Context: an optimization exercise on an open-source flow, tuned for small area and a short achievable clock period. The choices shown serve that exercise and are no tape-out recipe. At most, simulation tests tie the RTL to the original design; equivalence was not proved. Not every run is shown, and edits may drop behaviour that the tests do not exercise. For runs 1 to 3, 8 and 9, only the layout was checked, not whether the RTL still works.

--- flow/design.v: outline only ---
// module mul_R: 519 lines
// module mul_G: 531 lines
// module mul_B: 594 lines
// module mul_R_ct: 45 lines
// module mul_G_ct: 45 lines
// module mul_B_ct: 45 lines
// module add25: 92 lines
// module a1_ct23: 45 lines
// module a2_ct23: 45 lines
// module add8: 25 lines
// module add24: 89 lines
// module RGBtoGray: 325 lines
module RGBtoGray (r, g, b, valid_in, clk, rst, grayout, valid_out);
  // ...
==> flow/flow/run.sh <==
#!/bin/bash
set -euo pipefail
bash standard.sh SETUP_SLACK_MARGIN=7.5 finish > standard_flow.log 2>&1
==> flow/standard.sh <==
#!/bin/bash
# synth_recipe.tcl (not shown) runs the flow's synth.tcl, then flattens the netlist and writes it again
# the make line also repeats each setting of config.mk as NAME=value (left out here)
make -C /OpenROAD-flow-scripts/flow DESIGN_CONFIG=/design/flow/config.mk WORK_HOME=/design/flow/orfs CLKGATE_MAP_FILE= SYNTH_SCRIPT=/design/flow/synth_recipe.tcl "${@:-finish}"
==> flow/config.mk <==
export PLATFORM = sky130hd
export DESIGN_NAME = RGBtoGray
export DESIGN_NICKNAME = RGBtoGray
export VERILOG_FILES = /design/flow/design.v
export SDC_FILE = /design/flow/constraint.sdc
export NUM_CORES = 4
export LEC_CHECK = 0
export ABC_AREA = 1
export CAP_MARGIN = 20
export CORE_MARGIN = 2
export CORE_UTILIZATION = 40
export PLACE_DENSITY = 0.6
export SLEW_MARGIN = 20
==> flow/constraint.sdc <==
create_clock -name core_clock -period 12.0 [get_ports {clk}]
set_input_delay 2.4000 -clock core_clock [delete_from_list [all_inputs] [get_ports {clk}]]
set_output_delay 2.4000 -clock core_clock [all_outputs]
set_load 0.01 [all_outputs]
Figure 1. Drive-strength map (run 1).
The bar under the picture is 100 um long.
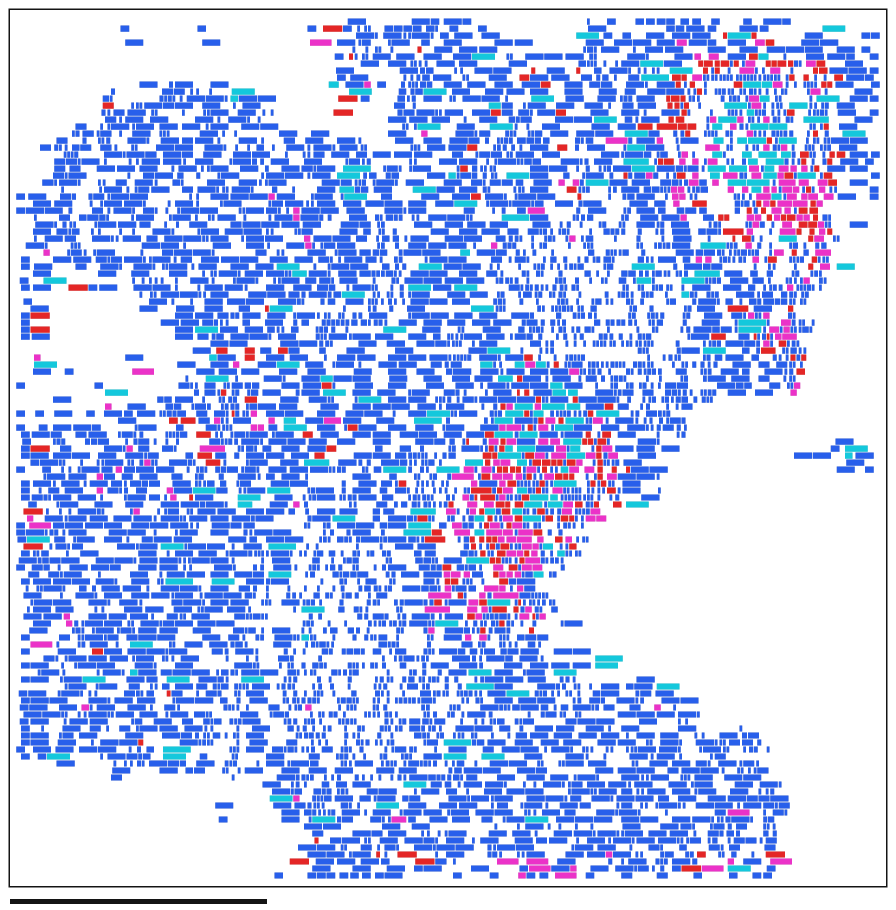
drive 2: shown in red, cells 267. drive 1 or less: shown in blue, cells 4677. drive 3 to 4: shown in magenta, cells 245. drive 6 and up: shown in cyan, cells 191.
final setup margin: 7080 ps
number of signal-net buffers in the layout: 295
Layout Cell Area excl Fill: 54400 um2

Figure 2. Routed metal per tile (run 1).
The bar under the picture is 100 um long. 34 x 34 tiles, from dark purple (low) to yellow (high), scaled to the fullest tile. Values are wire area over tile area, all layers added.
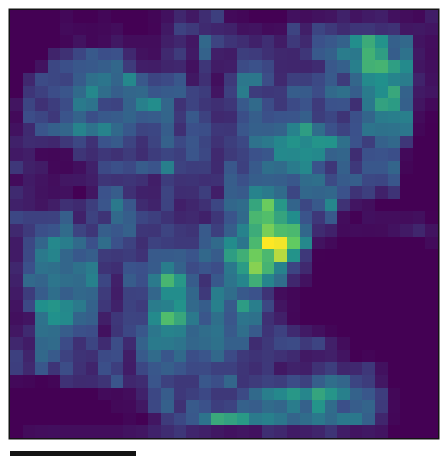
The mean over all tiles is 0.15. 4.5% of the tiles are over half the peak. The densest ninth of the die: center. The fullest tile reaches 0.77. 18% of the tiles are nearly empty.

Figure 3. Cell outlines without signal wires (run 1).
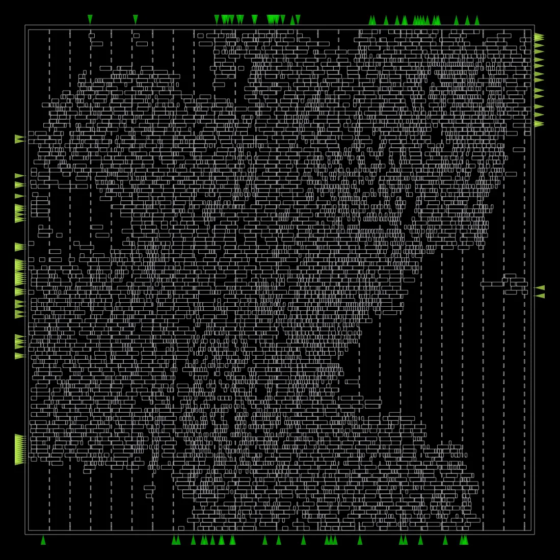
non-filler cells, final: 6881
floorplan row count: 123

==> metrics.yaml, run 1 <==
hold_viol: 0
endpoint_kind: "register"
synth_seq_area_share_pct: 33.9
cts_buffer_depth: 3
slew_headroom_pct: 28.8
timing.final.crit_share_pct: 41.0
dieWidth_um: 340
rsz0062_at_grt: "true"
setup_viol: 0
synth_area_per_cell_um2: 8.98
core_um2: 112000
cts_hold_buf: 0
drive_gt1_share_pct: 13.1
synth_edf_count: 0
status: "finished clean"
syn_nets: 5976
r2r_setup_slack_ps: 7080
period_needed_ps: 4920
clk-insertion-delay-late_ps: 680
holdPathStages: 0
cp-start-kind: "register"
final_common_cell: "nand2_1"
crit_top_cell: "nand2_1"
firstDrtPassIters: 6
synth_top_area_share_pct: 33.9
drt-initial-drc-count: 1894
hp-class: "register to register"
cts_setup_buffers: 91
reg2reg_depth: 33
die_h_um: 340
grt_max_degree: 93
ant_nets: 0
antenna_found_initial: 1
worst-path-buf-inv: 7
grtUsageTotal_pct: 18.8
final_cell_mix: "915 x nand2_1, 877 x inv_1, 740 x dfxtp_1"
cts-buffers-inserted: 84
cts_tree: "built"
via_count: 32700
synth_warnings: 1
place_inst: 6555
final_nets: 6249
critPathSlowestCell: "fa_2"
synth-main-ff-cell: "dfxtp_1"
slew_violations: 0
placed_area_um2: 48000
port-buffer-count: 131
area_growth_pct: 20.1
syn_area_um2: 45300
yosys-top-cells-area: "dfxtp_1 34%, fa_1 22%, ha_1 9.3%"
root_buffer: "clkbuf_16"
drc: 0
postLayoutCoreUtil_pct: 48.4
synthDistinctLibCells: 63
cts-resized-gates: 221
synth_area_leader_cell: "dfxtp_1"
==> run 1: worst reg2reg max path: cells and delay by family (launching register included) <==
kind                       cells  cell delay (ps)
and+or+nand+nor               20             2230
buffers and inverters          7              870
adders and majority gates      2              840
AOI/OAI and AO/OA              3              410
DFF                            1              380
xor gates and xnor gates       1              160
==> run 1: cell families after synthesis <==
| family | count (synthesis) | share of synthesized area [%] |
|---|---|---|
| DFF | 767 | 33.9 |
| muxes | 32 | 0.757 |
| and+or+nand+nor | 1557 | 14.2 |
| xor gates and xnor gates | 142 | 2.78 |
| AOI/OAI and AO/OA | 669 | 8.18 |
| adders and majority gates | 834 | 31.3 |
| buffers and inverters | 1042 | 8.81 |
==> run 1: stage by stage <==
| step | hold WS [ps] | worst slack [ps] |
|---|---|---|
| 2_1_floorplan | 310 | 7500 |
| 3_3_place_gp | 310 | 6460 |
| 3_5_place_dp | 312 | 6310 |
| 4_1_cts | 303 | 7130 |
| 5_1_grt | 309 | 6760 |
| 6_report | 308 | 7080 |
==> run 1: per-layer routing <==
| metal | wire length, um | GRT usage, % | share of wire, % | up-vias |
|---|---|---|---|---|
| met5 | 0 | 0 | 0 | - |
| met4 | 2920 | 5.01 | 2.7 | 0 |
| met3 | 5870 | 3.22 | 5.3 | 205 |
| met2 | 51600 | 31.3 | 47 | 783 |
| met1 | 49500 | 25.3 | 45 | 15500 |
| li1 | - | - | - | 16200 |
==> run 1: cells in the mapped netlist, types with 12 or more instances <==
cell type  number
nand2_2        13
a31oi_1        14
o21ai_0       369
buf_2          15
mux2_2         18
xor2_1        105
ha_1          335
xnor2_1        35
a21oi_1       160
nand2_1      1061
nor3_1         30
o21ai_1        12
nor2_1        209
o21bai_1       13
mux2i_1        14
fa_1          499
nand3_1       148
o211ai_1       36
nand4_1        32
a211oi_1       12
clkbuf_1       95
inv_1         892
dfxtp_1       767
==> run 1: area by class of cell <==
cell class / instances / area (um2) / area share [%]
tap: 1500 / 1880 / 3.45
inverter: 911 / 3500 / 6.44
clock inverter: 50 / 663 / 1.22
clock buffer: 100 / 2210 / 4.07
multi-input combinational: 3254 / 27600 / 50.7
sequential: 767 / 15400 / 28.4
antenna: 1 / 2.50 / 0.00460
timing repair inverter: 3 / 25.0 / 0.0460
timing repair buffer: 295 / 3080 / 5.67
==> run 2: changes to the inputs <==
--- a/flow/design.v
+++ b/flow/design.v
@@ -2250,26 +2250,8 @@
   add24 a1_uadd(.a({1'b1, a1_fl_q4}), .b(a1_ms_q4 ^ {24{a1_sub_q4}}), .ci(a1_sub_q4), .s(a1_ma), .co(a1_mc));
   wire [24:0] a1_m = {a1_mc & ~a1_sub_q4, a1_ma};
-  wire [23:0] a1_n0 = a1_m[23:0];
-  wire a1_z16 = (a1_n0[23:8] == 16'd0);
-  wire [23:0] a1_n1 = a1_z16 ? {a1_n0[7:0], 16'd0} : a1_n0;
-  wire a1_z8 = (a1_n1[23:16] == 8'd0);
-  wire [23:0] a1_n2 = a1_z8 ? {a1_n1[15:0], 8'd0} : a1_n1;
-  wire a1_z4 = (a1_n2[23:20] == 4'd0);
-  wire [23:0] a1_n3 = a1_z4 ? {a1_n2[19:0], 4'd0} : a1_n2;
-  wire a1_z2 = (a1_n3[23:22] == 2'd0);
-  wire [23:0] a1_n4 = a1_z2 ? {a1_n3[21:0], 2'd0} : a1_n3;
-  wire a1_z1 = ~a1_n4[23];
-  wire [23:0] a1_n5 = a1_z1 ? {a1_n4[22:0], 1'b0} : a1_n4;
-  wire [0:0] a1_mz = ~a1_m[24] & ~a1_n4[23] & ~a1_n4[22];
-  wire [22:0] a1_fo = a1_m[24] ? a1_m[23:1] : a1_n5[22:0];
-  wire [7:0] a1_lzn = a1_m[24] ? 8'd0 : {3'b111, ~a1_z16, ~a1_z8, ~a1_z4, ~a1_z2, ~a1_z1};
   reg [7:0] a1_el_q5;
   always @(posedge clk) a1_el_q5 <= a1_el_q4;
-  reg [7:0] a1_lzn_q5;
-  always @(posedge clk) a1_lzn_q5 <= a1_lzn;
-  reg [22:0] a1_fo_q5;
-  always @(posedge clk) a1_fo_q5 <= a1_fo;
-  reg [0:0] a1_mz_q5;
-  always @(posedge clk) a1_mz_q5 <= a1_mz;
+  reg [24:0] a1_m_q5;
+  always @(posedge clk) a1_m_q5 <= a1_m;
   reg [0:0] a1_sl_q5;
   always @(posedge clk) a1_sl_q5 <= a1_sl_q4;
@@ -2286,24 +2268,32 @@
   reg [0:0] zB_q5;
   always @(posedge clk) zB_q5 <= zB_q4;
-  wire [7:0] a1_eadd; wire a1_eco;
-  add8 a1_uexp(.a(a1_el_q5), .b(a1_lzn_q5), .ci(1'b1), .s(a1_eadd), .co(a1_eco));
-  wire [7:0] a1_eo = a1_mz_q5 ? 8'd0 : a1_eadd;
-  wire [0:0] a1_so = a1_mz_q5 ? 1'b0 : a1_sl_q5;
-  wire [22:0] a1_fo2 = a1_fo_q5;
-  wire [0:0] a1_zo = a1_zxy_q5 | (a1_nz_q5 & (a1_eo == 8'd0));
-  wire [7:0] a2_dxy, a2_dyx; wire a2_cxy, a2_cyx;
-  add8 a2_usxy(.a(eB2_q5), .b(~a1_eo), .ci(1'b1), .s(a2_dxy), .co(a2_cxy));
-  add8 a2_usyx(.a(a1_eo), .b(~eB2_q5), .ci(1'b1), .s(a2_dyx), .co(a2_cyx));
-  wire [0:0] a2_exlt = ~a2_cxy;
-  wire [0:0] a2_eq = a2_cxy & a2_cyx;
-  wire [7:0] a2_d = ~a2_cxy ? a2_dyx : a2_dxy;
-  reg [0:0] a1_so_q6;
-  always @(posedge clk) a1_so_q6 <= a1_so;
-  reg [7:0] a1_eo_q6;
-  always @(posedge clk) a1_eo_q6 <= a1_eo;
-  reg [22:0] a1_fo2_q6;
-  always @(posedge clk) a1_fo2_q6 <= a1_fo2;
-  reg [0:0] a1_zo_q6;
-  always @(posedge clk) a1_zo_q6 <= a1_zo;
+  wire [23:0] a1_n0 = a1_m_q5[23:0];
+  wire a1_z16 = (a1_n0[23:8] == 16'd0);
+  wire [23:0] a1_n1 = a1_z16 ? {a1_n0[7:0], 16'd0} : a1_n0;
+  wire a1_z8 = (a1_n1[23:16] == 8'd0);
+  wire [23:0] a1_n2 = a1_z8 ? {a1_n1[15:0], 8'd0} : a1_n1;
+  wire a1_z4 = (a1_n2[23:20] == 4'd0);
+  wire [23:0] a1_n3 = a1_z4 ? {a1_n2[19:0], 4'd0} : a1_n2;
+  wire a1_z2 = (a1_n3[23:22] == 2'd0);
+  wire [23:0] a1_n4 = a1_z2 ? {a1_n3[21:0], 2'd0} : a1_n3;
+  wire a1_z1 = ~a1_n4[23];
+  wire [23:0] a1_n5 = a1_z1 ? {a1_n4[22:0], 1'b0} : a1_n4;
+  wire [0:0] a1_mz = ~a1_m_q5[24] & ~a1_n4[23] & ~a1_n4[22];
+  wire [22:0] a1_fo = a1_m_q5[24] ? a1_m_q5[23:1] : a1_n5[22:0];
+  wire [7:0] a1_lzn = a1_m_q5[24] ? 8'd0 : {3'b111, ~a1_z16, ~a1_z8, ~a1_z4, ~a1_z2, ~a1_z1};
+  reg [7:0] a1_el_q6;
+  always @(posedge clk) a1_el_q6 <= a1_el_q5;
+  reg [7:0] a1_lzn_q6;
+  always @(posedge clk) a1_lzn_q6 <= a1_lzn;
+  reg [22:0] a1_fo_q6;
+  always @(posedge clk) a1_fo_q6 <= a1_fo;
+  reg [0:0] a1_mz_q6;
+  always @(posedge clk) a1_mz_q6 <= a1_mz;
+  reg [0:0] a1_sl_q6;
+  always @(posedge clk) a1_sl_q6 <= a1_sl_q5;
+  reg [0:0] a1_zxy_q6;
+  always @(posedge clk) a1_zxy_q6 <= a1_zxy_q5;
+  reg [0:0] a1_nz_q6;
+  always @(posedge clk) a1_nz_q6 <= a1_nz_q5;
   reg [0:0] sB2_q6;
   always @(posedge clk) sB2_q6 <= sB2_q5;
@@ -2314,49 +2304,87 @@
   reg [0:0] zB_q6;
   always @(posedge clk) zB_q6 <= zB_q5;
-  reg [7:0] a2_d_q6;
-  always @(posedge clk) a2_d_q6 <= a2_d;
-  reg [0:0] a2_exlt_q6;
-  always @(posedge clk) a2_exlt_q6 <= a2_exlt;
-  reg [0:0] a2_eq_q6;
-  always @(posedge clk) a2_eq_q6 <= a2_eq;
-  wire [0:0] a2_sely = ~a1_zo_q6 & (zB_q6 | a2_exlt_q6);
-  wire [7:0] a2_el = a2_sely ? a1_eo_q6 : eB2_q6;
-  wire [22:0] a2_flE = a2_sely ? a1_fo2_q6 : fB2_q6;
-  wire [22:0] a2_fsE = a2_sely ? fB2_q6 : a1_fo2_q6;
-  wire [0:0] a2_nz = ~zB_q6 & ~a1_zo_q6;
-  wire [0:0] a2_zxy = zB_q6 & a1_zo_q6;
+  wire [7:0] a1_eadd; wire a1_eco;
+  add8 a1_uexp(.a(a1_el_q6), .b(a1_lzn_q6), .ci(1'b1), .s(a1_eadd), .co(a1_eco));
+  wire [7:0] a1_eo = a1_mz_q6 ? 8'd0 : a1_eadd;
+  wire [0:0] a1_so = a1_mz_q6 ? 1'b0 : a1_sl_q6;
+  wire [22:0] a1_fo2 = a1_fo_q6;
+  wire [0:0] a1_zo = a1_zxy_q6 | (a1_nz_q6 & (a1_eo == 8'd0));
+  wire [7:0] a2_dxy, a2_dyx; wire a2_cxy, a2_cyx;
+  add8 a2_usxy(.a(eB2_q6), .b(~a1_eo), .ci(1'b1), .s(a2_dxy), .co(a2_cxy));
+  add8 a2_usyx(.a(a1_eo), .b(~eB2_q6), .ci(1'b1), .s(a2_dyx), .co(a2_cyx));
+  wire [0:0] a2_exlt = ~a2_cxy;
+  wire [0:0] a2_eq = a2_cxy & a2_cyx;
+  wire [7:0] a2_d = ~a2_cxy ? a2_dyx : a2_dxy;
+  reg [0:0] a1_so_q7;
+  always @(posedge clk) a1_so_q7 <= a1_so;
+  reg [7:0] a1_eo_q7;
+  always @(posedge clk) a1_eo_q7 <= a1_eo;
+  reg [22:0] a1_fo2_q7;
+  always @(posedge clk) a1_fo2_q7 <= a1_fo2;
+  reg [0:0] a1_zo_q7;
+  always @(posedge clk) a1_zo_q7 <= a1_zo;
+  reg [0:0] sB2_q7;
+  always @(posedge clk) sB2_q7 <= sB2_q6;
+  reg [7:0] eB2_q7;
+  always @(posedge clk) eB2_q7 <= eB2_q6;
+  reg [22:0] fB2_q7;
+  always @(posedge clk) fB2_q7 <= fB2_q6;
+  reg [0:0] zB_q7;
+  always @(posedge clk) zB_q7 <= zB_q6;
+  reg [7:0] a2_d_q7;
+  always @(posedge clk) a2_d_q7 <= a2_d;
+  reg [0:0] a2_exlt_q7;
+  always @(posedge clk) a2_exlt_q7 <= a2_exlt;
+  reg [0:0] a2_eq_q7;
+  always @(posedge clk) a2_eq_q7 <= a2_eq;
+  wire [0:0] a2_sely = ~a1_zo_q7 & (zB_q7 | a2_exlt_q7);
+  wire [7:0] a2_el = a2_sely ? a1_eo_q7 : eB2_q7;
+  wire [22:0] a2_flE = a2_sely ? a1_fo2_q7 : fB2_q7;
+  wire [22:0] a2_fsE = a2_sely ? fB2_q7 : a1_fo2_q7;
+  wire [0:0] a2_nz = ~zB_q7 & ~a1_zo_q7;
+  wire [0:0] a2_zxy = zB_q7 & a1_zo_q7;
   wire a2_fxge;
-  a2_ct23 a2_ucmp(.a(fB2_q6), .b(~a1_fo2_q6), .ci(1'b1), .co(a2_fxge));
-  wire [0:0] a2_swm = a2_nz & a2_eq_q6 & ~a2_fxge;
-  wire [0:0] a2_sl = (a2_sely | a2_swm) ? a1_so_q6 : sB2_q6;
-  wire [0:0] a2_sub = sB2_q6 ^ a1_so_q6;
-  wire [0:0] a2_kill = zB_q6 | a1_zo_q6 | (a2_d_q6[7:5] != 3'd0) | (a2_d_q6[4:3] == 2'b11);
+  a2_ct23 a2_ucmp(.a(fB2_q7), .b(~a1_fo2_q7), .ci(1'b1), .co(a2_fxge));
+  wire [0:0] a2_swm = a2_nz & a2_eq_q7 & ~a2_fxge;
+  wire [0:0] a2_sl = (a2_sely | a2_swm) ? a1_so_q7 : sB2_q7;
+  wire [0:0] a2_sub = sB2_q7 ^ a1_so_q7;
+  wire [0:0] a2_kill = zB_q7 | a1_zo_q7 | (a2_d_q7[7:5] != 3'd0) | (a2_d_q7[4:3] == 2'b11);
   wire [23:0] a2_a0 = {1'b1, a2_fsE};
-  wire [23:0] a2_a1 = a2_d_q6[0] ? {1'b0, a2_a0[23:1]} : a2_a0;
-  wire [23:0] a2_a2 = a2_d_q6[1] ? {2'b0, a2_a1[23:2]} : a2_a1;
-  wire [23:0] a2_a3 = a2_d_q6[2] ? {4'b0, a2_a2[23:4]} : a2_a2;
-  wire [23:0] a2_a4 = a2_d_q6[3] ? {8'b0, a2_a3[23:8]} : a2_a3;
-  wire [23:0] a2_a5 = a2_d_q6[4] ? {16'b0, a2_a4[23:16]} : a2_a4;
+  wire [23:0] a2_a1 = a2_d_q7[0] ? {1'b0, a2_a0[23:1]} : a2_a0;
+  wire [23:0] a2_a2 = a2_d_q7[1] ? {2'b0, a2_a1[23:2]} : a2_a1;
+  wire [23:0] a2_a3 = a2_d_q7[2] ? {4'b0, a2_a2[23:4]} : a2_a2;
+  wire [23:0] a2_a4 = a2_d_q7[3] ? {8'b0, a2_a3[23:8]} : a2_a3;
+  wire [23:0] a2_a5 = a2_d_q7[4] ? {16'b0, a2_a4[23:16]} : a2_a4;
   wire [23:0] a2_msE = a2_kill ? 24'd0 : a2_a5;
   wire [22:0] a2_fl = a2_swm ? a2_msE[22:0] : a2_flE;
   wire [23:0] a2_ms = a2_swm ? {1'b1, a2_flE} : a2_msE;
-  reg [7:0] a2_el_q7;
-  always @(posedge clk) a2_el_q7 <= a2_el;
-  reg [22:0] a2_fl_q7;
-  always @(posedge clk) a2_fl_q7 <= a2_fl;
-  reg [23:0] a2_ms_q7;
-  always @(posedge clk) a2_ms_q7 <= a2_ms;
-  reg [0:0] a2_sl_q7;
-  always @(posedge clk) a2_sl_q7 <= a2_sl;
-  reg [0:0] a2_sub_q7;
-  always @(posedge clk) a2_sub_q7 <= a2_sub;
-  reg [0:0] a2_zxy_q7;
-  always @(posedge clk) a2_zxy_q7 <= a2_zxy;
-  reg [0:0] a2_nz_q7;
-  always @(posedge clk) a2_nz_q7 <= a2_nz;
+  reg [7:0] a2_el_q8;
+  always @(posedge clk) a2_el_q8 <= a2_el;
+  reg [22:0] a2_fl_q8;
+  always @(posedge clk) a2_fl_q8 <= a2_fl;
+  reg [23:0] a2_ms_q8;
+  always @(posedge clk) a2_ms_q8 <= a2_ms;
+  reg [0:0] a2_sl_q8;
+  always @(posedge clk) a2_sl_q8 <= a2_sl;
+  reg [0:0] a2_sub_q8;
+  always @(posedge clk) a2_sub_q8 <= a2_sub;
+  reg [0:0] a2_zxy_q8;
+  always @(posedge clk) a2_zxy_q8 <= a2_zxy;
+  reg [0:0] a2_nz_q8;
+  always @(posedge clk) a2_nz_q8 <= a2_nz;
   wire [23:0] a2_ma; wire a2_mc;
-  add24 a2_uadd(.a({1'b1, a2_fl_q7}), .b(a2_ms_q7 ^ {24{a2_sub_q7}}), .ci(a2_sub_q7), .s(a2_ma), .co(a2_mc));
-  wire [24:0] a2_m = {a2_mc & ~a2_sub_q7, a2_ma};
-  wire [23:0] a2_n0 = a2_m[23:0];
+  add24 a2_uadd(.a({1'b1, a2_fl_q8}), .b(a2_ms_q8 ^ {24{a2_sub_q8}}), .ci(a2_sub_q8), .s(a2_ma), .co(a2_mc));
+  wire [24:0] a2_m = {a2_mc & ~a2_sub_q8, a2_ma};
+  reg [7:0] a2_el_q9;
+  always @(posedge clk) a2_el_q9 <= a2_el_q8;
+  reg [24:0] a2_m_q9;
+  always @(posedge clk) a2_m_q9 <= a2_m;
+  reg [0:0] a2_sl_q9;
+  always @(posedge clk) a2_sl_q9 <= a2_sl_q8;
+  reg [0:0] a2_zxy_q9;
+  always @(posedge clk) a2_zxy_q9 <= a2_zxy_q8;
+  reg [0:0] a2_nz_q9;
+  always @(posedge clk) a2_nz_q9 <= a2_nz_q8;
+  wire [23:0] a2_n0 = a2_m_q9[23:0];
   wire a2_z16 = (a2_n0[23:8] == 16'd0);
   wire [23:0] a2_n1 = a2_z16 ? {a2_n0[7:0], 16'd0} : a2_n0;
@@ -2369,32 +2397,30 @@
   wire a2_z1 = ~a2_n4[23];
   wire [23:0] a2_n5 = a2_z1 ? {a2_n4[22:0], 1'b0} : a2_n4;
-  wire [0:0] a2_mz = ~a2_m[24] & ~a2_n4[23] & ~a2_n4[22];
-  wire [22:0] a2_fo = a2_m[24] ? a2_m[23:1] : a2_n5[22:0];
-  wire [7:0] a2_lzn = a2_m[24] ? 8'd0 : {3'b111, ~a2_z16, ~a2_z8, ~a2_z4, ~a2_z2, ~a2_z1};
-  reg [7:0] a2_el_q8;
-  always @(posedge clk) a2_el_q8 <= a2_el_q7;
-  reg [7:0] a2_lzn_q8;
-  always @(posedge clk) a2_lzn_q8 <= a2_lzn;
-  reg [22:0] a2_fo_q8;
-  always @(posedge clk) a2_fo_q8 <= a2_fo;
-  reg [0:0] a2_mz_q8;
-  always @(posedge clk) a2_mz_q8 <= a2_mz;
-  reg [0:0] a2_sl_q8;
-  always @(posedge clk) a2_sl_q8 <= a2_sl_q7;
-  reg [0:0] a2_zxy_q8;
-  always @(posedge clk) a2_zxy_q8 <= a2_zxy_q7;
-  reg [0:0] a2_nz_q8;
-  always @(posedge clk) a2_nz_q8 <= a2_nz_q7;
+  wire [0:0] a2_mz = ~a2_m_q9[24] & ~a2_n4[23] & ~a2_n4[22];
+  wire [22:0] a2_fo = a2_m_q9[24] ? a2_m_q9[23:1] : a2_n5[22:0];
+  wire [7:0] a2_lzn = a2_m_q9[24] ? 8'd0 : {3'b111, ~a2_z16, ~a2_z8, ~a2_z4, ~a2_z2, ~a2_z1};
+  reg [7:0] a2_el_q10;
+  always @(posedge clk) a2_el_q10 <= a2_el_q9;
+  reg [7:0] a2_lzn_q10;
+  always @(posedge clk) a2_lzn_q10 <= a2_lzn;
+  reg [22:0] a2_fo_q10;
+  always @(posedge clk) a2_fo_q10 <= a2_fo;
+  reg [0:0] a2_mz_q10;
+  always @(posedge clk) a2_mz_q10 <= a2_mz;
+  reg [0:0] a2_sl_q10;
+  always @(posedge clk) a2_sl_q10 <= a2_sl_q9;
+  reg [0:0] a2_zxy_q10;
+  always @(posedge clk) a2_zxy_q10 <= a2_zxy_q9;
+  reg [0:0] a2_nz_q10;
+  always @(posedge clk) a2_nz_q10 <= a2_nz_q9;
   wire [7:0] a2_eadd; wire a2_eco;
-  add8 a2_uexp(.a(a2_el_q8), .b(a2_lzn_q8), .ci(1'b1), .s(a2_eadd), .co(a2_eco));
-  wire [7:0] a2_eo = a2_mz_q8 ? 8'd0 : a2_eadd;
-  wire [0:0] a2_so = a2_mz_q8 ? 1'b0 : a2_sl_q8;
-  wire [22:0] a2_fo2 = a2_fo_q8;
+  add8 a2_uexp(.a(a2_el_q10), .b(a2_lzn_q10), .ci(1'b1), .s(a2_eadd), .co(a2_eco));
+  wire [7:0] a2_eo = a2_mz_q10 ? 8'd0 : a2_eadd;
+  wire [0:0] a2_so = a2_mz_q10 ? 1'b0 : a2_sl_q10;
+  wire [22:0] a2_fo2 = a2_fo_q10;
   wire [31:0] gout = {a2_so, a2_eo, a2_fo2};
-  reg [31:0] gout_q9;
-  always @(posedge clk) gout_q9 <= gout;
-  assign grayout = gout_q9;
-  reg [8:0] vp;
-  always @(posedge clk) vp <= rst ? 9'd0 : {vp[7:0], valid_in};
-  assign valid_out = vp[8];
+  assign grayout = gout;
+  reg [9:0] vp;
+  always @(posedge clk) vp <= rst ? 10'd0 : {vp[8:0], valid_in};
+  assign valid_out = vp[9];
 endmodule
==> flow/flow/run.sh (replaced) <==
#!/bin/bash
set -euo pipefail
bash standard.sh SETUP_SLACK_MARGIN=7 finish > standard_flow.log 2>&1
==> metrics.yaml, run 2 <==
status: "finished clean"
cp-start-kind: "register"
drc: 0  # unchanged
clock_sinks: 839
placed_area_um2: 49500  # +3.2%
via_per_inst: 4.63
worst-path-buf-inv: 2  # -5
fin_cells: 6819  # -0.90%
synth_warnings: 1  # unchanged
final_nets: 6154  # -1.5%
yosysMostFrequentCell: "nand2_1"
place_inst: 6644  # +1.4%
drive_gt1_share_pct: 5.78  # -7.3 points
root_buffer: "clkbuf_16"
critPathSlowestCell: "fa_2"
die_h_um: 346  # +1.7%
grt_max_degree: 97  # +4.3%
io_pins: 132
path_class: "register to primary output"
clock.fmax_ghz: 0.206
grt_pass1_wl_mm: 168
endpoint_kind: "primary output"
synthDistinctLibCells: 60  # -4.8%
start_util_pct: 40.3
r2r_setup_slack_ps: 7460  # +380 ps
clk_pin_slew_worst_paths_ps: 70
hp-class: "register to register"
antennaDiodeCount: 0  # -1
dp_hpwl_mm: 83.3
gr-total-overflow: 0
crit_arrival_ps: 2460
clk-insertion-delay-late_ps: 690  # about the same
synth_cells: 5114
area_growth_pct: 13.0
setup_viol: 0  # unchanged
slew_violations: 0  # unchanged
synthArstFlopShare_pct: 0
hold_viol: 0  # unchanged
reg2reg_depth: 21  # -36%
synth_top_area_share_pct: 35.9  # +1.9 points
ant_nets: 0  # unchanged
synth_common_cells: "1026 x nand2_1, 898 x inv_1, 839 x dfxtp_1, 499 x fa_1, 375 x o21ai_0"
synth_area_leader_cell: "dfxtp_1"
grt_pass1_vias: 32100
synth_edf_count: 0  # unchanged
dieWidth_um: 346  # +1.7%
holdPathStages: 0  # unchanged
h-tree-depth: 3
synth_seq_area_share_pct: 35.9  # +1.9 points
cp_top_family: "adder cells"
maxCapViolCount: 0
setup_tns_ps: 0
path_cells: "inv_1 -> ha_2 -> fa_2 -> fa_1 -> xor2_1 -> nor2_1 -> clkdlybuf4s15_1"
ys_seq_elements: 839
cts_buffer_depth: 3  # unchanged
rsz0062_at_grt: "true"
cts-buffers-inserted: 91  # +8.3%
worst_path_largest_cell_delay_ps: 390
syn_nets: 6047  # +1.2%
cts_hold_buf: 0  # unchanged
required_ps: 9600
antenna_found_initial: 1  # unchanged
cts_tree: "built"
finClkSkew_ps: 81.6
gp_congestion: 0.926
tightest_slew_ps: 977
critPathMaxFanout: 2
firstDrtPassIters: 7  # +1
post_drt_wl_per_cell_um: 15.1
drt-initial-drc-count: 1585  # -16%
synth-main-ff-cell: "dfxtp_1"
timing.final.crit_share_pct: 40.5  # -0.50 points
final_common_cell: "nand2_1"
yosys-top-cells-area: "dfxtp_1 36%, fa_1 21%, ha_1 8.9%"
synth_area_per_cell_um2: 9.16  # +2.0%
final_cell_area_um2: 52900  # -2.6%
syn_area_um2: 46800  # +3.5%
port-buffer-count: 131  # unchanged
core_um2: 116000  # +3.4%
crit_cells: 7
slew_headroom_pct: 34.5  # +5.7 points
die_area_um2: 120000
final_cell_mix: "1025 x nand2_1, 891 x inv_1, 833 x dfxtp_1"
period_needed_ps: 4860  # -60.2 ps
==> run 2: what timing repair did <==
item	in CTS	in global routing
gates resized for setup	13	31
setup buffers	0	7
endpoints found under the setup margin	12	14
pin swaps	2	7
==> run 2: cell type report <==
type | instances | area, um2
sequential | 839 | 16800
timing repair buffer | 151 | 1450
multi-input combinational | 3224 | 26100
clock buffer | 115 | 2500
clock inverter | 52 | 749
inverter | 914 | 3450
fill | 11100 | 63300
tap | 1524 | 1910
==> run 2: routing by layer <==
metal	track usage (%)	share of wire, %	up-vias
li1	-	-	16000
met1	22.6	45	14800
met5	0	0.017	-
met3	2.88	3.9	209
met2	29.4	47	599
met4	6.55	3.7	2
==> run 2: cell families after synthesis <==
| kind of cell | synth area share (%) |
|---|---|
| multiplexers | 0.884 |
| AO/OA/AOI/OAI | 7.75 |
| adder cells (fa/ha/maj) | 30.3 |
| AND/OR/NAND/NOR | 13.7 |
| XOR/XNOR | 2.80 |
| buffers and inverters | 8.69 |
| flip-flops | 35.9 |
==> run 2: worst reg2reg max path, delay by kind of cell (launching register included) <==
kind | cells | cell delay [ps]
AOI/OAI and AO/OA | 6 | 1120
and+or+nand+nor | 7 | 1090
adders and majority gates | 2 | 620
buffers and inverters | 3 | 490
xor gates and xnor gates | 2 | 480
DFF | 1 | 380
muxes | 1 | 290
==> run 2: metrics by stage <==
step / utilization [%] / hold slack, ps / setup WS (ps)
global route: 45.6 / 319 / 6960
CTS: 45.4 / 310 / 6900
floorplan: - / 310 / 7740
finish: 45.6 / 312 / 7140
global placement: 42.6 / 310 / 6970
detailed placement: 42.6 / 312 / 6870
Figure 4. Cell outlines without signal wires (run 2).
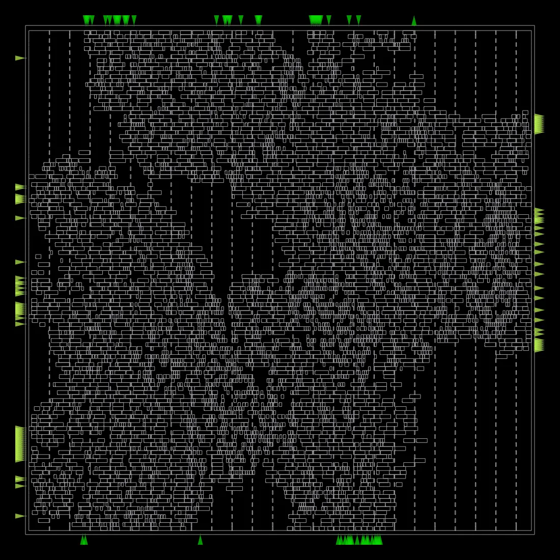
tapcell count: 1524
FILL cells: 11100
floorplan row count: 125
Seq area share: 31.7%
Seq cells: 839

Figure 5. Routed metal per tile (run 2).
The bar under the picture is 100 um long. 35 x 35 tiles, from dark purple (low) to yellow (high), scaled to the fullest tile. Values are wire area over tile area, all layers added.
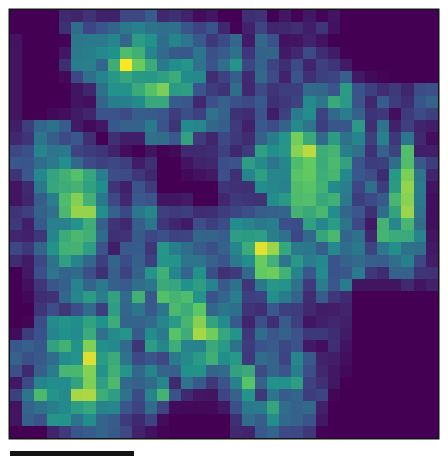
17% of the tiles are nearly empty. 16% of the tiles are over half the peak. The emptiest ninth of the die: south-east.
vias: 31600
total track usage: 17.5%
DRT Wirelength: 103 mm

Figure 6. Drive-strength map (run 2).
The bar under the picture is 100 um long.
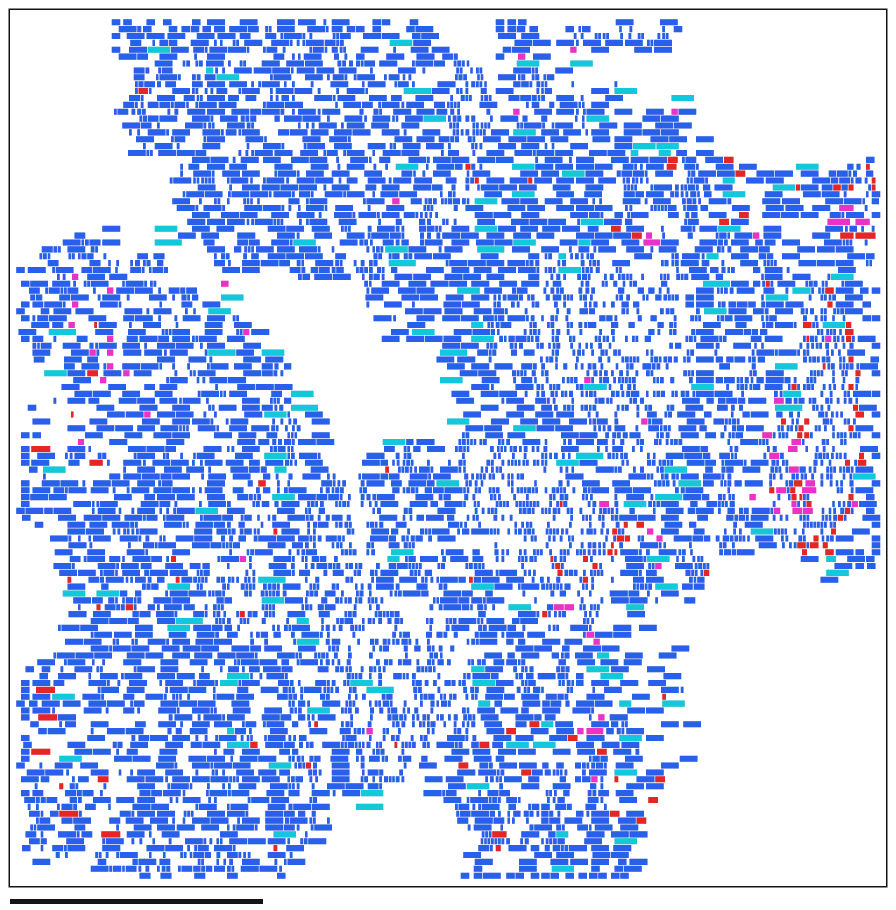
drive 3 to 4: shown in magenta, cells 57. drive 6 and up: shown in cyan, cells 130. drive 2: shown in red, cells 119. drive 1 or less: shown in blue, cells 4989.

Figure 7. Met3 routing (run 2).
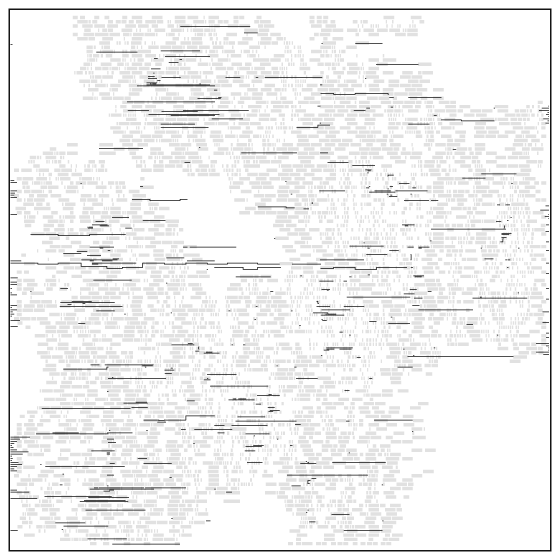
The layer carries 4080 um of wire. 270 nets have wire on it. The layer holds 4.0% of the routed length.
met3 Usage GRT: 2.88%

==> run 3: changes to the inputs <==
==> flow/flow/run.sh (replaced) <==
#!/bin/bash
set -euo pipefail
bash standard.sh SETUP_SLACK_MARGIN=8 finish > standard_flow.log 2>&1
==> metrics.yaml, run 3 <==
status: "finished clean"
setup_viol: 0  # unchanged
drc: 0  # unchanged
slew_violations: 0  # unchanged
clk-insertion-delay-late_ps: 690  # about the same
endpoint_kind: "primary output"
drive_gt1_share_pct: 10.2  # +4.4 points
crit_arrival_ps: 2490  # +30 ps
required_ps: 9600  # about the same
yosys-top-cells-area: "dfxtp_1 36%, fa_1 21%, ha_1 8.9%"
finClkSkew_ps: 48.3  # -33.4 ps
root_buffer: "clkbuf_16"
gp_congestion: 0.929  # +0.33%
cp-start-kind: "register"
path_class: "register to primary output"
reg2reg_depth: 22  # +4.8%
drt-initial-drc-count: 1749  # +10%
die_h_um: 346  # unchanged
multi_input_area_um2: 26500  # +1.6%
rows: 125  # unchanged
grt_pass1_wl_mm: 170  # +1.5%
start_util_pct: 40.3  # unchanged
rsz0062_at_grt: "true"
cts_hold_buf: 0  # unchanged
syn_nets: 6047  # unchanged
grtUsageTotal_pct: 17.7  # +0.24 points
grt_pass1_vias: 32300  # +0.60%
final_nets: 6254  # +1.6%
die_area_um2: 120000  # unchanged
antenna_found_initial: 0  # -1
final_cell_mix: "1016 x nand2_1, 854 x inv_1, 784 x dfxtp_1"
port-buffer-count: 131  # unchanged
final_common_cell: "nand2_1"
hp-class: "register to register"
synth_warnings: 1  # unchanged
period_needed_ps: 4890  # +30.4 ps
io_pins: 132  # unchanged
cts_tree: "built"
clock.fmax_ghz: 0.204  # -0.62%
gr-total-overflow: 0  # unchanged
slew_headroom_pct: 33.1  # -1.4 points
drt_wl_total_mm: 105  # +2.1%
place_inst: 6642  # -0.030%
critPathMaxFanout: 2  # unchanged
maxCapViolCount: 0  # unchanged
synth_seq_area_share_pct: 35.9  # unchanged
r2r_setup_slack_ps: 8070  # +610 ps
synth_top_area_share_pct: 35.9  # unchanged
synth_edf_count: 0  # unchanged
setup_tns_ps: 0  # unchanged
synth_common_cells: "1026 x nand2_1, 898 x inv_1, 839 x dfxtp_1, 499 x fa_1, 375 x o21ai_0"
h-tree-depth: 3  # unchanged
tightest_slew_ps: 995  # +18.1 ps
antennaDiodeCount: 0  # unchanged
dp_hpwl_mm: 83.8  # +0.61%
clock_sinks: 839  # unchanged
synth_area_per_cell_um2: 9.16  # unchanged
yosysMostFrequentCell: "nand2_1"
firstDrtPassIters: 7  # unchanged
synthArstFlopShare_pct: 0  # unchanged
synth_area_leader_cell: "dfxtp_1"
via_per_inst: 4.64  # about the same
hold_viol: 0  # unchanged
syn_area_um2: 46800  # unchanged
clk_pin_slew_worst_paths_ps: 60  # about the same
ant_nets: 0  # unchanged
synthDistinctLibCells: 60  # unchanged
timing.final.crit_share_pct: 40.8  # +0.25 points
via_count: 32100  # +1.5%
dieWidth_um: 346  # unchanged
cts-buffers-inserted: 92  # +1.1%
synth_cells: 5114  # unchanged
holdPathStages: 0  # unchanged
grt_max_degree: 97  # unchanged
core_um2: 116000  # unchanged
post_drt_wl_per_cell_um: 15.2  # +0.60%
ys_seq_elements: 839  # unchanged
cts_buffer_depth: 3  # unchanged
synth-main-ff-cell: "dfxtp_1"
regArea_um2: 16900  # +0.71%
## run 3: layout make-up
class	count	area share (%)
Multi-Input combinational cell	3224	48.7
Sequential cell	839	31.1
Inverter	914	6.53
Clock buffer	120	4.72
Timing Repair Buffer	250	4.04
Tap cell	1524	3.51
Clock inverter	51	1.39
## run 3: logic make-up (layout without fill, tap and decap cells)
| kind of cell | after synthesis | count (layout) | synth area share (%) |
|---|---|---|---|
| DFF | 839 | 839 | 35.9 |
| AOI/OAI and AO/OA | 660 | 660 | 7.75 |
| and+or+nand+nor | 1541 | 1541 | 13.7 |
| adders and majority gates | 834 | 834 | 30.3 |
| xor gates and xnor gates | 150 | 150 | 2.80 |
| muxes | 39 | 39 | 0.884 |
| buffers and inverters | 1051 | 1335 | 8.69 |
## run 3: repair_timing
| action | CTS | global route |
|---|---|---|
| pin swaps | 19 | 52 |
| buffers inserted | 36 | 73 |
| endpoints found under the hold margin | 0 | 0 |
| gates resized for setup | 136 | 121 |
| setup endpoints to repair | 30 | 28 |
## run 3: worst max-delay path: stages (launching register included)
cell and delay (ps):
dfxtp_2 320, inv_2 40, ha_4 150, fa_2 360, buf_4 150, buf_6 100, fa_2 320, xor2_1 140
nor2_1 100, buf_2 140
## run 3: through the flow
stage | worst slack [ps] | hold slack (ps) | util [%] | cell area, um2
final | 7110 | 291 | 46.8 | 54400
after global placement | 7050 | 311 | 42.6 | 49500
after global routing | 6980 | 296 | 46.8 | 54400
after floorplan | 8000 | 310 | - | 46900
after detailed placement | 6940 | 312 | 42.6 | 49500
after CTS | 7000 | 291 | 46.0 | 53400
## run 3: layer usage
layer | global-route usage (%) | vias up | part of all wire (%)
li1 | - | 16200 | -
met1 | 23.2 | 15100 | 45
met2 | 30.2 | 608 | 48
met3 | 2.71 | 162 | 4.0
met4 | 5.37 | 0 | 2.5
met5 | 0 | - | 0
Figure 8. Cell outlines without signal wires (run 3).
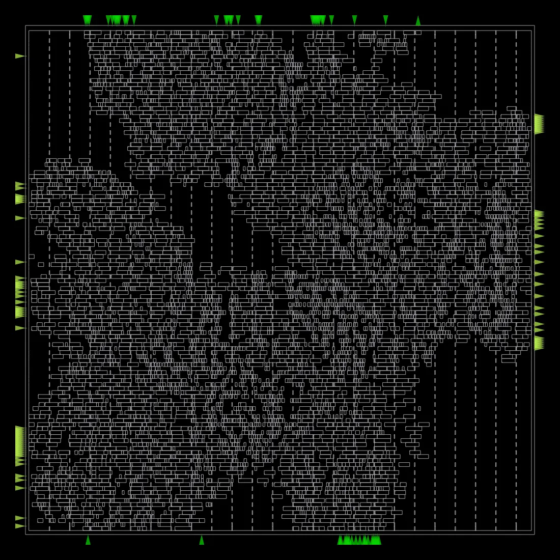
non-filler cells, final: 6922
final core occ: 46.8%
Seq area share: 31.1%
FILL cells: 11000

Figure 9. Met3 routing (run 3).
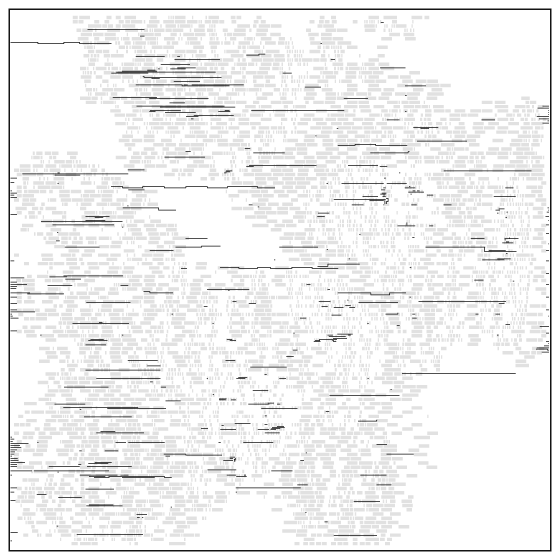
The longest straight run is 72.7 um. The wires run mostly horizontal. 270 nets have wire on it. The layer carries 4230 um of wire. The layer holds 4.0% of the routed length.

Figure 10. Routed metal per tile (run 3).
The bar under the picture is 100 um long. 35 x 35 tiles, from dark purple (low) to yellow (high), scaled to the fullest tile. Values are wire area over tile area, all layers added.
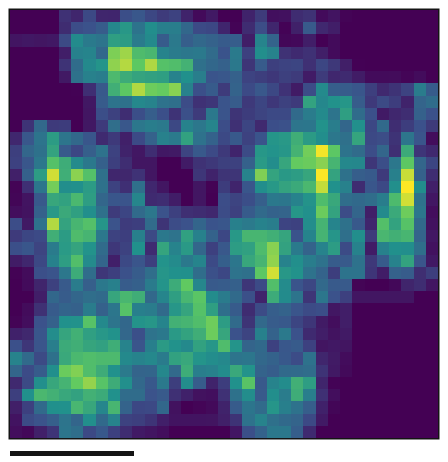
The mean over all tiles is 0.14. The emptiest ninth of the die: south-east. The fullest tile reaches 0.48.

Figure 11. Drive-strength map (run 3).
The bar under the picture is 100 um long.
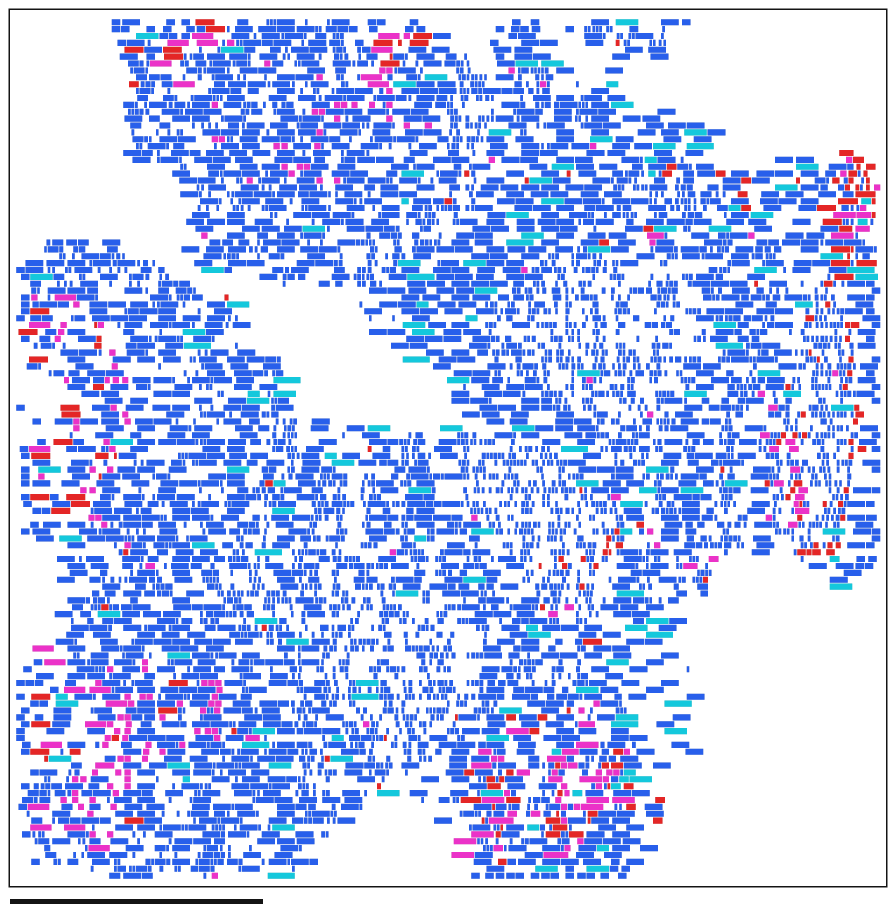
drive 3 to 4: shown in magenta, cells 232. drive 2: shown in red, cells 181. drive 1 or less: shown in blue, cells 4847. drive 6 and up: shown in cyan, cells 138.
number of signal-net buffers in the layout: 250
Syn-to-layout area delta: 16.1%
Layout Cell Area excl Fill: 54400 um2
final setup margin: 7110 ps

==> run 4: changes to the inputs <==
--- a/flow/design.v
+++ b/flow/design.v
@@ -2105,10 +2105,4 @@
   wire [0:0] zR = ziR | (eR == 8'd0);
   wire [0:0] zG = ziG | (eG == 8'd0);
-  wire [7:0] a1_dxy, a1_dyx; wire a1_cxy, a1_cyx;
-  add8 a1_usxy(.a(eG), .b(~eR), .ci(1'b1), .s(a1_dxy), .co(a1_cxy));
-  add8 a1_usyx(.a(eR), .b(~eG), .ci(1'b1), .s(a1_dyx), .co(a1_cyx));
-  wire [0:0] a1_exlt = ~a1_cxy;
-  wire [0:0] a1_eq = a1_cxy & a1_cyx;
-  wire [7:0] a1_d = ~a1_cxy ? a1_dyx : a1_dxy;
   wire [0:0] zB = ziB | (eB == 8'd0);
   reg [24:0] haR_q2;
@@ -2156,10 +2150,10 @@
   reg [0:0] zB_q2;
   always @(posedge clk) zB_q2 <= zB;
-  reg [7:0] a1_d_q2;
-  always @(posedge clk) a1_d_q2 <= a1_d;
-  reg [0:0] a1_exlt_q2;
-  always @(posedge clk) a1_exlt_q2 <= a1_exlt;
-  reg [0:0] a1_eq_q2;
-  always @(posedge clk) a1_eq_q2 <= a1_eq;
+  wire [7:0] a1_dxy, a1_dyx; wire a1_cxy, a1_cyx;
+  add8 a1_usxy(.a(eG_q2), .b(~eR_q2), .ci(1'b1), .s(a1_dxy), .co(a1_cxy));
+  add8 a1_usyx(.a(eR_q2), .b(~eG_q2), .ci(1'b1), .s(a1_dyx), .co(a1_cyx));
+  wire [0:0] a1_exlt = ~a1_cxy;
+  wire [0:0] a1_eq = a1_cxy & a1_cyx;
+  wire [7:0] a1_d = ~a1_cxy ? a1_dyx : a1_dxy;
   wire [24:0] pR; wire pcR;
   add25 uadR(.a(haR_q2), .b(hbR_q2), .ci(clR_q2), .s(pR), .co(pcR));
@@ -2199,9 +2193,9 @@
   always @(posedge clk) zB_q3 <= zB_q2;
   reg [7:0] a1_d_q3;
-  always @(posedge clk) a1_d_q3 <= a1_d_q2;
+  always @(posedge clk) a1_d_q3 <= a1_d;
   reg [0:0] a1_exlt_q3;
-  always @(posedge clk) a1_exlt_q3 <= a1_exlt_q2;
+  always @(posedge clk) a1_exlt_q3 <= a1_exlt;
   reg [0:0] a1_eq_q3;
-  always @(posedge clk) a1_eq_q3 <= a1_eq_q2;
+  always @(posedge clk) a1_eq_q3 <= a1_eq;
   wire [0:0] a1_sely = ~zR_q3 & (zG_q3 | a1_exlt_q3);
   wire [7:0] a1_el = a1_sely ? eR_q3 : eG_q3;
@@ -2420,7 +2414,9 @@
   wire [22:0] a2_fo2 = a2_fo_q10;
   wire [31:0] gout = {a2_so, a2_eo, a2_fo2};
-  assign grayout = gout;
-  reg [9:0] vp;
-  always @(posedge clk) vp <= rst ? 10'd0 : {vp[8:0], valid_in};
-  assign valid_out = vp[9];
+  reg [31:0] gout_q11;
+  always @(posedge clk) gout_q11 <= gout;
+  assign grayout = gout_q11;
+  reg [10:0] vp;
+  always @(posedge clk) vp <= rst ? 11'd0 : {vp[9:0], valid_in};
+  assign valid_out = vp[10];
 endmodule
==> flow/flow/run.sh (replaced) <==
#!/bin/bash
set -euo pipefail
bash standard.sh SETUP_SLACK_MARGIN=7.5 finish > standard_flow.log 2>&1
==> metrics.yaml, run 4 <==
hp-class: "register to register"
start_util_pct: 40.4  # +0.10 points
firstDrtPassIters: 5  # -2
yosysMostFrequentCell: "nand2_1"
via_count: 31400  # -2.2%
area_growth_pct: 13.0
cts_hold_buf: 0  # unchanged
synth_cells: 5065  # -0.96%
synth_area_per_cell_um2: 9.30  # +1.5%
final_cell_area_um2: 53200  # -2.1%
dieWidth_um: 347  # +0.26%
drive_gt1_share_pct: 5.06  # -5.2 points
placed_area_um2: 49800  # +0.50%
maxCapViolCount: 0  # unchanged
critPathMaxFanout: 7  # +5
via_per_inst: 4.62  # -0.25%
final_common_cell: "nand2_1"
synthArstFlopShare_pct: 0  # unchanged
cts_tree: "built"
antennaDiodeCount: 0  # unchanged
cts-buffers-inserted: 94  # +2.2%
r2r_setup_slack_ps: 7800  # -270 ps
nFillCells: 11200  # +2.3%
finClkSkew_ps: 65.8  # +17.6 ps
synth_area_leader_cell: "dfxtp_1"
critPathSlowestCell: "fa_1"
post_drt_wl_per_cell_um: 15.2  # -0.23%
worst_path_largest_cell_delay_ps: 570  # +210 ps
hold_viol: 0  # unchanged
die_h_um: 347  # +0.26%
synth_edf_count: 0  # unchanged
endpoint_kind: "register"
clk-insertion-delay-late_ps: 710  # +20 ps
cts_buffer_depth: 3  # unchanged
drt-initial-drc-count: 1559  # -11%
grtUsageTotal_pct: 17.5  # -0.22 points
holdPathStages: 0  # unchanged
final_cell_mix: "1000 x nand2_1, 880 x inv_1, 861 x dfxtp_1"
crit_top_cell: "fa_1"
setup_tns_ps: 0  # unchanged
place_ws_ps: 7610  # +671 ps
timing.final.crit_share_pct: 35.0  # -5.8 points
clk_pin_slew_worst_paths_ps: 70  # about the same
path_class: "register to register"
synth_top_area_share_pct: 36.6  # +0.79 points
syn_nets: 5997  # -0.83%
rows: 125  # unchanged
required_ps: 12600  # +3000 ps
path_cells: "inv_1 -> fa_1 -> fa_1 -> fa_1 -> inv_1 -> fa_1 -> fa_1 -> ha_1 -> nand3_1 -> o41ai_1"
clock_sinks: 862  # +2.7%
gp_congestion: 0.906  # -2.5%
final_nets: 6112  # -2.3%
rsz0062_at_grt: "false"
synthDistinctLibCells: 59  # -1.7%
grt_pass1_vias: 31800  # -1.3%
reg2reg_depth: 10  # -55%
drc: 0  # unchanged
root_buffer: "clkbuf_16"
synth_common_cells: "1000 x nand2_1, 880 x inv_1, 862 x dfxtp_1, 498 x fa_1, 335 x ha_1"
drt_wl_total_mm: 103  # -2.2%
gr-total-overflow: 0  # unchanged
die_area_um2: 120000  # +0.52%
crit_arrival_ps: 4800  # +2310 ps
tightest_slew_ps: 1070  # +71.2 ps
period_needed_ps: 4200  # -690 ps
setup_viol: 0  # unchanged
clock.fmax_ghz: 0.238  # +16%
grt_max_degree: 93  # -4.1%
synth_seq_area_share_pct: 36.6  # +0.79 points
ys_seq_elements: 862  # +2.7%
grt_pass1_wl_mm: 168  # -1.1%
cp-start-kind: "register"
dp_hpwl_mm: 82.9  # -1.0%
yosys-top-cells-area: "dfxtp_1 37%, fa_1 21%, ha_1 8.9%"
syn_area_um2: 47100  # +0.53%
h-tree-depth: 3  # unchanged
core_um2: 117000  # +0.27%
antenna_found_initial: 2  # +2
finalWorstSetupSlack_ps: 7800  # +690 ps
cts_setup_buffers: 0  # -100%
synth-main-ff-cell: "dfxtp_1"
ant_nets: 0  # unchanged
slew_headroom_pct: 28.3  # -4.8 points
status: "finished clean"
==> run 4: cell types whose count changed after synthesis, moves of 10 or more <==
cell | before | now
nand3_1 | 153 | 139
xnor2_1 | 36 | 46
buf_1 | 8 | 22
o21ai_0 | 375 | 331
clkbuf_1 | 100 | 72
nand2_2 | 31 | 12
a21oi_1 | 161 | 174
mux2i_1 | 20 | 30
nand2_1 | 1026 | 1000
inv_1 | 898 | 880
nor2_1 | 220 | 235
o22ai_1 | 3 | 16
dfxtp_1 | 839 | 862
==> run 4: cells by family after synthesis <==
kind of cell	after synthesis	share of synthesized area, %
muxes	46	1.02
buffers and inverters	1018	8.48
DFF	862	36.6
AOI/OAI and AO/OA	637	7.44
adders and majority gates	833	30.1
xor gates and xnor gates	156	2.90
and+or+nand+nor	1513	13.4
==> run 4: per-stage QoR <==
stage               util [%]  hold slack, ps  cells
floorplan                  -             310   5065
global placement        42.7             310   6607
detailed placement      42.7             312   6607
CTS                     45.7             278   6783
global route            45.7             281   6784
finish                  45.7             275   6784
==> run 4: worst max-delay path, delay by kind of cell (launching register included) <==
family                   cells  cell delay [ps]
adder cells (fa/ha/maj)      6             2830
flip-flops                   1              540
AND/OR/NAND/NOR              1               70
AO/OA/AOI/OAI                1              340
buffers and inverters        2              310
==> run 4: routing by layer <==
metal | routed length [um] | GRT usage (%) | share of wire (%) | vias up
met3 | 4510 | 3.45 | 4.4 | 157
li1 | - | - | - | 15900
met4 | 2620 | 4.87 | 2.5 | 0
met5 | 0 | 0 | 0 | -
met2 | 49000 | 29.5 | 48 | 539
met1 | 47000 | 22.9 | 46 | 14800
==> run 4: timing repair <==
item / in CTS / in global routing
endpoints found under the hold margin: 0 / 0
gates resized for setup: 0 / 1
setup endpoints to repair: 0 / 1
==> run 4: layout make-up <==
type / count / area (um2) / share of cell area [%]
clock buffers: 125 / 2680 / 5.03
clock inverters: 51 / 744 / 1.40
inverters: 893 / 3360 / 6.31
multi-input cells: 3185 / 25900 / 48.6
flip-flops and latches: 862 / 17300 / 32.4
well taps: 1524 / 1910 / 3.58
repair buffers: 144 / 1430 / 2.68
Figure 12. Met3 routing (run 4).
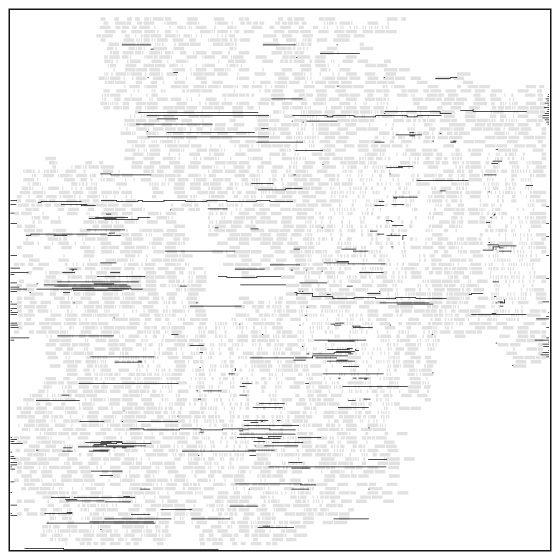
The layer carries 4510 um of wire. The wires run mostly horizontal. The longest straight run is 99.4 um.

Figure 13. Drive-strength map (run 4).
The bar under the picture is 100 um long.
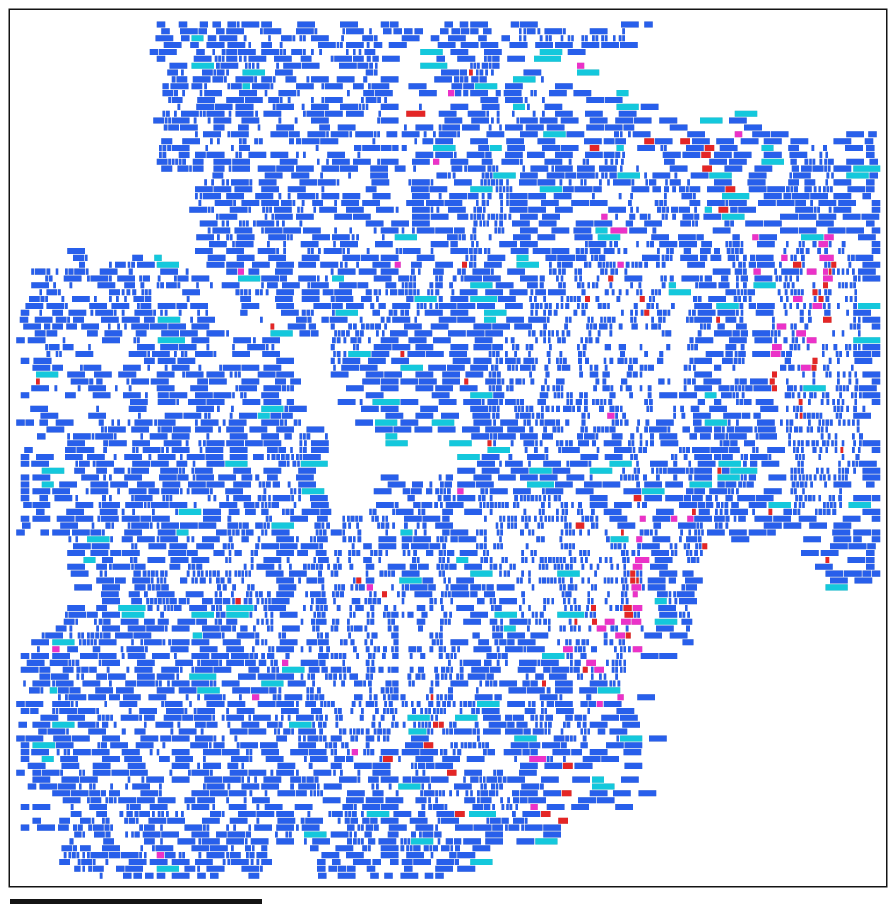
drive 1 or less: shown in blue, cells 4994. drive 2: shown in red, cells 69. drive 6 and up: shown in cyan, cells 141. drive 3 to 4: shown in magenta, cells 56.

Figure 14. Wires at chosen ports, followed through buffers (run 4).
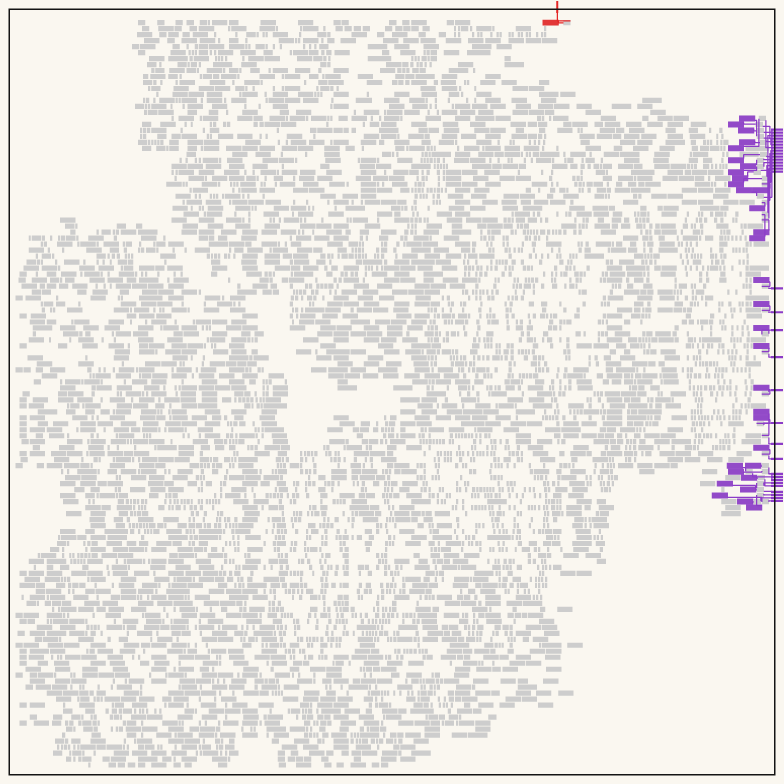
`grayout`: shown in purple, bits 32, direction output, edge east, end cells 32, wire 490 um. `valid_out`: shown in red, bits 1, direction output, edge north, end cells 1, wire 13.6 um.
port bufs: 131
IO Pins: 132

Figure 15. Routed metal per tile (run 4).
The bar under the picture is 100 um long. 35 x 35 tiles, from dark purple (low) to yellow (high), scaled to the fullest tile. Values are wire area over tile area, all layers added.
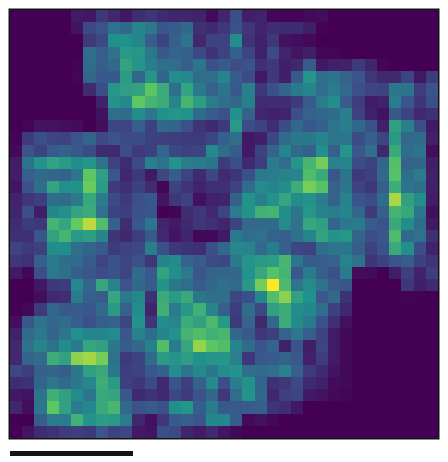
18% of the tiles are nearly empty. 13% of the tiles are over half the peak. The fullest tile reaches 0.52. The emptiest ninth of the die: south-east. The mean over all tiles is 0.13.

==> run 5: changes to the inputs <==
==> flow/flow/run.sh (replaced) <==
#!/bin/bash
# 1. the standard synthesis (standard.sh synth), unchanged.
# 2. flow/invpush.py: full adders are self-dual, so an fa cell can take complemented inputs and
#    give complemented outputs; it flips fa cells where that needs fewer inverters. Registers,
#    ports and every register's and port's logic function stay as synthesis made them.
set -euo pipefail
R=orfs/results/${FLOW_PLATFORM}/RGBtoGray/base
bash standard.sh SETUP_SLACK_MARGIN=8.0 synth > synth.log 2>&1
python3 flow/invpush.py $R/1_2_yosys.v $R/1_2_yosys.inv.v > invpush.log 2>&1
mv $R/1_2_yosys.inv.v $R/1_2_yosys.v
rm -f $R/1_synth.odb
bash standard.sh SETUP_SLACK_MARGIN=8.0 finish > standard_flow.log 2>&1
==> flow/flow/invpush.py (new file) <==
#!/usr/bin/env python3
"""Push inverters through full-adder cells in a flat sky130 netlist written by Yosys.
A full adder is self-dual: FA(~a,~b,~c) = (~sum, ~cout). Each fa cell may be flipped to take
complemented inputs and give complemented outputs; the flips are chosen greedily to need the
fewest inverters. The logic function of every net that is a port or a register pin is unchanged.
Usage: invpush.py IN.v OUT.v"""
import re, sys
from collections import defaultdict

src = open(sys.argv[1]).read()
inst_re = re.compile(r'^  (sky130_fd_sc_hd__\w+) (\S+)\s+\((.*?)\n  \);\n', re.S | re.M)
pin_re = re.compile(r'\.(\w+)\(([^()]*)\)')
OUTS = {'X', 'Y', 'Q', 'Q_N', 'SUM', 'COUT', 'HI', 'LO'}
insts = []
for m in inst_re.finditer(src):
    typ, name, body = m.group(1), m.group(2), m.group(3)
    pins = [(p, n.strip()) for p, n in pin_re.findall(body)]
    insts.append(dict(typ=typ, name=name, pins=pins, span=m.span()))
# ports
ports = set()
for m in re.finditer(r'^\s*(input|output)\s+(\[\d+:\d+\])?\s*(\S+);', src, re.M):
    w, n = m.group(2), m.group(3)
    if w:
        hi, lo = map(int, w[1:-1].split(':'))
        for i in range(min(hi, lo), max(hi, lo) + 1): ports.add(f"{n}[{i}]")
    ports.add(n)
def is_inv(t): return re.match(r'sky130_fd_sc_hd__(clk)?inv_\d+$', t) is not None
def is_fa(t): return re.match(r'sky130_fd_sc_hd__fa_\d+$', t) is not None
driver = {}
for k, it in enumerate(insts):
    for p, n in it['pins']:
        if p in OUTS: driver[n] = (k, p)
inv_in = {}
for k, it in enumerate(insts):
    if is_inv(it['typ']):
        d = dict(it['pins']); inv_in[d['Y']] = d['A']
# protected inverters: output is a port
def base(n):
    pol = 0
    seen = 0
    while n in inv_in and n not in ports and seen < 100:
        n = inv_in[n]; pol ^= 1; seen += 1
    return n, pol
removable = set()
for k, it in enumerate(insts):
    if is_inv(it['typ']):
        y = dict(it['pins'])['Y']
        if y not in ports: removable.add(k)
# loads: (inst k, pin p) for input pins of non-removable cells, on net n -> (base, pol)
loads = []
for k, it in enumerate(insts):
    if k in removable: continue
    for p, n in it['pins']:
        if p in OUTS: continue
        if n.startswith("1'") or n == '': continue
        b, pol = base(n)
        loads.append((k, p, b, pol))
fa = [k for k, it in enumerate(insts) if is_fa(it['typ'])
      and not any(p in OUTS and n in ports for p, n in it['pins'])]
flip = defaultdict(int)
def drvflip(b):
    d = driver.get(b)
    return flip[d[0]] if d and is_fa(insts[d[0]]['typ']) else 0
# per base: list of (load k, pol)
byb = defaultdict(list)
for k, p, b, pol in loads: byb[b].append((k, pol))
fa_in = defaultdict(set); fa_out = defaultdict(set)
for k, p, b, pol in loads:
    if is_fa(insts[k]['typ']): fa_in[k].add(b)
for b, (k, p) in driver.items():
    if is_fa(insts[k]['typ']): fa_out[k].add(b)
def cost_b(b):
    av = drvflip(b)
    return 1 if any((pol ^ flip[k]) != av for k, pol in byb[b]) else 0
def local(k):
    return sum(cost_b(b) for b in fa_in[k] | fa_out[k])
before = sum(cost_b(b) for b in byb)
for it_ in range(20):
    changed = 0
    for k in fa:
        c0 = local(k); flip[k] ^= 1; c1 = local(k)
        if c1 < c0: changed += 1
        else: flip[k] ^= 1
    if not changed: break
after = sum(cost_b(b) for b in byb)
# rewrite
newinv = {}
cnt = [0]
def inv_net(b):
    if b not in newinv:
        cnt[0] += 1
        newinv[b] = f"_invp{cnt[0]}_"
    return newinv[b]
repl = {}
for k, p, b, pol in loads:
    need = pol ^ flip[k]
    repl[(k, p)] = b if need == drvflip(b) else inv_net(b)
def esc(n):
    return n + ' ' if n.startswith('\\') else n
out = []
pos = 0
for k, it in enumerate(insts):
    s, e = it['span']
    out.append(src[pos:s]); pos = e
    if k in removable: continue
    lines = [f"  {it['typ']} {esc(it['name'])} ("]
    pl = []
    for p, n in it['pins']:
        pl.append(f"    .{p}({esc(repl.get((k, p), n))})")
    lines.append(",\n".join(pl))
    lines.append("  );\n")
    out.append("\n".join(lines))
rest = src[pos:]
extra = []
for b, n in newinv.items():
    extra.append(f"  sky130_fd_sc_hd__inv_1 {n}c (\n    .A({esc(b)}),\n    .Y({n})\n  );\n")
rest = rest.replace("endmodule", "".join(extra) + "endmodule", 1)
out.append(rest)
text = "".join(out)
decl = "".join(f"  wire {n};\n" for n in newinv.values())
text = re.sub(r'(module RGBtoGray\([^)]*\);\n)', lambda m: m.group(1) + decl, text, count=1)
open(sys.argv[2], 'w').write(text)
sys.stderr.write(f"invpush: inverters {len(removable)} -> {len(newinv)} (model {before} -> {after}), flipped {sum(flip[k] for k in fa)} of {len(fa)} fa\n")
==> metrics.yaml, run 5 <==
dieWidth_um: 344  # -0.96%
hp-class: "register to register"
final_nets: 5898  # -3.5%
drive_gt1_share_pct: 6.33  # +1.3 points
slew_headroom_pct: 39.6  # +11 points
required_ps: 12550  # -50 ps
syn_area_um2: 46200  # -1.9%
port-buffer-count: 131  # unchanged
rsz0062_at_grt: "true"
ant_nets: 0  # unchanged
h-tree-depth: 3  # unchanged
grt_pass1_wl_mm: 166  # -1.3%
regArea_um2: 17300  # +0.20%
worst_path_largest_cell_delay_ps: 540  # -30 ps
reg2reg_depth: 10  # unchanged
maxCapViolCount: 0  # unchanged
via_per_inst: 4.69  # +1.4%
gp_congestion: 0.930  # +2.7%
synth_area_per_cell_um2: 9.57  # +3.0%
synth_cells: 4823  # -4.8%
setup_viol: 0  # unchanged
endpoint_kind: "register"
cts_buffer_depth: 3  # unchanged
hold_viol: 0  # unchanged
path_cells: "clkinvlp_4 -> fa_1 -> fa_1 -> fa_1 -> fa_1 -> fa_1 -> inv_1 -> ha_1 -> nand3_1 -> o41ai_1"
setup_tns_ps: 0  # unchanged
path_class: "register to register"
multi_input_area_um2: 25900  # about the same
period_needed_ps: 3940  # -263 ps
clock_sinks: 862  # unchanged
worst-path-buf-inv: 2  # unchanged
critPathMaxFanout: 7  # unchanged
final_common_cell: "nand2_1"
crit_cells: 10  # unchanged
core_um2: 114000  # -1.9%
fin_cells: 6554  # -3.4%
critPathSlowestCell: "fa_1"
holdPathStages: 0  # unchanged
grt_max_degree: 103  # +11%
drt-initial-drc-count: 1588  # +1.9%
status: "finished clean"
drc: 0  # unchanged
syn_nets: 5755  # -4.0%
die_area_um2: 118000  # -1.9%
antennaDiodeCount: 0  # unchanged
run 5: what timing repair did:
item,CTS,global route
setup buffers,0,30
resized for setup,8,37
endpoints found under the setup margin,4,12
run 5: cell type report:
class	instances	share of cell area (%)
Multi-Input combinational cell	3185	49.2
Sequential cell	862	32.9
Clock buffer	115	4.91
Inverter	651	4.71
Tap cell	1512	3.60
Timing Repair Buffer	171	3.09
Clock inverter	58	1.64
run 5: stage by stage:
| stage | hold WS [ps] | util [%] | instance area [um2] | setup WS, ps |
|---|---|---|---|---|
| global placement | 310 | 42.7 | 48800 | 7750 |
| detailed placement | 312 | 42.7 | 48800 | 7670 |
| CTS | 306 | 45.7 | 52300 | 7970 |
| global route | 306 | 46.0 | 52600 | 7890 |
| floorplan | 310 | - | 46200 | 8070 |
| finish | 304 | 46.0 | 52600 | 8060 |
run 5: routing by layer:
metal / part of all wire, % / global-route usage, % / up-vias
li1: - / - / 15500
met1: 45 / 22.7 / 14500
met2: 48 / 30.3 / 572
met3: 3.9 / 2.65 / 164
met4: 3.3 / 6.47 / 0
met5: 0 / 0 / -
Figure 16. Routed metal per tile (run 5).
The bar under the picture is 100 um long. 34 x 34 tiles, from dark purple (low) to yellow (high), scaled to the fullest tile. Values are wire area over tile area, all layers added.
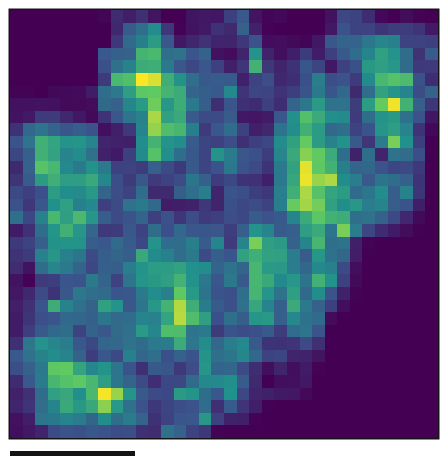
The fullest tile reaches 0.50. The mean over all tiles is 0.14. 17% of the tiles are over half the peak.
total track usage: 17.7%
wire per inst: 15.6 um
DRT Wirelength: 102 mm
vias: 30700

Figure 17. Drive-strength map (run 5).
The bar under the picture is 100 um long.
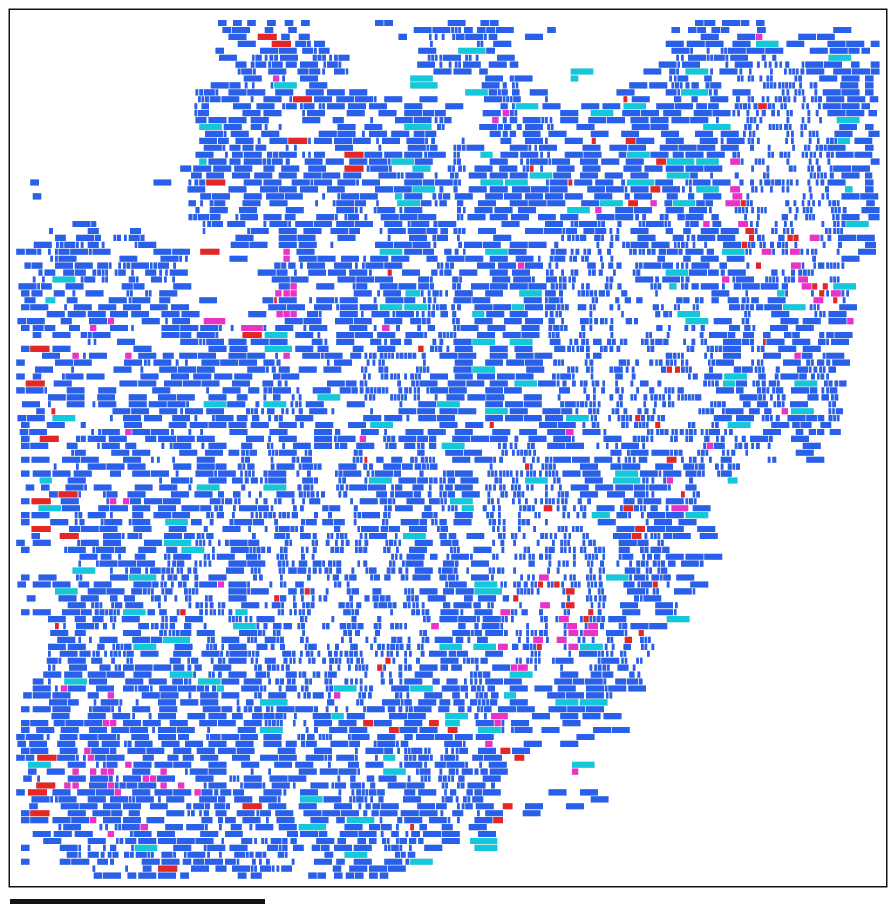
drive 3 to 4: shown in magenta, cells 95. drive 1 or less: shown in blue, cells 4723. drive 6 and up: shown in cyan, cells 138. drive 2: shown in red, cells 86.

Figure 18. Cell outlines without signal wires (run 5).
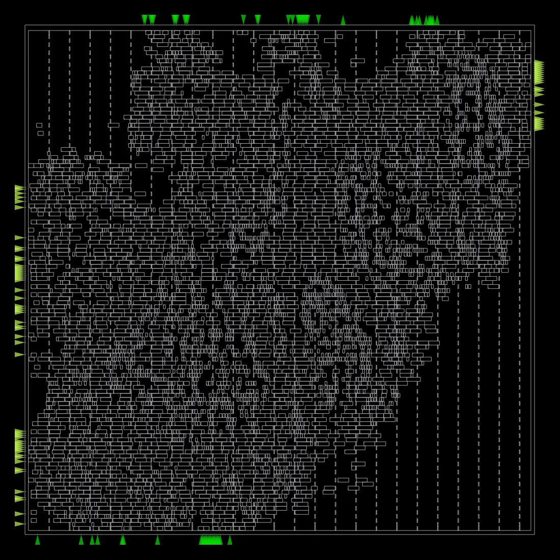
tapcell count: 1512
floorplan row count: 124
Seq area share: 32.9%

Figure 19. Met3 routing (run 5).
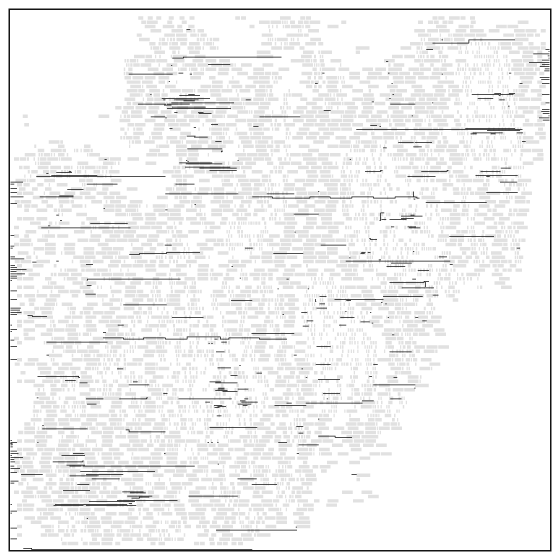
The layer carries 3930 um of wire. The layer holds 3.9% of the routed length. The wires run mostly horizontal. The longest straight run is 140 um.

==> run 6: changes to the inputs <==
--- a/flow/flow/run.sh
+++ b/flow/flow/run.sh
@@ -6,7 +6,7 @@
 set -euo pipefail
 R=orfs/results/${FLOW_PLATFORM}/RGBtoGray/base
-bash standard.sh SETUP_SLACK_MARGIN=8.0 synth > synth.log 2>&1
+bash standard.sh SETUP_SLACK_MARGIN=7.5 synth > synth.log 2>&1
 python3 flow/invpush.py $R/1_2_yosys.v $R/1_2_yosys.inv.v > invpush.log 2>&1
 mv $R/1_2_yosys.inv.v $R/1_2_yosys.v
 rm -f $R/1_synth.odb
-bash standard.sh SETUP_SLACK_MARGIN=8.0 finish > standard_flow.log 2>&1
+bash standard.sh SETUP_SLACK_MARGIN=7.5 finish > standard_flow.log 2>&1
--- a/flow/config.mk
+++ b/flow/config.mk
@@ -10,4 +10,5 @@
 export CORE_MARGIN = 2
 export CORE_UTILIZATION = 40
+export CTS_BUF_LIST = sky130_fd_sc_hd__clkbuf_4
 export PLACE_DENSITY = 0.6
 export SLEW_MARGIN = 20
==> metrics.yaml, run 6 <==
status: "finished clean"
rows: 124  # unchanged
placed_area_um2: 48800  # unchanged
core_um2: 114000  # unchanged
gp_congestion: 0.930  # unchanged
clock_sinks: 862  # unchanged
grt_pass1_wl_mm: 167  # +0.43%
worst_path_largest_cell_delay_ps: 520  # -20 ps
crit_cells: 1  # -9
dieWidth_um: 344  # unchanged
drt-initial-drc-count: 1579  # -0.57%
holdPathStages: 0  # unchanged
final_common_cell: "nand2_1"
required_ps: 9600  # -2950 ps
drt_wl_total_mm: 102  # about the same
final_cell_area_um2: 51600  # -1.8%
syn_nets: 5755  # unchanged
hp-class: "register to register"
path_cells: "clkdlybuf4s50_1"
reg2reg_depth: 10  # unchanged
setup_viol: 0  # unchanged
critPathMaxFanout: 1  # -6
via_per_inst: 4.64  # -0.96%
ant_nets: 0  # unchanged
final_cell_mix: "1000 x nand2_1, 861 x dfxtp_1, 649 x inv_1"
clock.fmax_ghz: 0.232
grtUsageTotal_pct: 17.9  # +0.20 points
die_area_um2: 118000  # unchanged
h-tree-depth: 4  # +1
clk_pin_slew_worst_paths_ps: 60
synth_area_per_cell_um2: 9.57  # unchanged
syn_area_um2: 46200  # unchanged
cts_tree: "built"
drc: 0  # unchanged
final_nets: 5991  # +1.6%
cts_setup_buffers: 0  # unchanged
endpoint_kind: "primary output"
wl_met2_mm: 49.0  # -0.38%
path_class: "register to primary output"
tightest_slew_ps: 898
maxCapViolCount: 0  # unchanged
cts-buffers-inserted: 218
wl_met1_mm: 45.1  # -1.1%
top_layer: "met4"
worst-path-buf-inv: 1  # -1
period_needed_ps: 4310  # +369 ps
wl_met3_mm: 4.35  # +10%
setup_tns_ps: 0  # unchanged
grt_max_degree: 103  # unchanged
rsz0062_at_grt: "false"
synth_cells: 4823  # unchanged
via_count: 31300  # +2.0%
hold_viol: 0  # unchanged
critPathSlowestCell: "clkdlybuf4s50_1"
post_drt_wl_per_cell_um: 15.1  # -2.8%
port-buffer-count: 131  # unchanged
whs_ps: 250  # -54.0 ps
drive_gt1_share_pct: 8.22  # +1.9 points
cts_buffer_depth: 3  # unchanged
slew_headroom_pct: 40.2  # +0.55 points
run 6: metrics by stage:
stage | std cells | utilization [%] | setup slack [ps]
floorplan | 4823 | - | 8070
global placement | 6351 | 42.7 | 7750
detailed placement | 6351 | 42.7 | 7670
CTS | 6744 | 45.2 | 7510
global route | 6749 | 45.2 | 7490
finish | 6750 | 45.2 | 7690
run 6: repair_timing:
action | CTS | global route
resized for setup | 32 | 1
setup endpoints to repair | 32 | 1
endpoints found under the hold margin | 0 | 0
run 6: area by class of cell:
type | count | area (um2) | share of cell area, %
tap | 1512 | 1890 | 3.66
multi-input combinational | 3185 | 25900 | 50.1
timing repair buffer | 141 | 1350 | 2.61
antenna | 6 | 15.0 | 0.0291
sequential | 862 | 17300 | 33.4
clock inverter | 90 | 563 | 1.09
inverter | 651 | 2440 | 4.73
clock buffer | 303 | 2270 | 4.40
run 6: routing by layer:
metal,vias to the layer above,GRT usage [%]
li1,15800,-
met1,14700,22.3
met3,177,3.60
met2,664,30.1
met4,0,7.91
met5,-,0
run 6: worst reg2reg max path: stages (launching register included):
cell and delay [ps]:
dfxtp_1 550, inv_1 260, fa_1 560, fa_1 430
fa_1 500, fa_1 520, fa_1 540, inv_1 60
ha_1 280, nand3_1 70, o41ai_1 340
Figure 20. Cell outlines without signal wires (run 6).
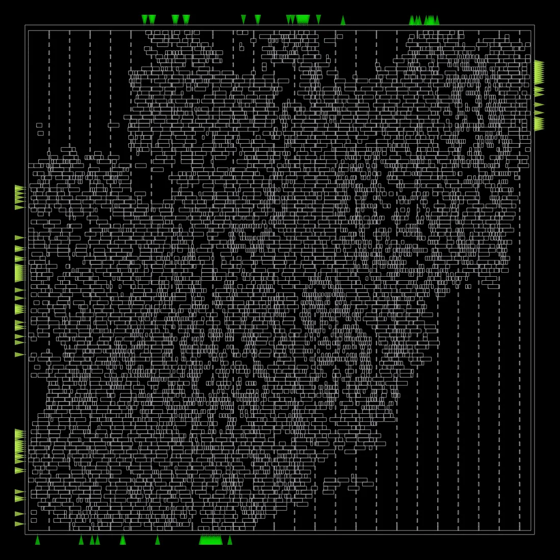
FILL cells: 11000
Seq cells: 862
Seq area share: 33.4%

Figure 21. Met3 routing (run 6).
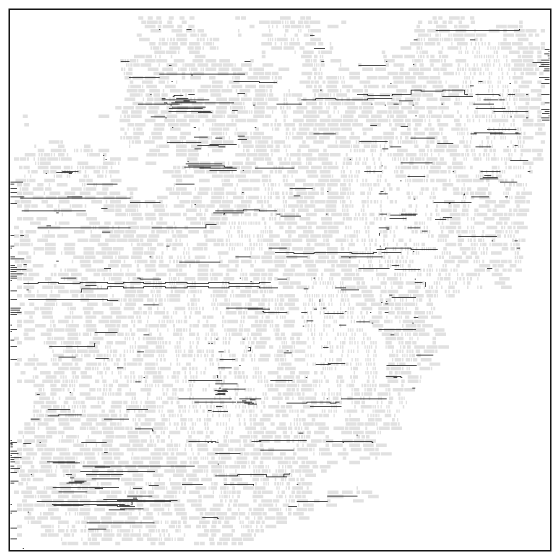
The wires run mostly horizontal. The layer carries 4350 um of wire. The layer holds 4.3% of the routed length. The longest straight run is 85.1 um. 259 nets have wire on it.

Figure 22. Drive-strength map (run 6).
The bar under the picture is 100 um long.
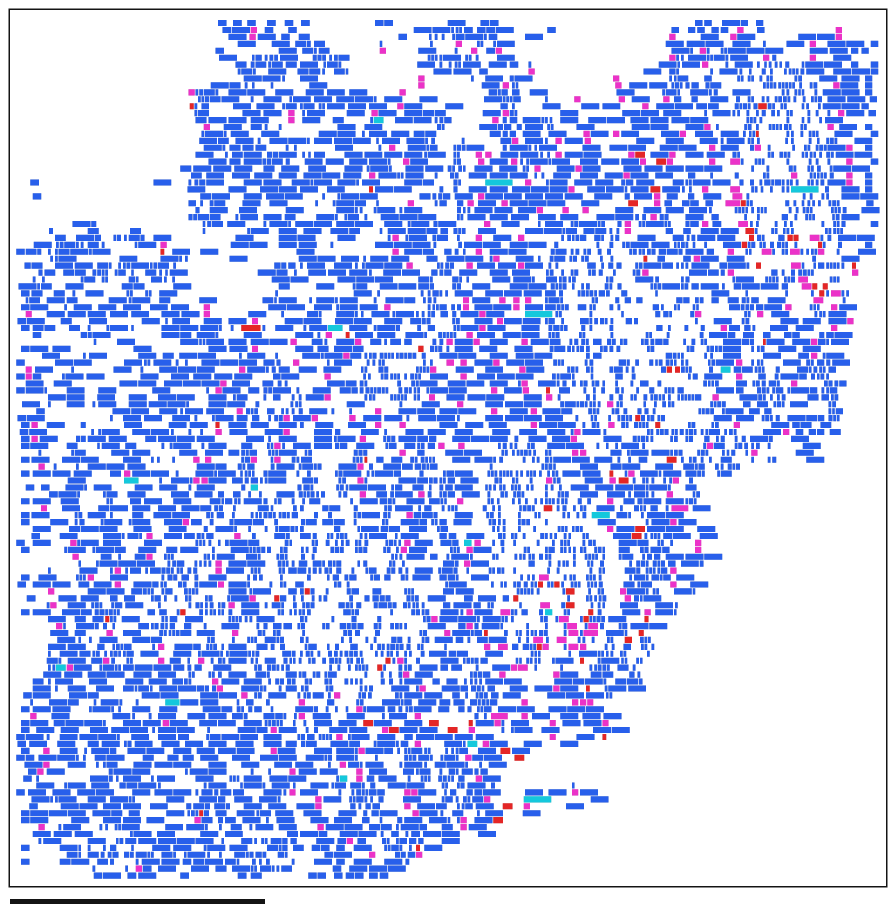
drive 3 to 4: shown in magenta, cells 343. drive 2: shown in red, cells 71. drive 1 or less: shown in blue, cells 4802. drive 6 and up: shown in cyan, cells 16.

Figure 23. Wires at chosen ports, followed through buffers (run 6).
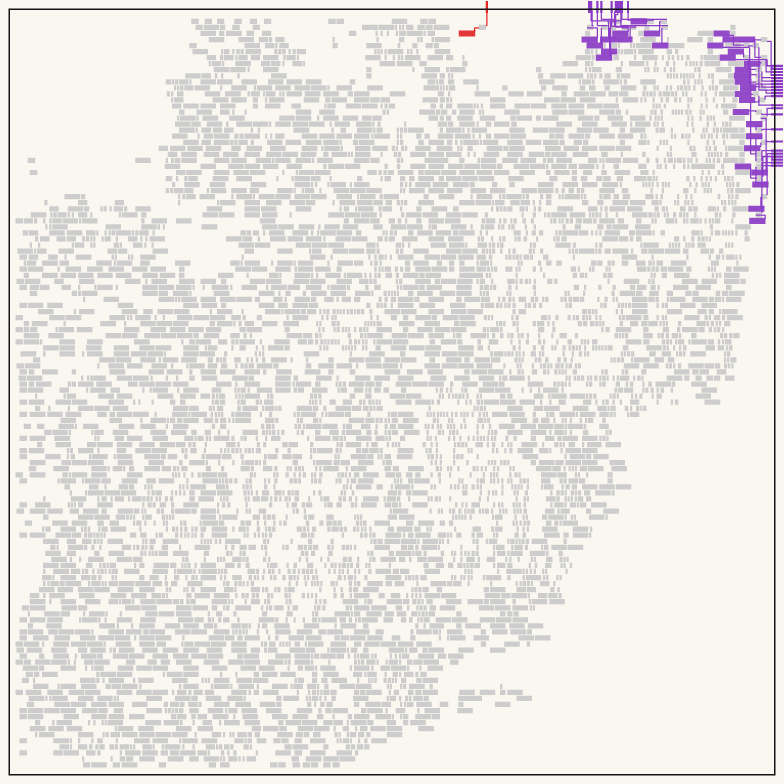
`grayout`: shown in purple, bits 32, direction output, edge 22 east, 10 north, end cells 32, wire 677 um. `valid_out`: shown in red, bits 1, direction output, edge north, end cells 1, wire 10.7 um.

==> run 7: changes to the inputs <==
--- a/flow/config.mk
+++ b/flow/config.mk
@@ -10,5 +10,4 @@
 export CORE_MARGIN = 2
 export CORE_UTILIZATION = 40
-export CTS_BUF_LIST = sky130_fd_sc_hd__clkbuf_4
 export PLACE_DENSITY = 0.6
 export SLEW_MARGIN = 20
==> metrics.yaml, run 7 <==
port-buffer-count: 131  # unchanged
root_buffer: "clkbuf_16"
endpoint_kind: "register"
slew_headroom_pct: 40.1  # about the same
drive_gt1_share_pct: 5.09  # -3.1 points
synth_warnings: 1
reg2reg_depth: 10  # unchanged
place_inst: 6351  # unchanged
grt_pass1_wl_mm: 166  # -0.43%
finClkSkew_ps: 33.9
antennaDiodeCount: 0  # -6
critPathMaxFanout: 7  # +6
syn_nets: 5755  # unchanged
cts_tree: "built"
grt_pass1_vias: 31500
gp_congestion: 0.930  # unchanged
r2r_setup_slack_ps: 7800
syn_area_um2: 46200  # unchanged
clk-insertion-delay-late_ps: 680
critPathSlowestCell: "fa_1"
grt_max_degree: 103  # unchanged
path_class: "register to register"
final_cell_mix: "1000 x nand2_1, 861 x dfxtp_1, 649 x inv_1"
rsz0062_at_grt: "false"
holdPathStages: 0  # unchanged
hp-class: "register to register"
synth_cells: 4823  # unchanged
path_cells: "inv_1 -> fa_1 -> fa_1 -> fa_1 -> fa_1 -> fa_1 -> inv_1 -> ha_1 -> nand3_1 -> o41ai_1"
firstDrtPassIters: 5
required_ps: 12550  # +2950 ps
clock.fmax_ghz: 0.238  # +2.6%
dp_hpwl_mm: 81.9
start_util_pct: 40.4
h-tree-depth: 3  # -1
hold_viol: 0  # unchanged
status: "finished clean"
cts_buffer_depth: 3  # unchanged
crit_top_cell: "fa_1"
drc: 0  # unchanged
period_needed_ps: 4200  # -109 ps
maxCapViolCount: 0  # unchanged
area_growth_pct: 13.2
io_pins: 132
cts-buffers-inserted: 95  # -56%
clock_sinks: 862  # unchanged
dieWidth_um: 344  # unchanged
ant_nets: 0  # unchanged
slew_violations: 0
worst_path_largest_cell_delay_ps: 560  # +40 ps
final_nets: 5868  # -2.1%
clk_pin_slew_worst_paths_ps: 60  # about the same
grtUsageTotal_pct: 17.7  # -0.20 points
synth_area_per_cell_um2: 9.57  # unchanged
die_h_um: 344
rows: 124  # unchanged
cp-start-kind: "register"
drt-initial-drc-count: 1576  # -0.19%
final_common_cell: "nand2_1"
whs_ps: 303  # +52.9 ps
cts-resized-gates: 0  # -100%
crit_arrival_ps: 4750
timing.final.crit_share_pct: 35.0
tightest_slew_ps: 898  # +0.411 ps
antenna_found_initial: 2
die_area_um2: 118000  # unchanged
cts_setup_buffers: 0  # unchanged
gr-total-overflow: 0
setup_viol: 0  # unchanged
via_per_inst: 4.69  # +1.1%
core_um2: 114000  # unchanged
cts_hold_buf: 0
setup_tns_ps: 0  # unchanged
==> run 7: metal layers <==
metal  share of wire (%)  GRT usage [%]  vias to the layer above
met4                 3.2           6.47                        0
met2                  48           30.3                      558
met1                  45           22.7                    14500
li1                    -              -                    15400
met5                   0              0                        -
met3                 3.8           2.71                      164
==> run 7: critical path, delay by kind of cell, from the launching register on <==
family / cells / cell delay (ps)
adder cells (fa/ha/maj): 6 / 2820
AO/OA/AOI/OAI: 1 / 340
flip-flops: 1 / 550
buffers and inverters: 2 / 320
AND/OR/NAND/NOR: 1 / 70
==> run 7: area by class of cell <==
| class | instances | area, um2 |
|---|---|---|
| Timing Repair Buffer | 141 | 1390 |
| Tap cell | 1512 | 1890 |
| Multi-Input combinational cell | 3185 | 25900 |
| Clock buffer | 115 | 2580 |
| Clock inverter | 58 | 865 |
| Fill cell | 10800 | 62100 |
| Inverter | 651 | 2440 |
| Sequential cell | 862 | 17300 |
==> run 7: through the flow <==
step	worst slack, ps	area, um2
2_1_floorplan	8070	46200
3_3_place_gp	7750	48800
3_5_place_dp	7670	48800
4_1_cts	7660	52300
5_1_grt	7580	52300
6_report	7800	52300
Figure 24. Cell outlines without signal wires (run 7).
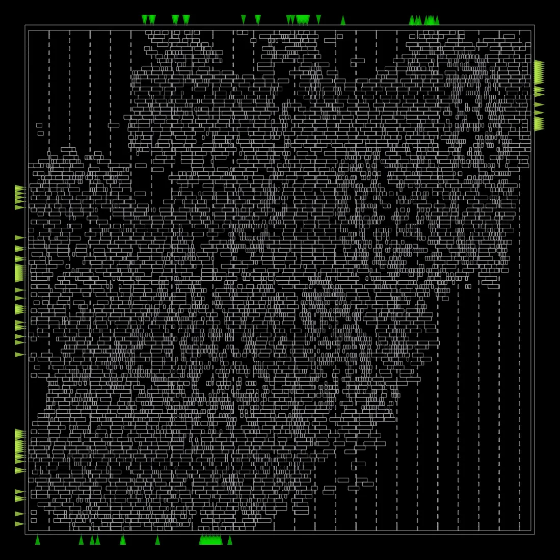
FILL cells: 10800
final core occ: 45.7%
Seq area share: 33.0%
non-filler cells, final: 6524

Figure 25. Routed metal per tile (run 7).
The bar under the picture is 100 um long. 34 x 34 tiles, from dark purple (low) to yellow (high), scaled to the fullest tile. Values are wire area over tile area, all layers added.
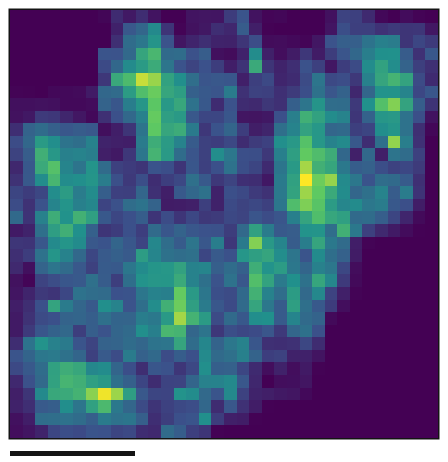
20% of the tiles are nearly empty. The emptiest ninth of the die: south-east. The mean over all tiles is 0.14. The fullest tile reaches 0.53. 13% of the tiles are over half the peak.
DRT Wirelength: 102 mm
wire per inst: 15.6 um
vias: 30600

Figure 26. Met3 routing (run 7).
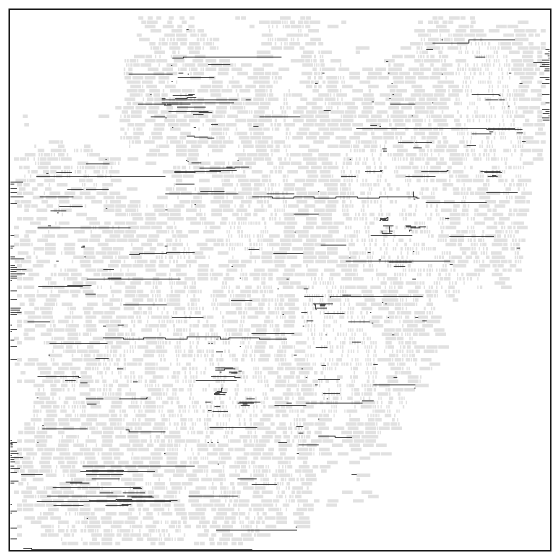
248 nets have wire on it. The layer carries 3910 um of wire.
met3 Usage GRT: 2.71%

Figure 27. Drive-strength map (run 7).
The bar under the picture is 100 um long.
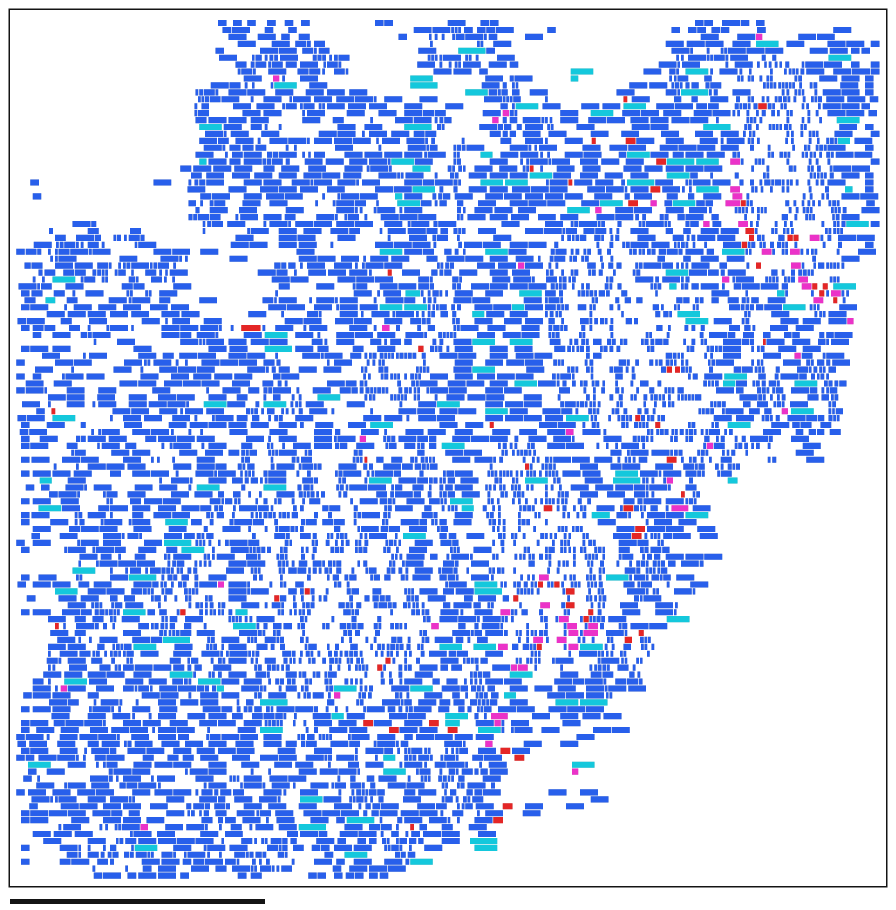
drive 1 or less: shown in blue, cells 4757. drive 3 to 4: shown in magenta, cells 54. drive 6 and up: shown in cyan, cells 138. drive 2: shown in red, cells 63.
final setup margin: 7800 ps
number of signal-net buffers in the layout: 141

==> run 8: changes to the inputs <==
--- a/flow/design.v
+++ b/flow/design.v
@@ -2275,8 +2275,8 @@
   wire [0:0] a1_mz = ~a1_m_q5[24] & ~a1_n4[23] & ~a1_n4[22];
   wire [22:0] a1_fo = a1_m_q5[24] ? a1_m_q5[23:1] : a1_n5[22:0];
-  wire [7:0] a1_lzn = a1_m_q5[24] ? 8'd0 : {3'b111, ~a1_z16, ~a1_z8, ~a1_z4, ~a1_z2, ~a1_z1};
+  wire [5:0] a1_lzn = {a1_m_q5[24], ~a1_z16, ~a1_z8, ~a1_z4, ~a1_z2, ~a1_z1};
   reg [7:0] a1_el_q6;
   always @(posedge clk) a1_el_q6 <= a1_el_q5;
-  reg [7:0] a1_lzn_q6;
+  reg [5:0] a1_lzn_q6;
   always @(posedge clk) a1_lzn_q6 <= a1_lzn;
   reg [22:0] a1_fo_q6;
@@ -2299,5 +2299,5 @@
   always @(posedge clk) zB_q6 <= zB_q5;
   wire [7:0] a1_eadd; wire a1_eco;
-  add8 a1_uexp(.a(a1_el_q6), .b(a1_lzn_q6), .ci(1'b1), .s(a1_eadd), .co(a1_eco));
+  add8 a1_uexp(.a(a1_el_q6), .b(a1_lzn_q6[5] ? 8'd0 : {3'b111, a1_lzn_q6[4:0]}), .ci(1'b1), .s(a1_eadd), .co(a1_eco));
   wire [7:0] a1_eo = a1_mz_q6 ? 8'd0 : a1_eadd;
   wire [0:0] a1_so = a1_mz_q6 ? 1'b0 : a1_sl_q6;
@@ -2363,8 +2363,4 @@
   reg [0:0] a2_sub_q8;
   always @(posedge clk) a2_sub_q8 <= a2_sub;
-  reg [0:0] a2_zxy_q8;
-  always @(posedge clk) a2_zxy_q8 <= a2_zxy;
-  reg [0:0] a2_nz_q8;
-  always @(posedge clk) a2_nz_q8 <= a2_nz;
   wire [23:0] a2_ma; wire a2_mc;
   add24 a2_uadd(.a({1'b1, a2_fl_q8}), .b(a2_ms_q8 ^ {24{a2_sub_q8}}), .ci(a2_sub_q8), .s(a2_ma), .co(a2_mc));
@@ -2376,8 +2372,4 @@
   reg [0:0] a2_sl_q9;
   always @(posedge clk) a2_sl_q9 <= a2_sl_q8;
-  reg [0:0] a2_zxy_q9;
-  always @(posedge clk) a2_zxy_q9 <= a2_zxy_q8;
-  reg [0:0] a2_nz_q9;
-  always @(posedge clk) a2_nz_q9 <= a2_nz_q8;
   wire [23:0] a2_n0 = a2_m_q9[23:0];
   wire a2_z16 = (a2_n0[23:8] == 16'd0);
@@ -2393,8 +2385,8 @@
   wire [0:0] a2_mz = ~a2_m_q9[24] & ~a2_n4[23] & ~a2_n4[22];
   wire [22:0] a2_fo = a2_m_q9[24] ? a2_m_q9[23:1] : a2_n5[22:0];
-  wire [7:0] a2_lzn = a2_m_q9[24] ? 8'd0 : {3'b111, ~a2_z16, ~a2_z8, ~a2_z4, ~a2_z2, ~a2_z1};
+  wire [5:0] a2_lzn = {a2_m_q9[24], ~a2_z16, ~a2_z8, ~a2_z4, ~a2_z2, ~a2_z1};
   reg [7:0] a2_el_q10;
   always @(posedge clk) a2_el_q10 <= a2_el_q9;
-  reg [7:0] a2_lzn_q10;
+  reg [5:0] a2_lzn_q10;
   always @(posedge clk) a2_lzn_q10 <= a2_lzn;
   reg [22:0] a2_fo_q10;
@@ -2404,10 +2396,6 @@
   reg [0:0] a2_sl_q10;
   always @(posedge clk) a2_sl_q10 <= a2_sl_q9;
-  reg [0:0] a2_zxy_q10;
-  always @(posedge clk) a2_zxy_q10 <= a2_zxy_q9;
-  reg [0:0] a2_nz_q10;
-  always @(posedge clk) a2_nz_q10 <= a2_nz_q9;
   wire [7:0] a2_eadd; wire a2_eco;
-  add8 a2_uexp(.a(a2_el_q10), .b(a2_lzn_q10), .ci(1'b1), .s(a2_eadd), .co(a2_eco));
+  add8 a2_uexp(.a(a2_el_q10), .b(a2_lzn_q10[5] ? 8'd0 : {3'b111, a2_lzn_q10[4:0]}), .ci(1'b1), .s(a2_eadd), .co(a2_eco));
   wire [7:0] a2_eo = a2_mz_q10 ? 8'd0 : a2_eadd;
   wire [0:0] a2_so = a2_mz_q10 ? 1'b0 : a2_sl_q10;
--- a/flow/flow/run.sh
+++ b/flow/flow/run.sh
@@ -6,7 +6,7 @@
 set -euo pipefail
 R=orfs/results/${FLOW_PLATFORM}/RGBtoGray/base
-bash standard.sh SETUP_SLACK_MARGIN=7.5 synth > synth.log 2>&1
+bash standard.sh SETUP_SLACK_MARGIN=8 'BUFFER_PORTS_ARGS=-buffer_cell sky130_fd_sc_hd__buf_1' synth > synth.log 2>&1
 python3 flow/invpush.py $R/1_2_yosys.v $R/1_2_yosys.inv.v > invpush.log 2>&1
 mv $R/1_2_yosys.inv.v $R/1_2_yosys.v
 rm -f $R/1_synth.odb
-bash standard.sh SETUP_SLACK_MARGIN=7.5 finish > standard_flow.log 2>&1
+bash standard.sh SETUP_SLACK_MARGIN=8 'BUFFER_PORTS_ARGS=-buffer_cell sky130_fd_sc_hd__buf_1' finish > standard_flow.log 2>&1
==> metrics.yaml, run 8 <==
status: "finished clean"
grtUsageTotal_pct: 17.8  # +0.030 points
setup_tns_ps: 0  # unchanged
gr-total-overflow: 0  # unchanged
whs_ps: 283  # -20.0 ps
path_class: "register to register"
synth_cells: 4871  # +1.0%
final_nets: 5952  # +1.4%
maxCapViolCount: 0  # unchanged
cts_tree: "built"
timing.final.crit_share_pct: 32.1  # -2.9 points
top_layer: "met4"
wl_met1_mm: 46.9  # +3.0%
required_ps: 12560  # about the same
start_util_pct: 40.4  # about the same
gp_congestion: 0.895  # -3.7%
port-buffer-count: 131  # unchanged
drt_wl_total_mm: 103  # +0.87%
h-tree-depth: 3  # unchanged
cts-buffers-inserted: 93  # -2.1%
drc: 0  # unchanged
reg2reg_depth: 17  # +7
endpoint_kind: "register"
setup_viol: 0  # unchanged
cts_hold_buf: 0  # unchanged
synth_warnings: 1  # unchanged
slew_violations: 0  # unchanged
clk-insertion-delay-late_ps: 700  # +20 ps
syn_nets: 5803  # +0.83%
holdPathStages: 0  # unchanged
drt-initial-drc-count: 1679  # +6.5%
root_buffer: "clkbuf_16"
critPathMaxFanout: 7  # unchanged
finClkSkew_ps: 56.2  # +22.2 ps
grt_max_degree: 103  # unchanged
hp-class: "register to register"
antennaDiodeCount: 0  # unchanged
final_cell_mix: "1051 x nand2_1, 830 x dfxtp_1, 649 x inv_1"
die_area_um2: 118000  # about the same
clk_pin_slew_worst_paths_ps: 60  # about the same
dp_hpwl_mm: 81.3  # -0.69%
ant_nets: 0  # unchanged
hold_viol: 0  # unchanged
grt_pass1_vias: 31300  # -0.50%
rsz0062_at_grt: "true"
die_h_um: 344  # about the same
period_needed_ps: 3850  # -350 ps
syn_area_um2: 46200  # about the same
dieWidth_um: 344  # about the same
slew_headroom_pct: 31.4  # -8.7 points
clock_sinks: 862  # unchanged
synth_area_per_cell_um2: 9.48  # -1.0%
wl_met3_mm: 3.67  # -6.2%
clock.fmax_ghz: 0.260  # +9.1%
firstDrtPassIters: 5  # unchanged
final_common_cell: "nand2_1"
cts_buffer_depth: 3  # unchanged
grt_pass1_wl_mm: 166  # -0.17%
cp-start-kind: "register"
rows: 124  # unchanged
tightest_slew_ps: 1030  # +129 ps
r2r_setup_slack_ps: 8150  # +350 ps
via_count: 31200  # +1.8%
antenna_found_initial: 0  # -2
crit_arrival_ps: 4400  # -350 ps
via_per_inst: 4.72  # +0.47%
post_drt_wl_per_cell_um: 15.5  # -0.44%
drive_gt1_share_pct: 6.59  # +1.5 points
io_pins: 132  # unchanged
wl_met2_mm: 49.2  # +0.52%
-- run 8: cell count changes in the layout (fill, tap and decap cells not counted), sizes merged, moves of 5 or more --
cell | previous run | this run
buf | 10 | 187
clkdlybuf4s50 | 131 | 0
clkinvlp | 10 | 29
nand2 | 1022 | 1065
nand3 | 142 | 149
nor2 | 253 | 226
o211ai | 26 | 43
o22ai | 16 | 9
or2 | 11 | 6
xnor2 | 46 | 38
xor2 | 110 | 120
-- run 8: per-layer routing --
metal	global-route usage [%]	vias up
li1	-	15600
met1	23.6	14800
met2	30.1	575
met3	2.53	166
met4	5.23	0
met5	0	-
-- run 8: area by class of cell --
cell class | instances | area, um2
clock inverter | 56 | 837
clock buffer | 117 | 2550
sequential | 862 | 17300
timing repair buffer | 187 | 912
inverter | 669 | 2580
tap | 1512 | 1890
fill | 11000 | 62400
multi-input combinational | 3207 | 25900
-- run 8: worst max-delay path: stages (launching register included) --
cell	delay (ps)
dfxtp_1	340
inv_1	140
nand2_1	70
ha_1	190
fa_1	400
fa_1	380
inv_1	80
nor2_1	40
nor3_1	560
inv_1	140
ha_1	390
a31oi_1	190
nand2_1	120
nand2_1	90
nand2_2	90
o21ai_1	210
o211ai_1	130
xor2_1	150
-- run 8: repair_timing --
action / CTS / global route
pin swaps: 0 / 1
cloned: 0 / 0
resized for setup: 17 / 53
setup endpoints to repair: 6 / 31
setup buffers: 2 / 44
-- run 8: per-stage QoR --
step           setup slack, ps  util (%)  area (um2)  instances
3_3_place_gp              7670      42.0       48100       6391
5_1_grt                   7890      45.5       52000       6610
4_1_cts                   8000      45.0       51500       6566
2_1_floorplan             8000         -       46200       4871
3_5_place_dp              7620      42.0       48100       6391
6_report                  8150      45.5       52000       6610
Figure 28. Met3 routing (run 8).
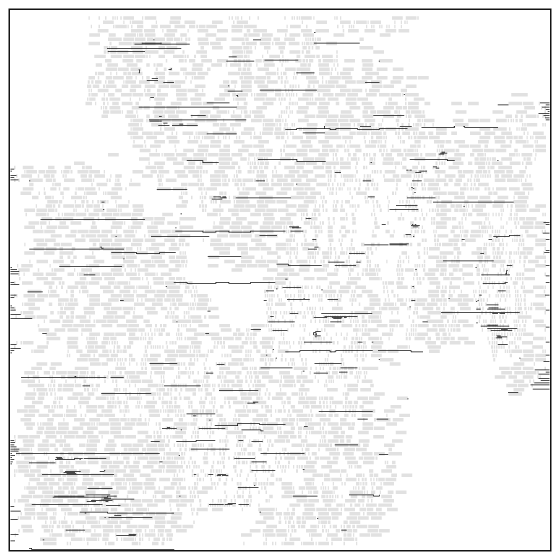
The wires run mostly horizontal. The layer holds 3.6% of the routed length. The longest straight run is 91.3 um. The layer carries 3670 um of wire. 247 nets have wire on it.

Figure 29. Drive-strength map (run 8).
The bar under the picture is 100 um long.
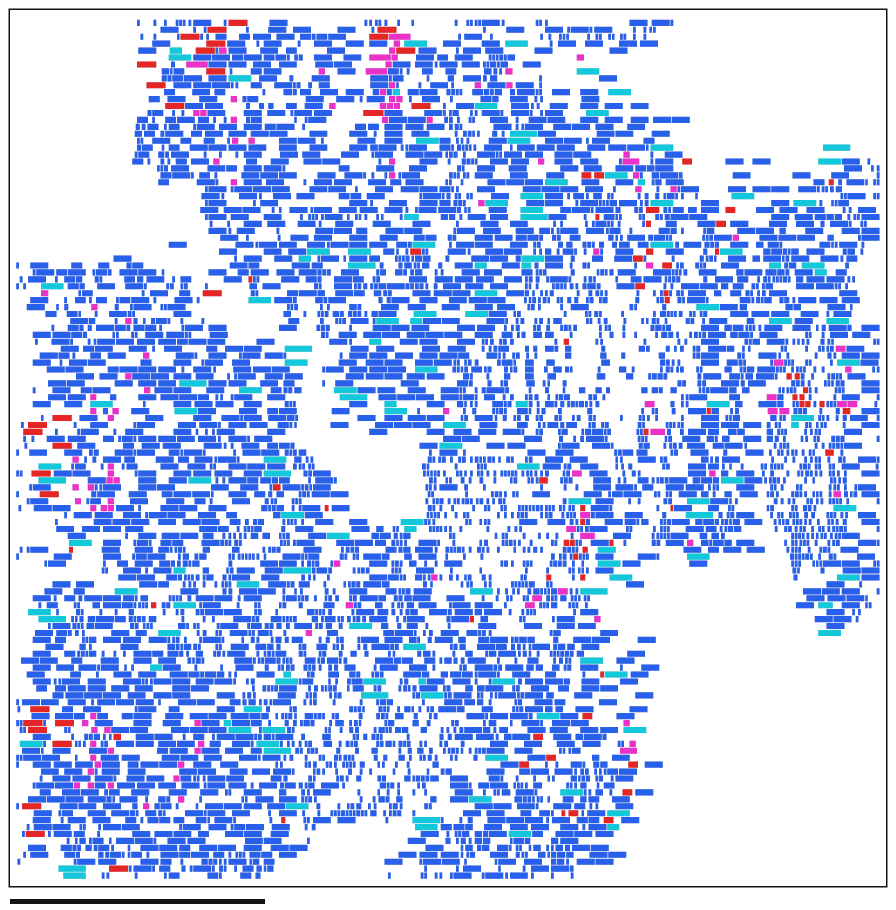
drive 3 to 4: shown in magenta, cells 114. drive 1 or less: shown in blue, cells 4762. drive 6 and up: shown in cyan, cells 134. drive 2: shown in red, cells 88.
number of signal-net buffers in the layout: 187
Layout Cell Area excl Fill: 52000 um2
final setup margin: 8150 ps
Syn-to-layout area delta: 12.6%

Figure 30. Routed metal per tile (run 8).
The bar under the picture is 100 um long. 34 x 34 tiles, from dark purple (low) to yellow (high), scaled to the fullest tile. Values are wire area over tile area, all layers added.
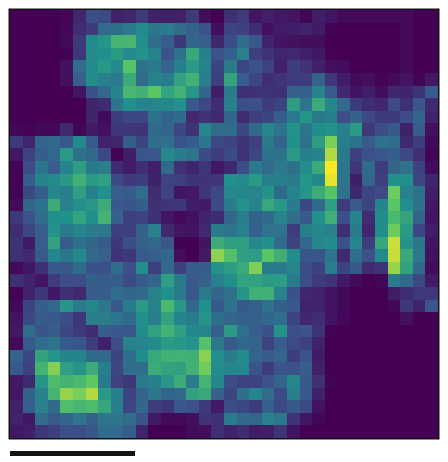
17% of the tiles are nearly empty. The mean over all tiles is 0.14. The fullest tile reaches 0.52. 13% of the tiles are over half the peak. The emptiest ninth of the die: south-east.

Figure 31. Cell outlines without signal wires (run 8).
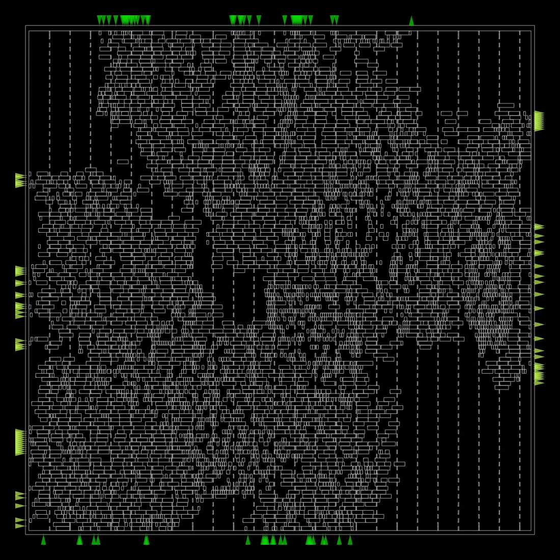
FILL cells: 11000
core box area: 114000 um2
Seq area share: 33.3%

==> run 9: changes to the inputs <==
--- a/flow/config.mk
+++ b/flow/config.mk
@@ -10,4 +10,5 @@
 export CORE_MARGIN = 2
 export CORE_UTILIZATION = 40
+export CTS_BUF_LIST = sky130_fd_sc_hd__clkbuf_4
 export PLACE_DENSITY = 0.6
 export SLEW_MARGIN = 20
==> metrics.yaml, run 9 <==
status: "finished clean"
slew_violations: 0  # unchanged
cts_hold_buf: 0  # unchanged
holdPathStages: 0  # unchanged
ant_nets: 0  # unchanged
place_inst: 6391  # unchanged
tightest_slew_ps: 1070  # +41.0 ps
io_pins: 132  # unchanged
antenna_found_initial: 4  # +4
place_ws_ps: 7620  # unchanged
path_cells: "buf_6"
drt-initial-drc-count: 1611  # -4.1%
h-tree-depth: 4  # +1
reg2reg_depth: 11  # -6
cts-buffers-inserted: 222  # +140%
rsz0062_at_grt: "true"
grt_pass1_vias: 32300  # +3.3%
critPathMaxFanout: 1  # -6
crit_cells: 1  # -16
final_cell_mix: "1050 x nand2_1, 810 x dfxtp_1, 648 x inv_1"
critPathSlowestCell: "dfxtp_2"
gp_congestion: 0.895  # unchanged
hold_viol: 0  # unchanged
slew_headroom_pct: 28.7  # -2.7 points
r2r_setup_slack_ps: 8170  # +20 ps
port-buffer-count: 131  # unchanged
synth_warnings: 1  # unchanged
required_ps: 9600  # -2960 ps
drive_gt1_share_pct: 10.5  # +3.9 points
endpoint_kind: "primary output"
final_common_cell: "nand2_1"
clk_pin_slew_worst_paths_ps: 80  # +20 ps
syn_area_um2: 46200  # unchanged
finClkSkew_ps: 106  # +49.7 ps
drc: 0  # unchanged
setup_tns_ps: 0  # unchanged
grt_max_degree: 103  # unchanged
dp_hpwl_mm: 81.3  # unchanged
via_per_inst: 4.67  # -0.98%
timing.final.crit_share_pct: 33.0  # +0.93 points
==> run 9: cell type report <==
class                           instances  area [um2]
Fill cell                           11100       62800
Multi-Input combinational cell       3207       25900
Sequential cell                       862       17300
Inverter                              669        2580
Clock buffer                          290        2180
Tap cell                             1512        1890
Timing Repair Buffer                  188        1080
Clock inverter                         91         566
Antenna cell                            9        22.5
==> run 9: timing repair <==
action                                  4_1_cts  5_1_grt
gates resized for setup                      52       88
pin swaps                                     0        2
endpoints found under the setup margin       39       70
buffers inserted                              1       46
==> run 9: metal layers <==
metal	part of all wire (%)	GRT usage [%]	vias to the layer above
met5	0.011	0	-
met4	2.5	6.10	2
met3	4.5	3.86	177
met2	48	30.0	646
met1	45	23.0	15000
li1	-	-	16000
==> run 9: through the flow <==
stage / area, um2 / hold WS (ps)
2_1_floorplan: 46200 / 310
3_3_place_gp: 48100 / 310
3_5_place_dp: 48100 / 312
4_1_cts: 50900 / 271
5_1_grt: 51500 / 281
6_report: 51500 / 295
Figure 32. Met3 routing (run 9).
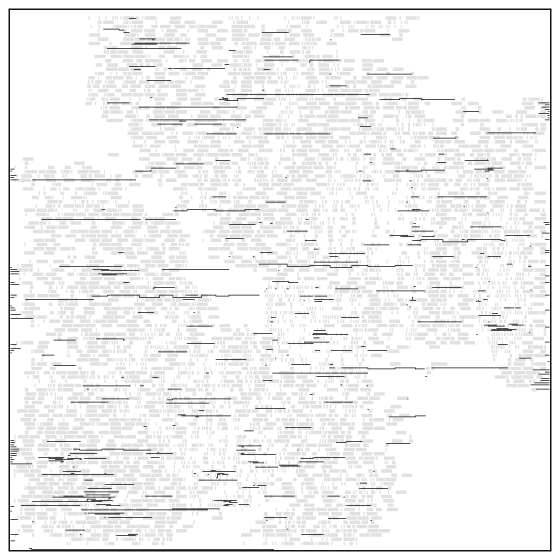
The layer carries 4620 um of wire. The longest straight run is 154 um. The layer holds 4.5% of the routed length.
met3 Usage GRT: 3.86%
vias: 31900
DRT Wirelength: 103 mm

Figure 33. Wires at chosen ports, followed through buffers (run 9).
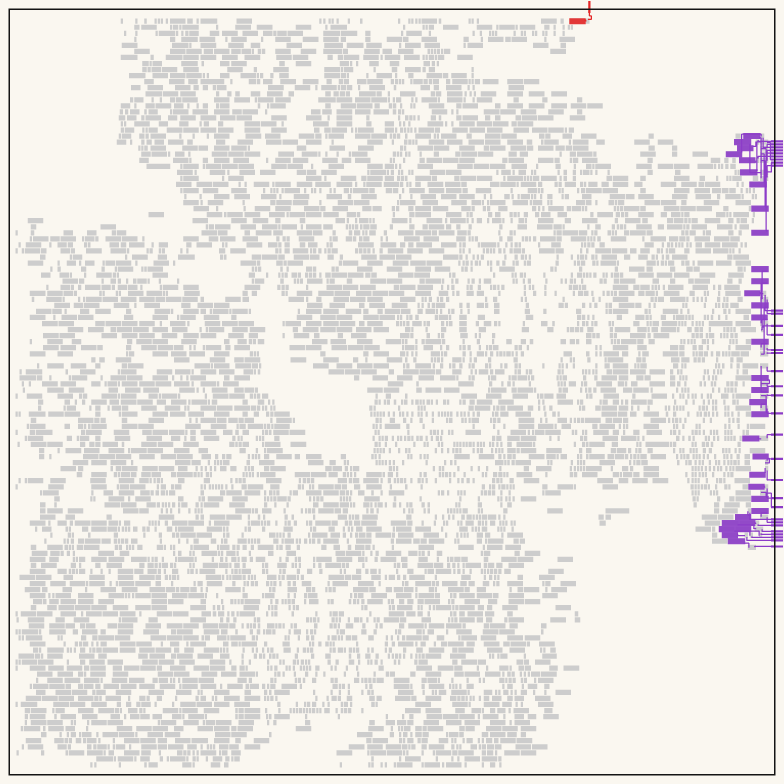
`grayout`: shown in purple, bits 32, direction output, edge east, end cells 32, wire 533 um. `valid_out`: shown in red, bits 1, direction output, edge north, end cells 1, wire 7.40 um.

Figure 34. Routed metal per tile (run 9).
The bar under the picture is 100 um long. 34 x 34 tiles, from dark purple (low) to yellow (high), scaled to the fullest tile. Values are wire area over tile area, all layers added.
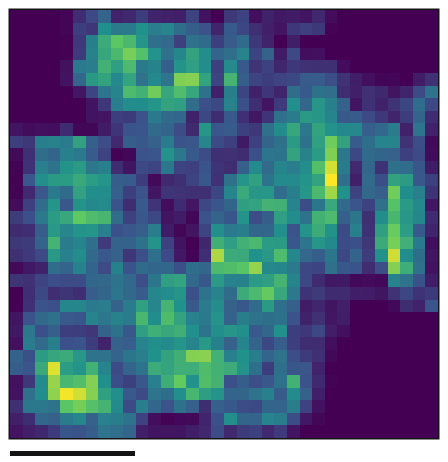
17% of the tiles are nearly empty. 17% of the tiles are over half the peak. The fullest tile reaches 0.49. The mean over all tiles is 0.14.
total track usage: 17.9%
wire per inst: 15.1 um

Figure 35. Cell outlines without signal wires (run 9).
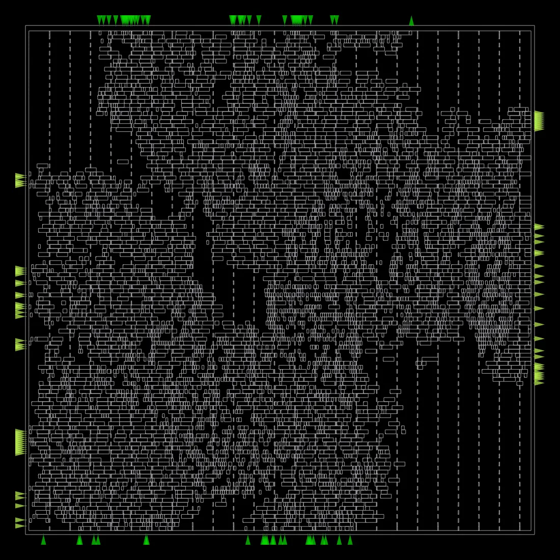
Seq area share: 33.6%
non-filler cells, final: 6828
final core occ: 45.1%
FILL cells: 11100


==> notes/layouts.md <==
Pictures saved along the way, in no particular order.

Wires at chosen ports, followed through buffers.
(a)
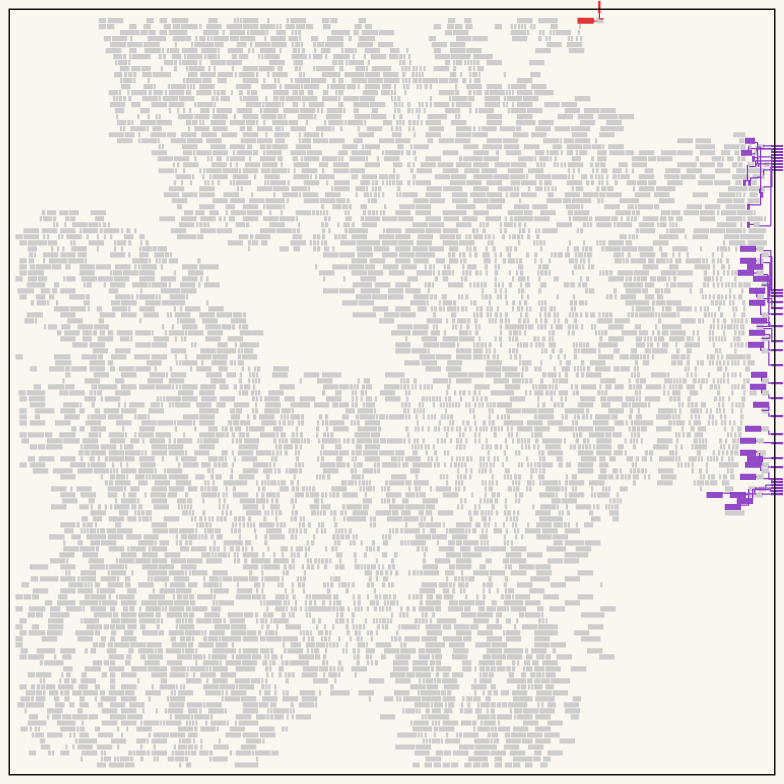
(b)
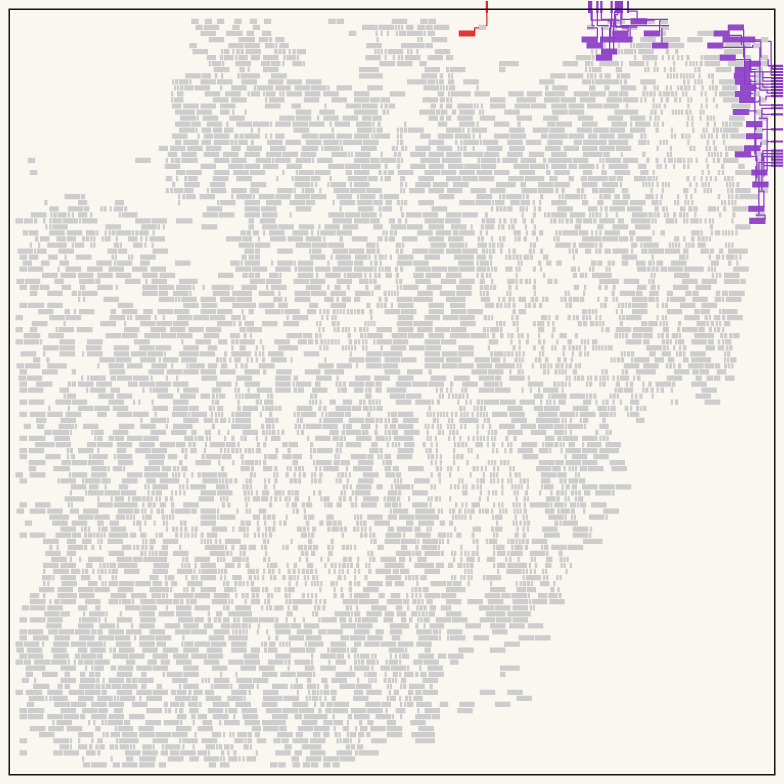
For run 3, see (a).
For run 5, see (b).

Key to (a):
`grayout`: shown in purple, bits 32, direction output, edge east, end cells 32, wire 476 um. `valid_out`: shown in red, bits 1, direction output, edge north, end cells 1, wire 7.50 um.

[afterwards: timing with drivers on the ports]
No port has a modelled driver above. Below, the same layouts with a new extraction and two added sets of constraints. Step 1 sets driving cells, clkbuf_16 on the clock port and buf_2 on the other inputs (assumed; they add their load-dependent delay and slew). Step 2 adds t to the input delays and takes it off the output delays; t is the mean of the earliest and latest rising clock arrival at the registers after step 1. Input paths then give back, and output paths get back, about the clock's delay inside the block. Slacks: ideal ports / drivers / drivers and shift; pairs: ideal ports / drivers.
| run | t (ns) | slack for setup (ns) | clock arrival spread, ns | worst slew at a driven data input, ns |
|---|---|---|---|---|
| run 1 | 0.726 | 7.078 / 7.078 / 7.078 | 0.043 / 0.042 | 0.05 |
| run 2 | 0.716 | 7.138 / 7.073 / 7.464 | 0.085 / 0.085 | 0.05 |
| run 3 | 0.734 | 7.108 / 7.040 / 7.774 | 0.051 / 0.052 | 0.06 |
| run 4 | 0.742 | 7.798 / 7.798 / 7.798 | 0.067 / 0.067 | 0.07 |
| run 5 | 0.726 | 8.061 / 8.000 / 8.061 | 0.034 / 0.034 | 0.06 |
| run 6 | 1.177 | 7.693 / 7.623 / 7.765 | 0.114 / 0.113 | 0.05 |
| run 7 | 0.727 | 7.802 / 7.802 / 7.802 | 0.036 / 0.036 | 0.06 |
| run 8 | 0.740 | 8.151 / 8.151 / 8.151 | 0.061 / 0.061 | 0.09 |
| run 9 | 1.198 | 8.040 / 7.975 / 8.168 | 0.126 / 0.126 | 0.09 |
After both steps setup and hold are still met in every run listed.
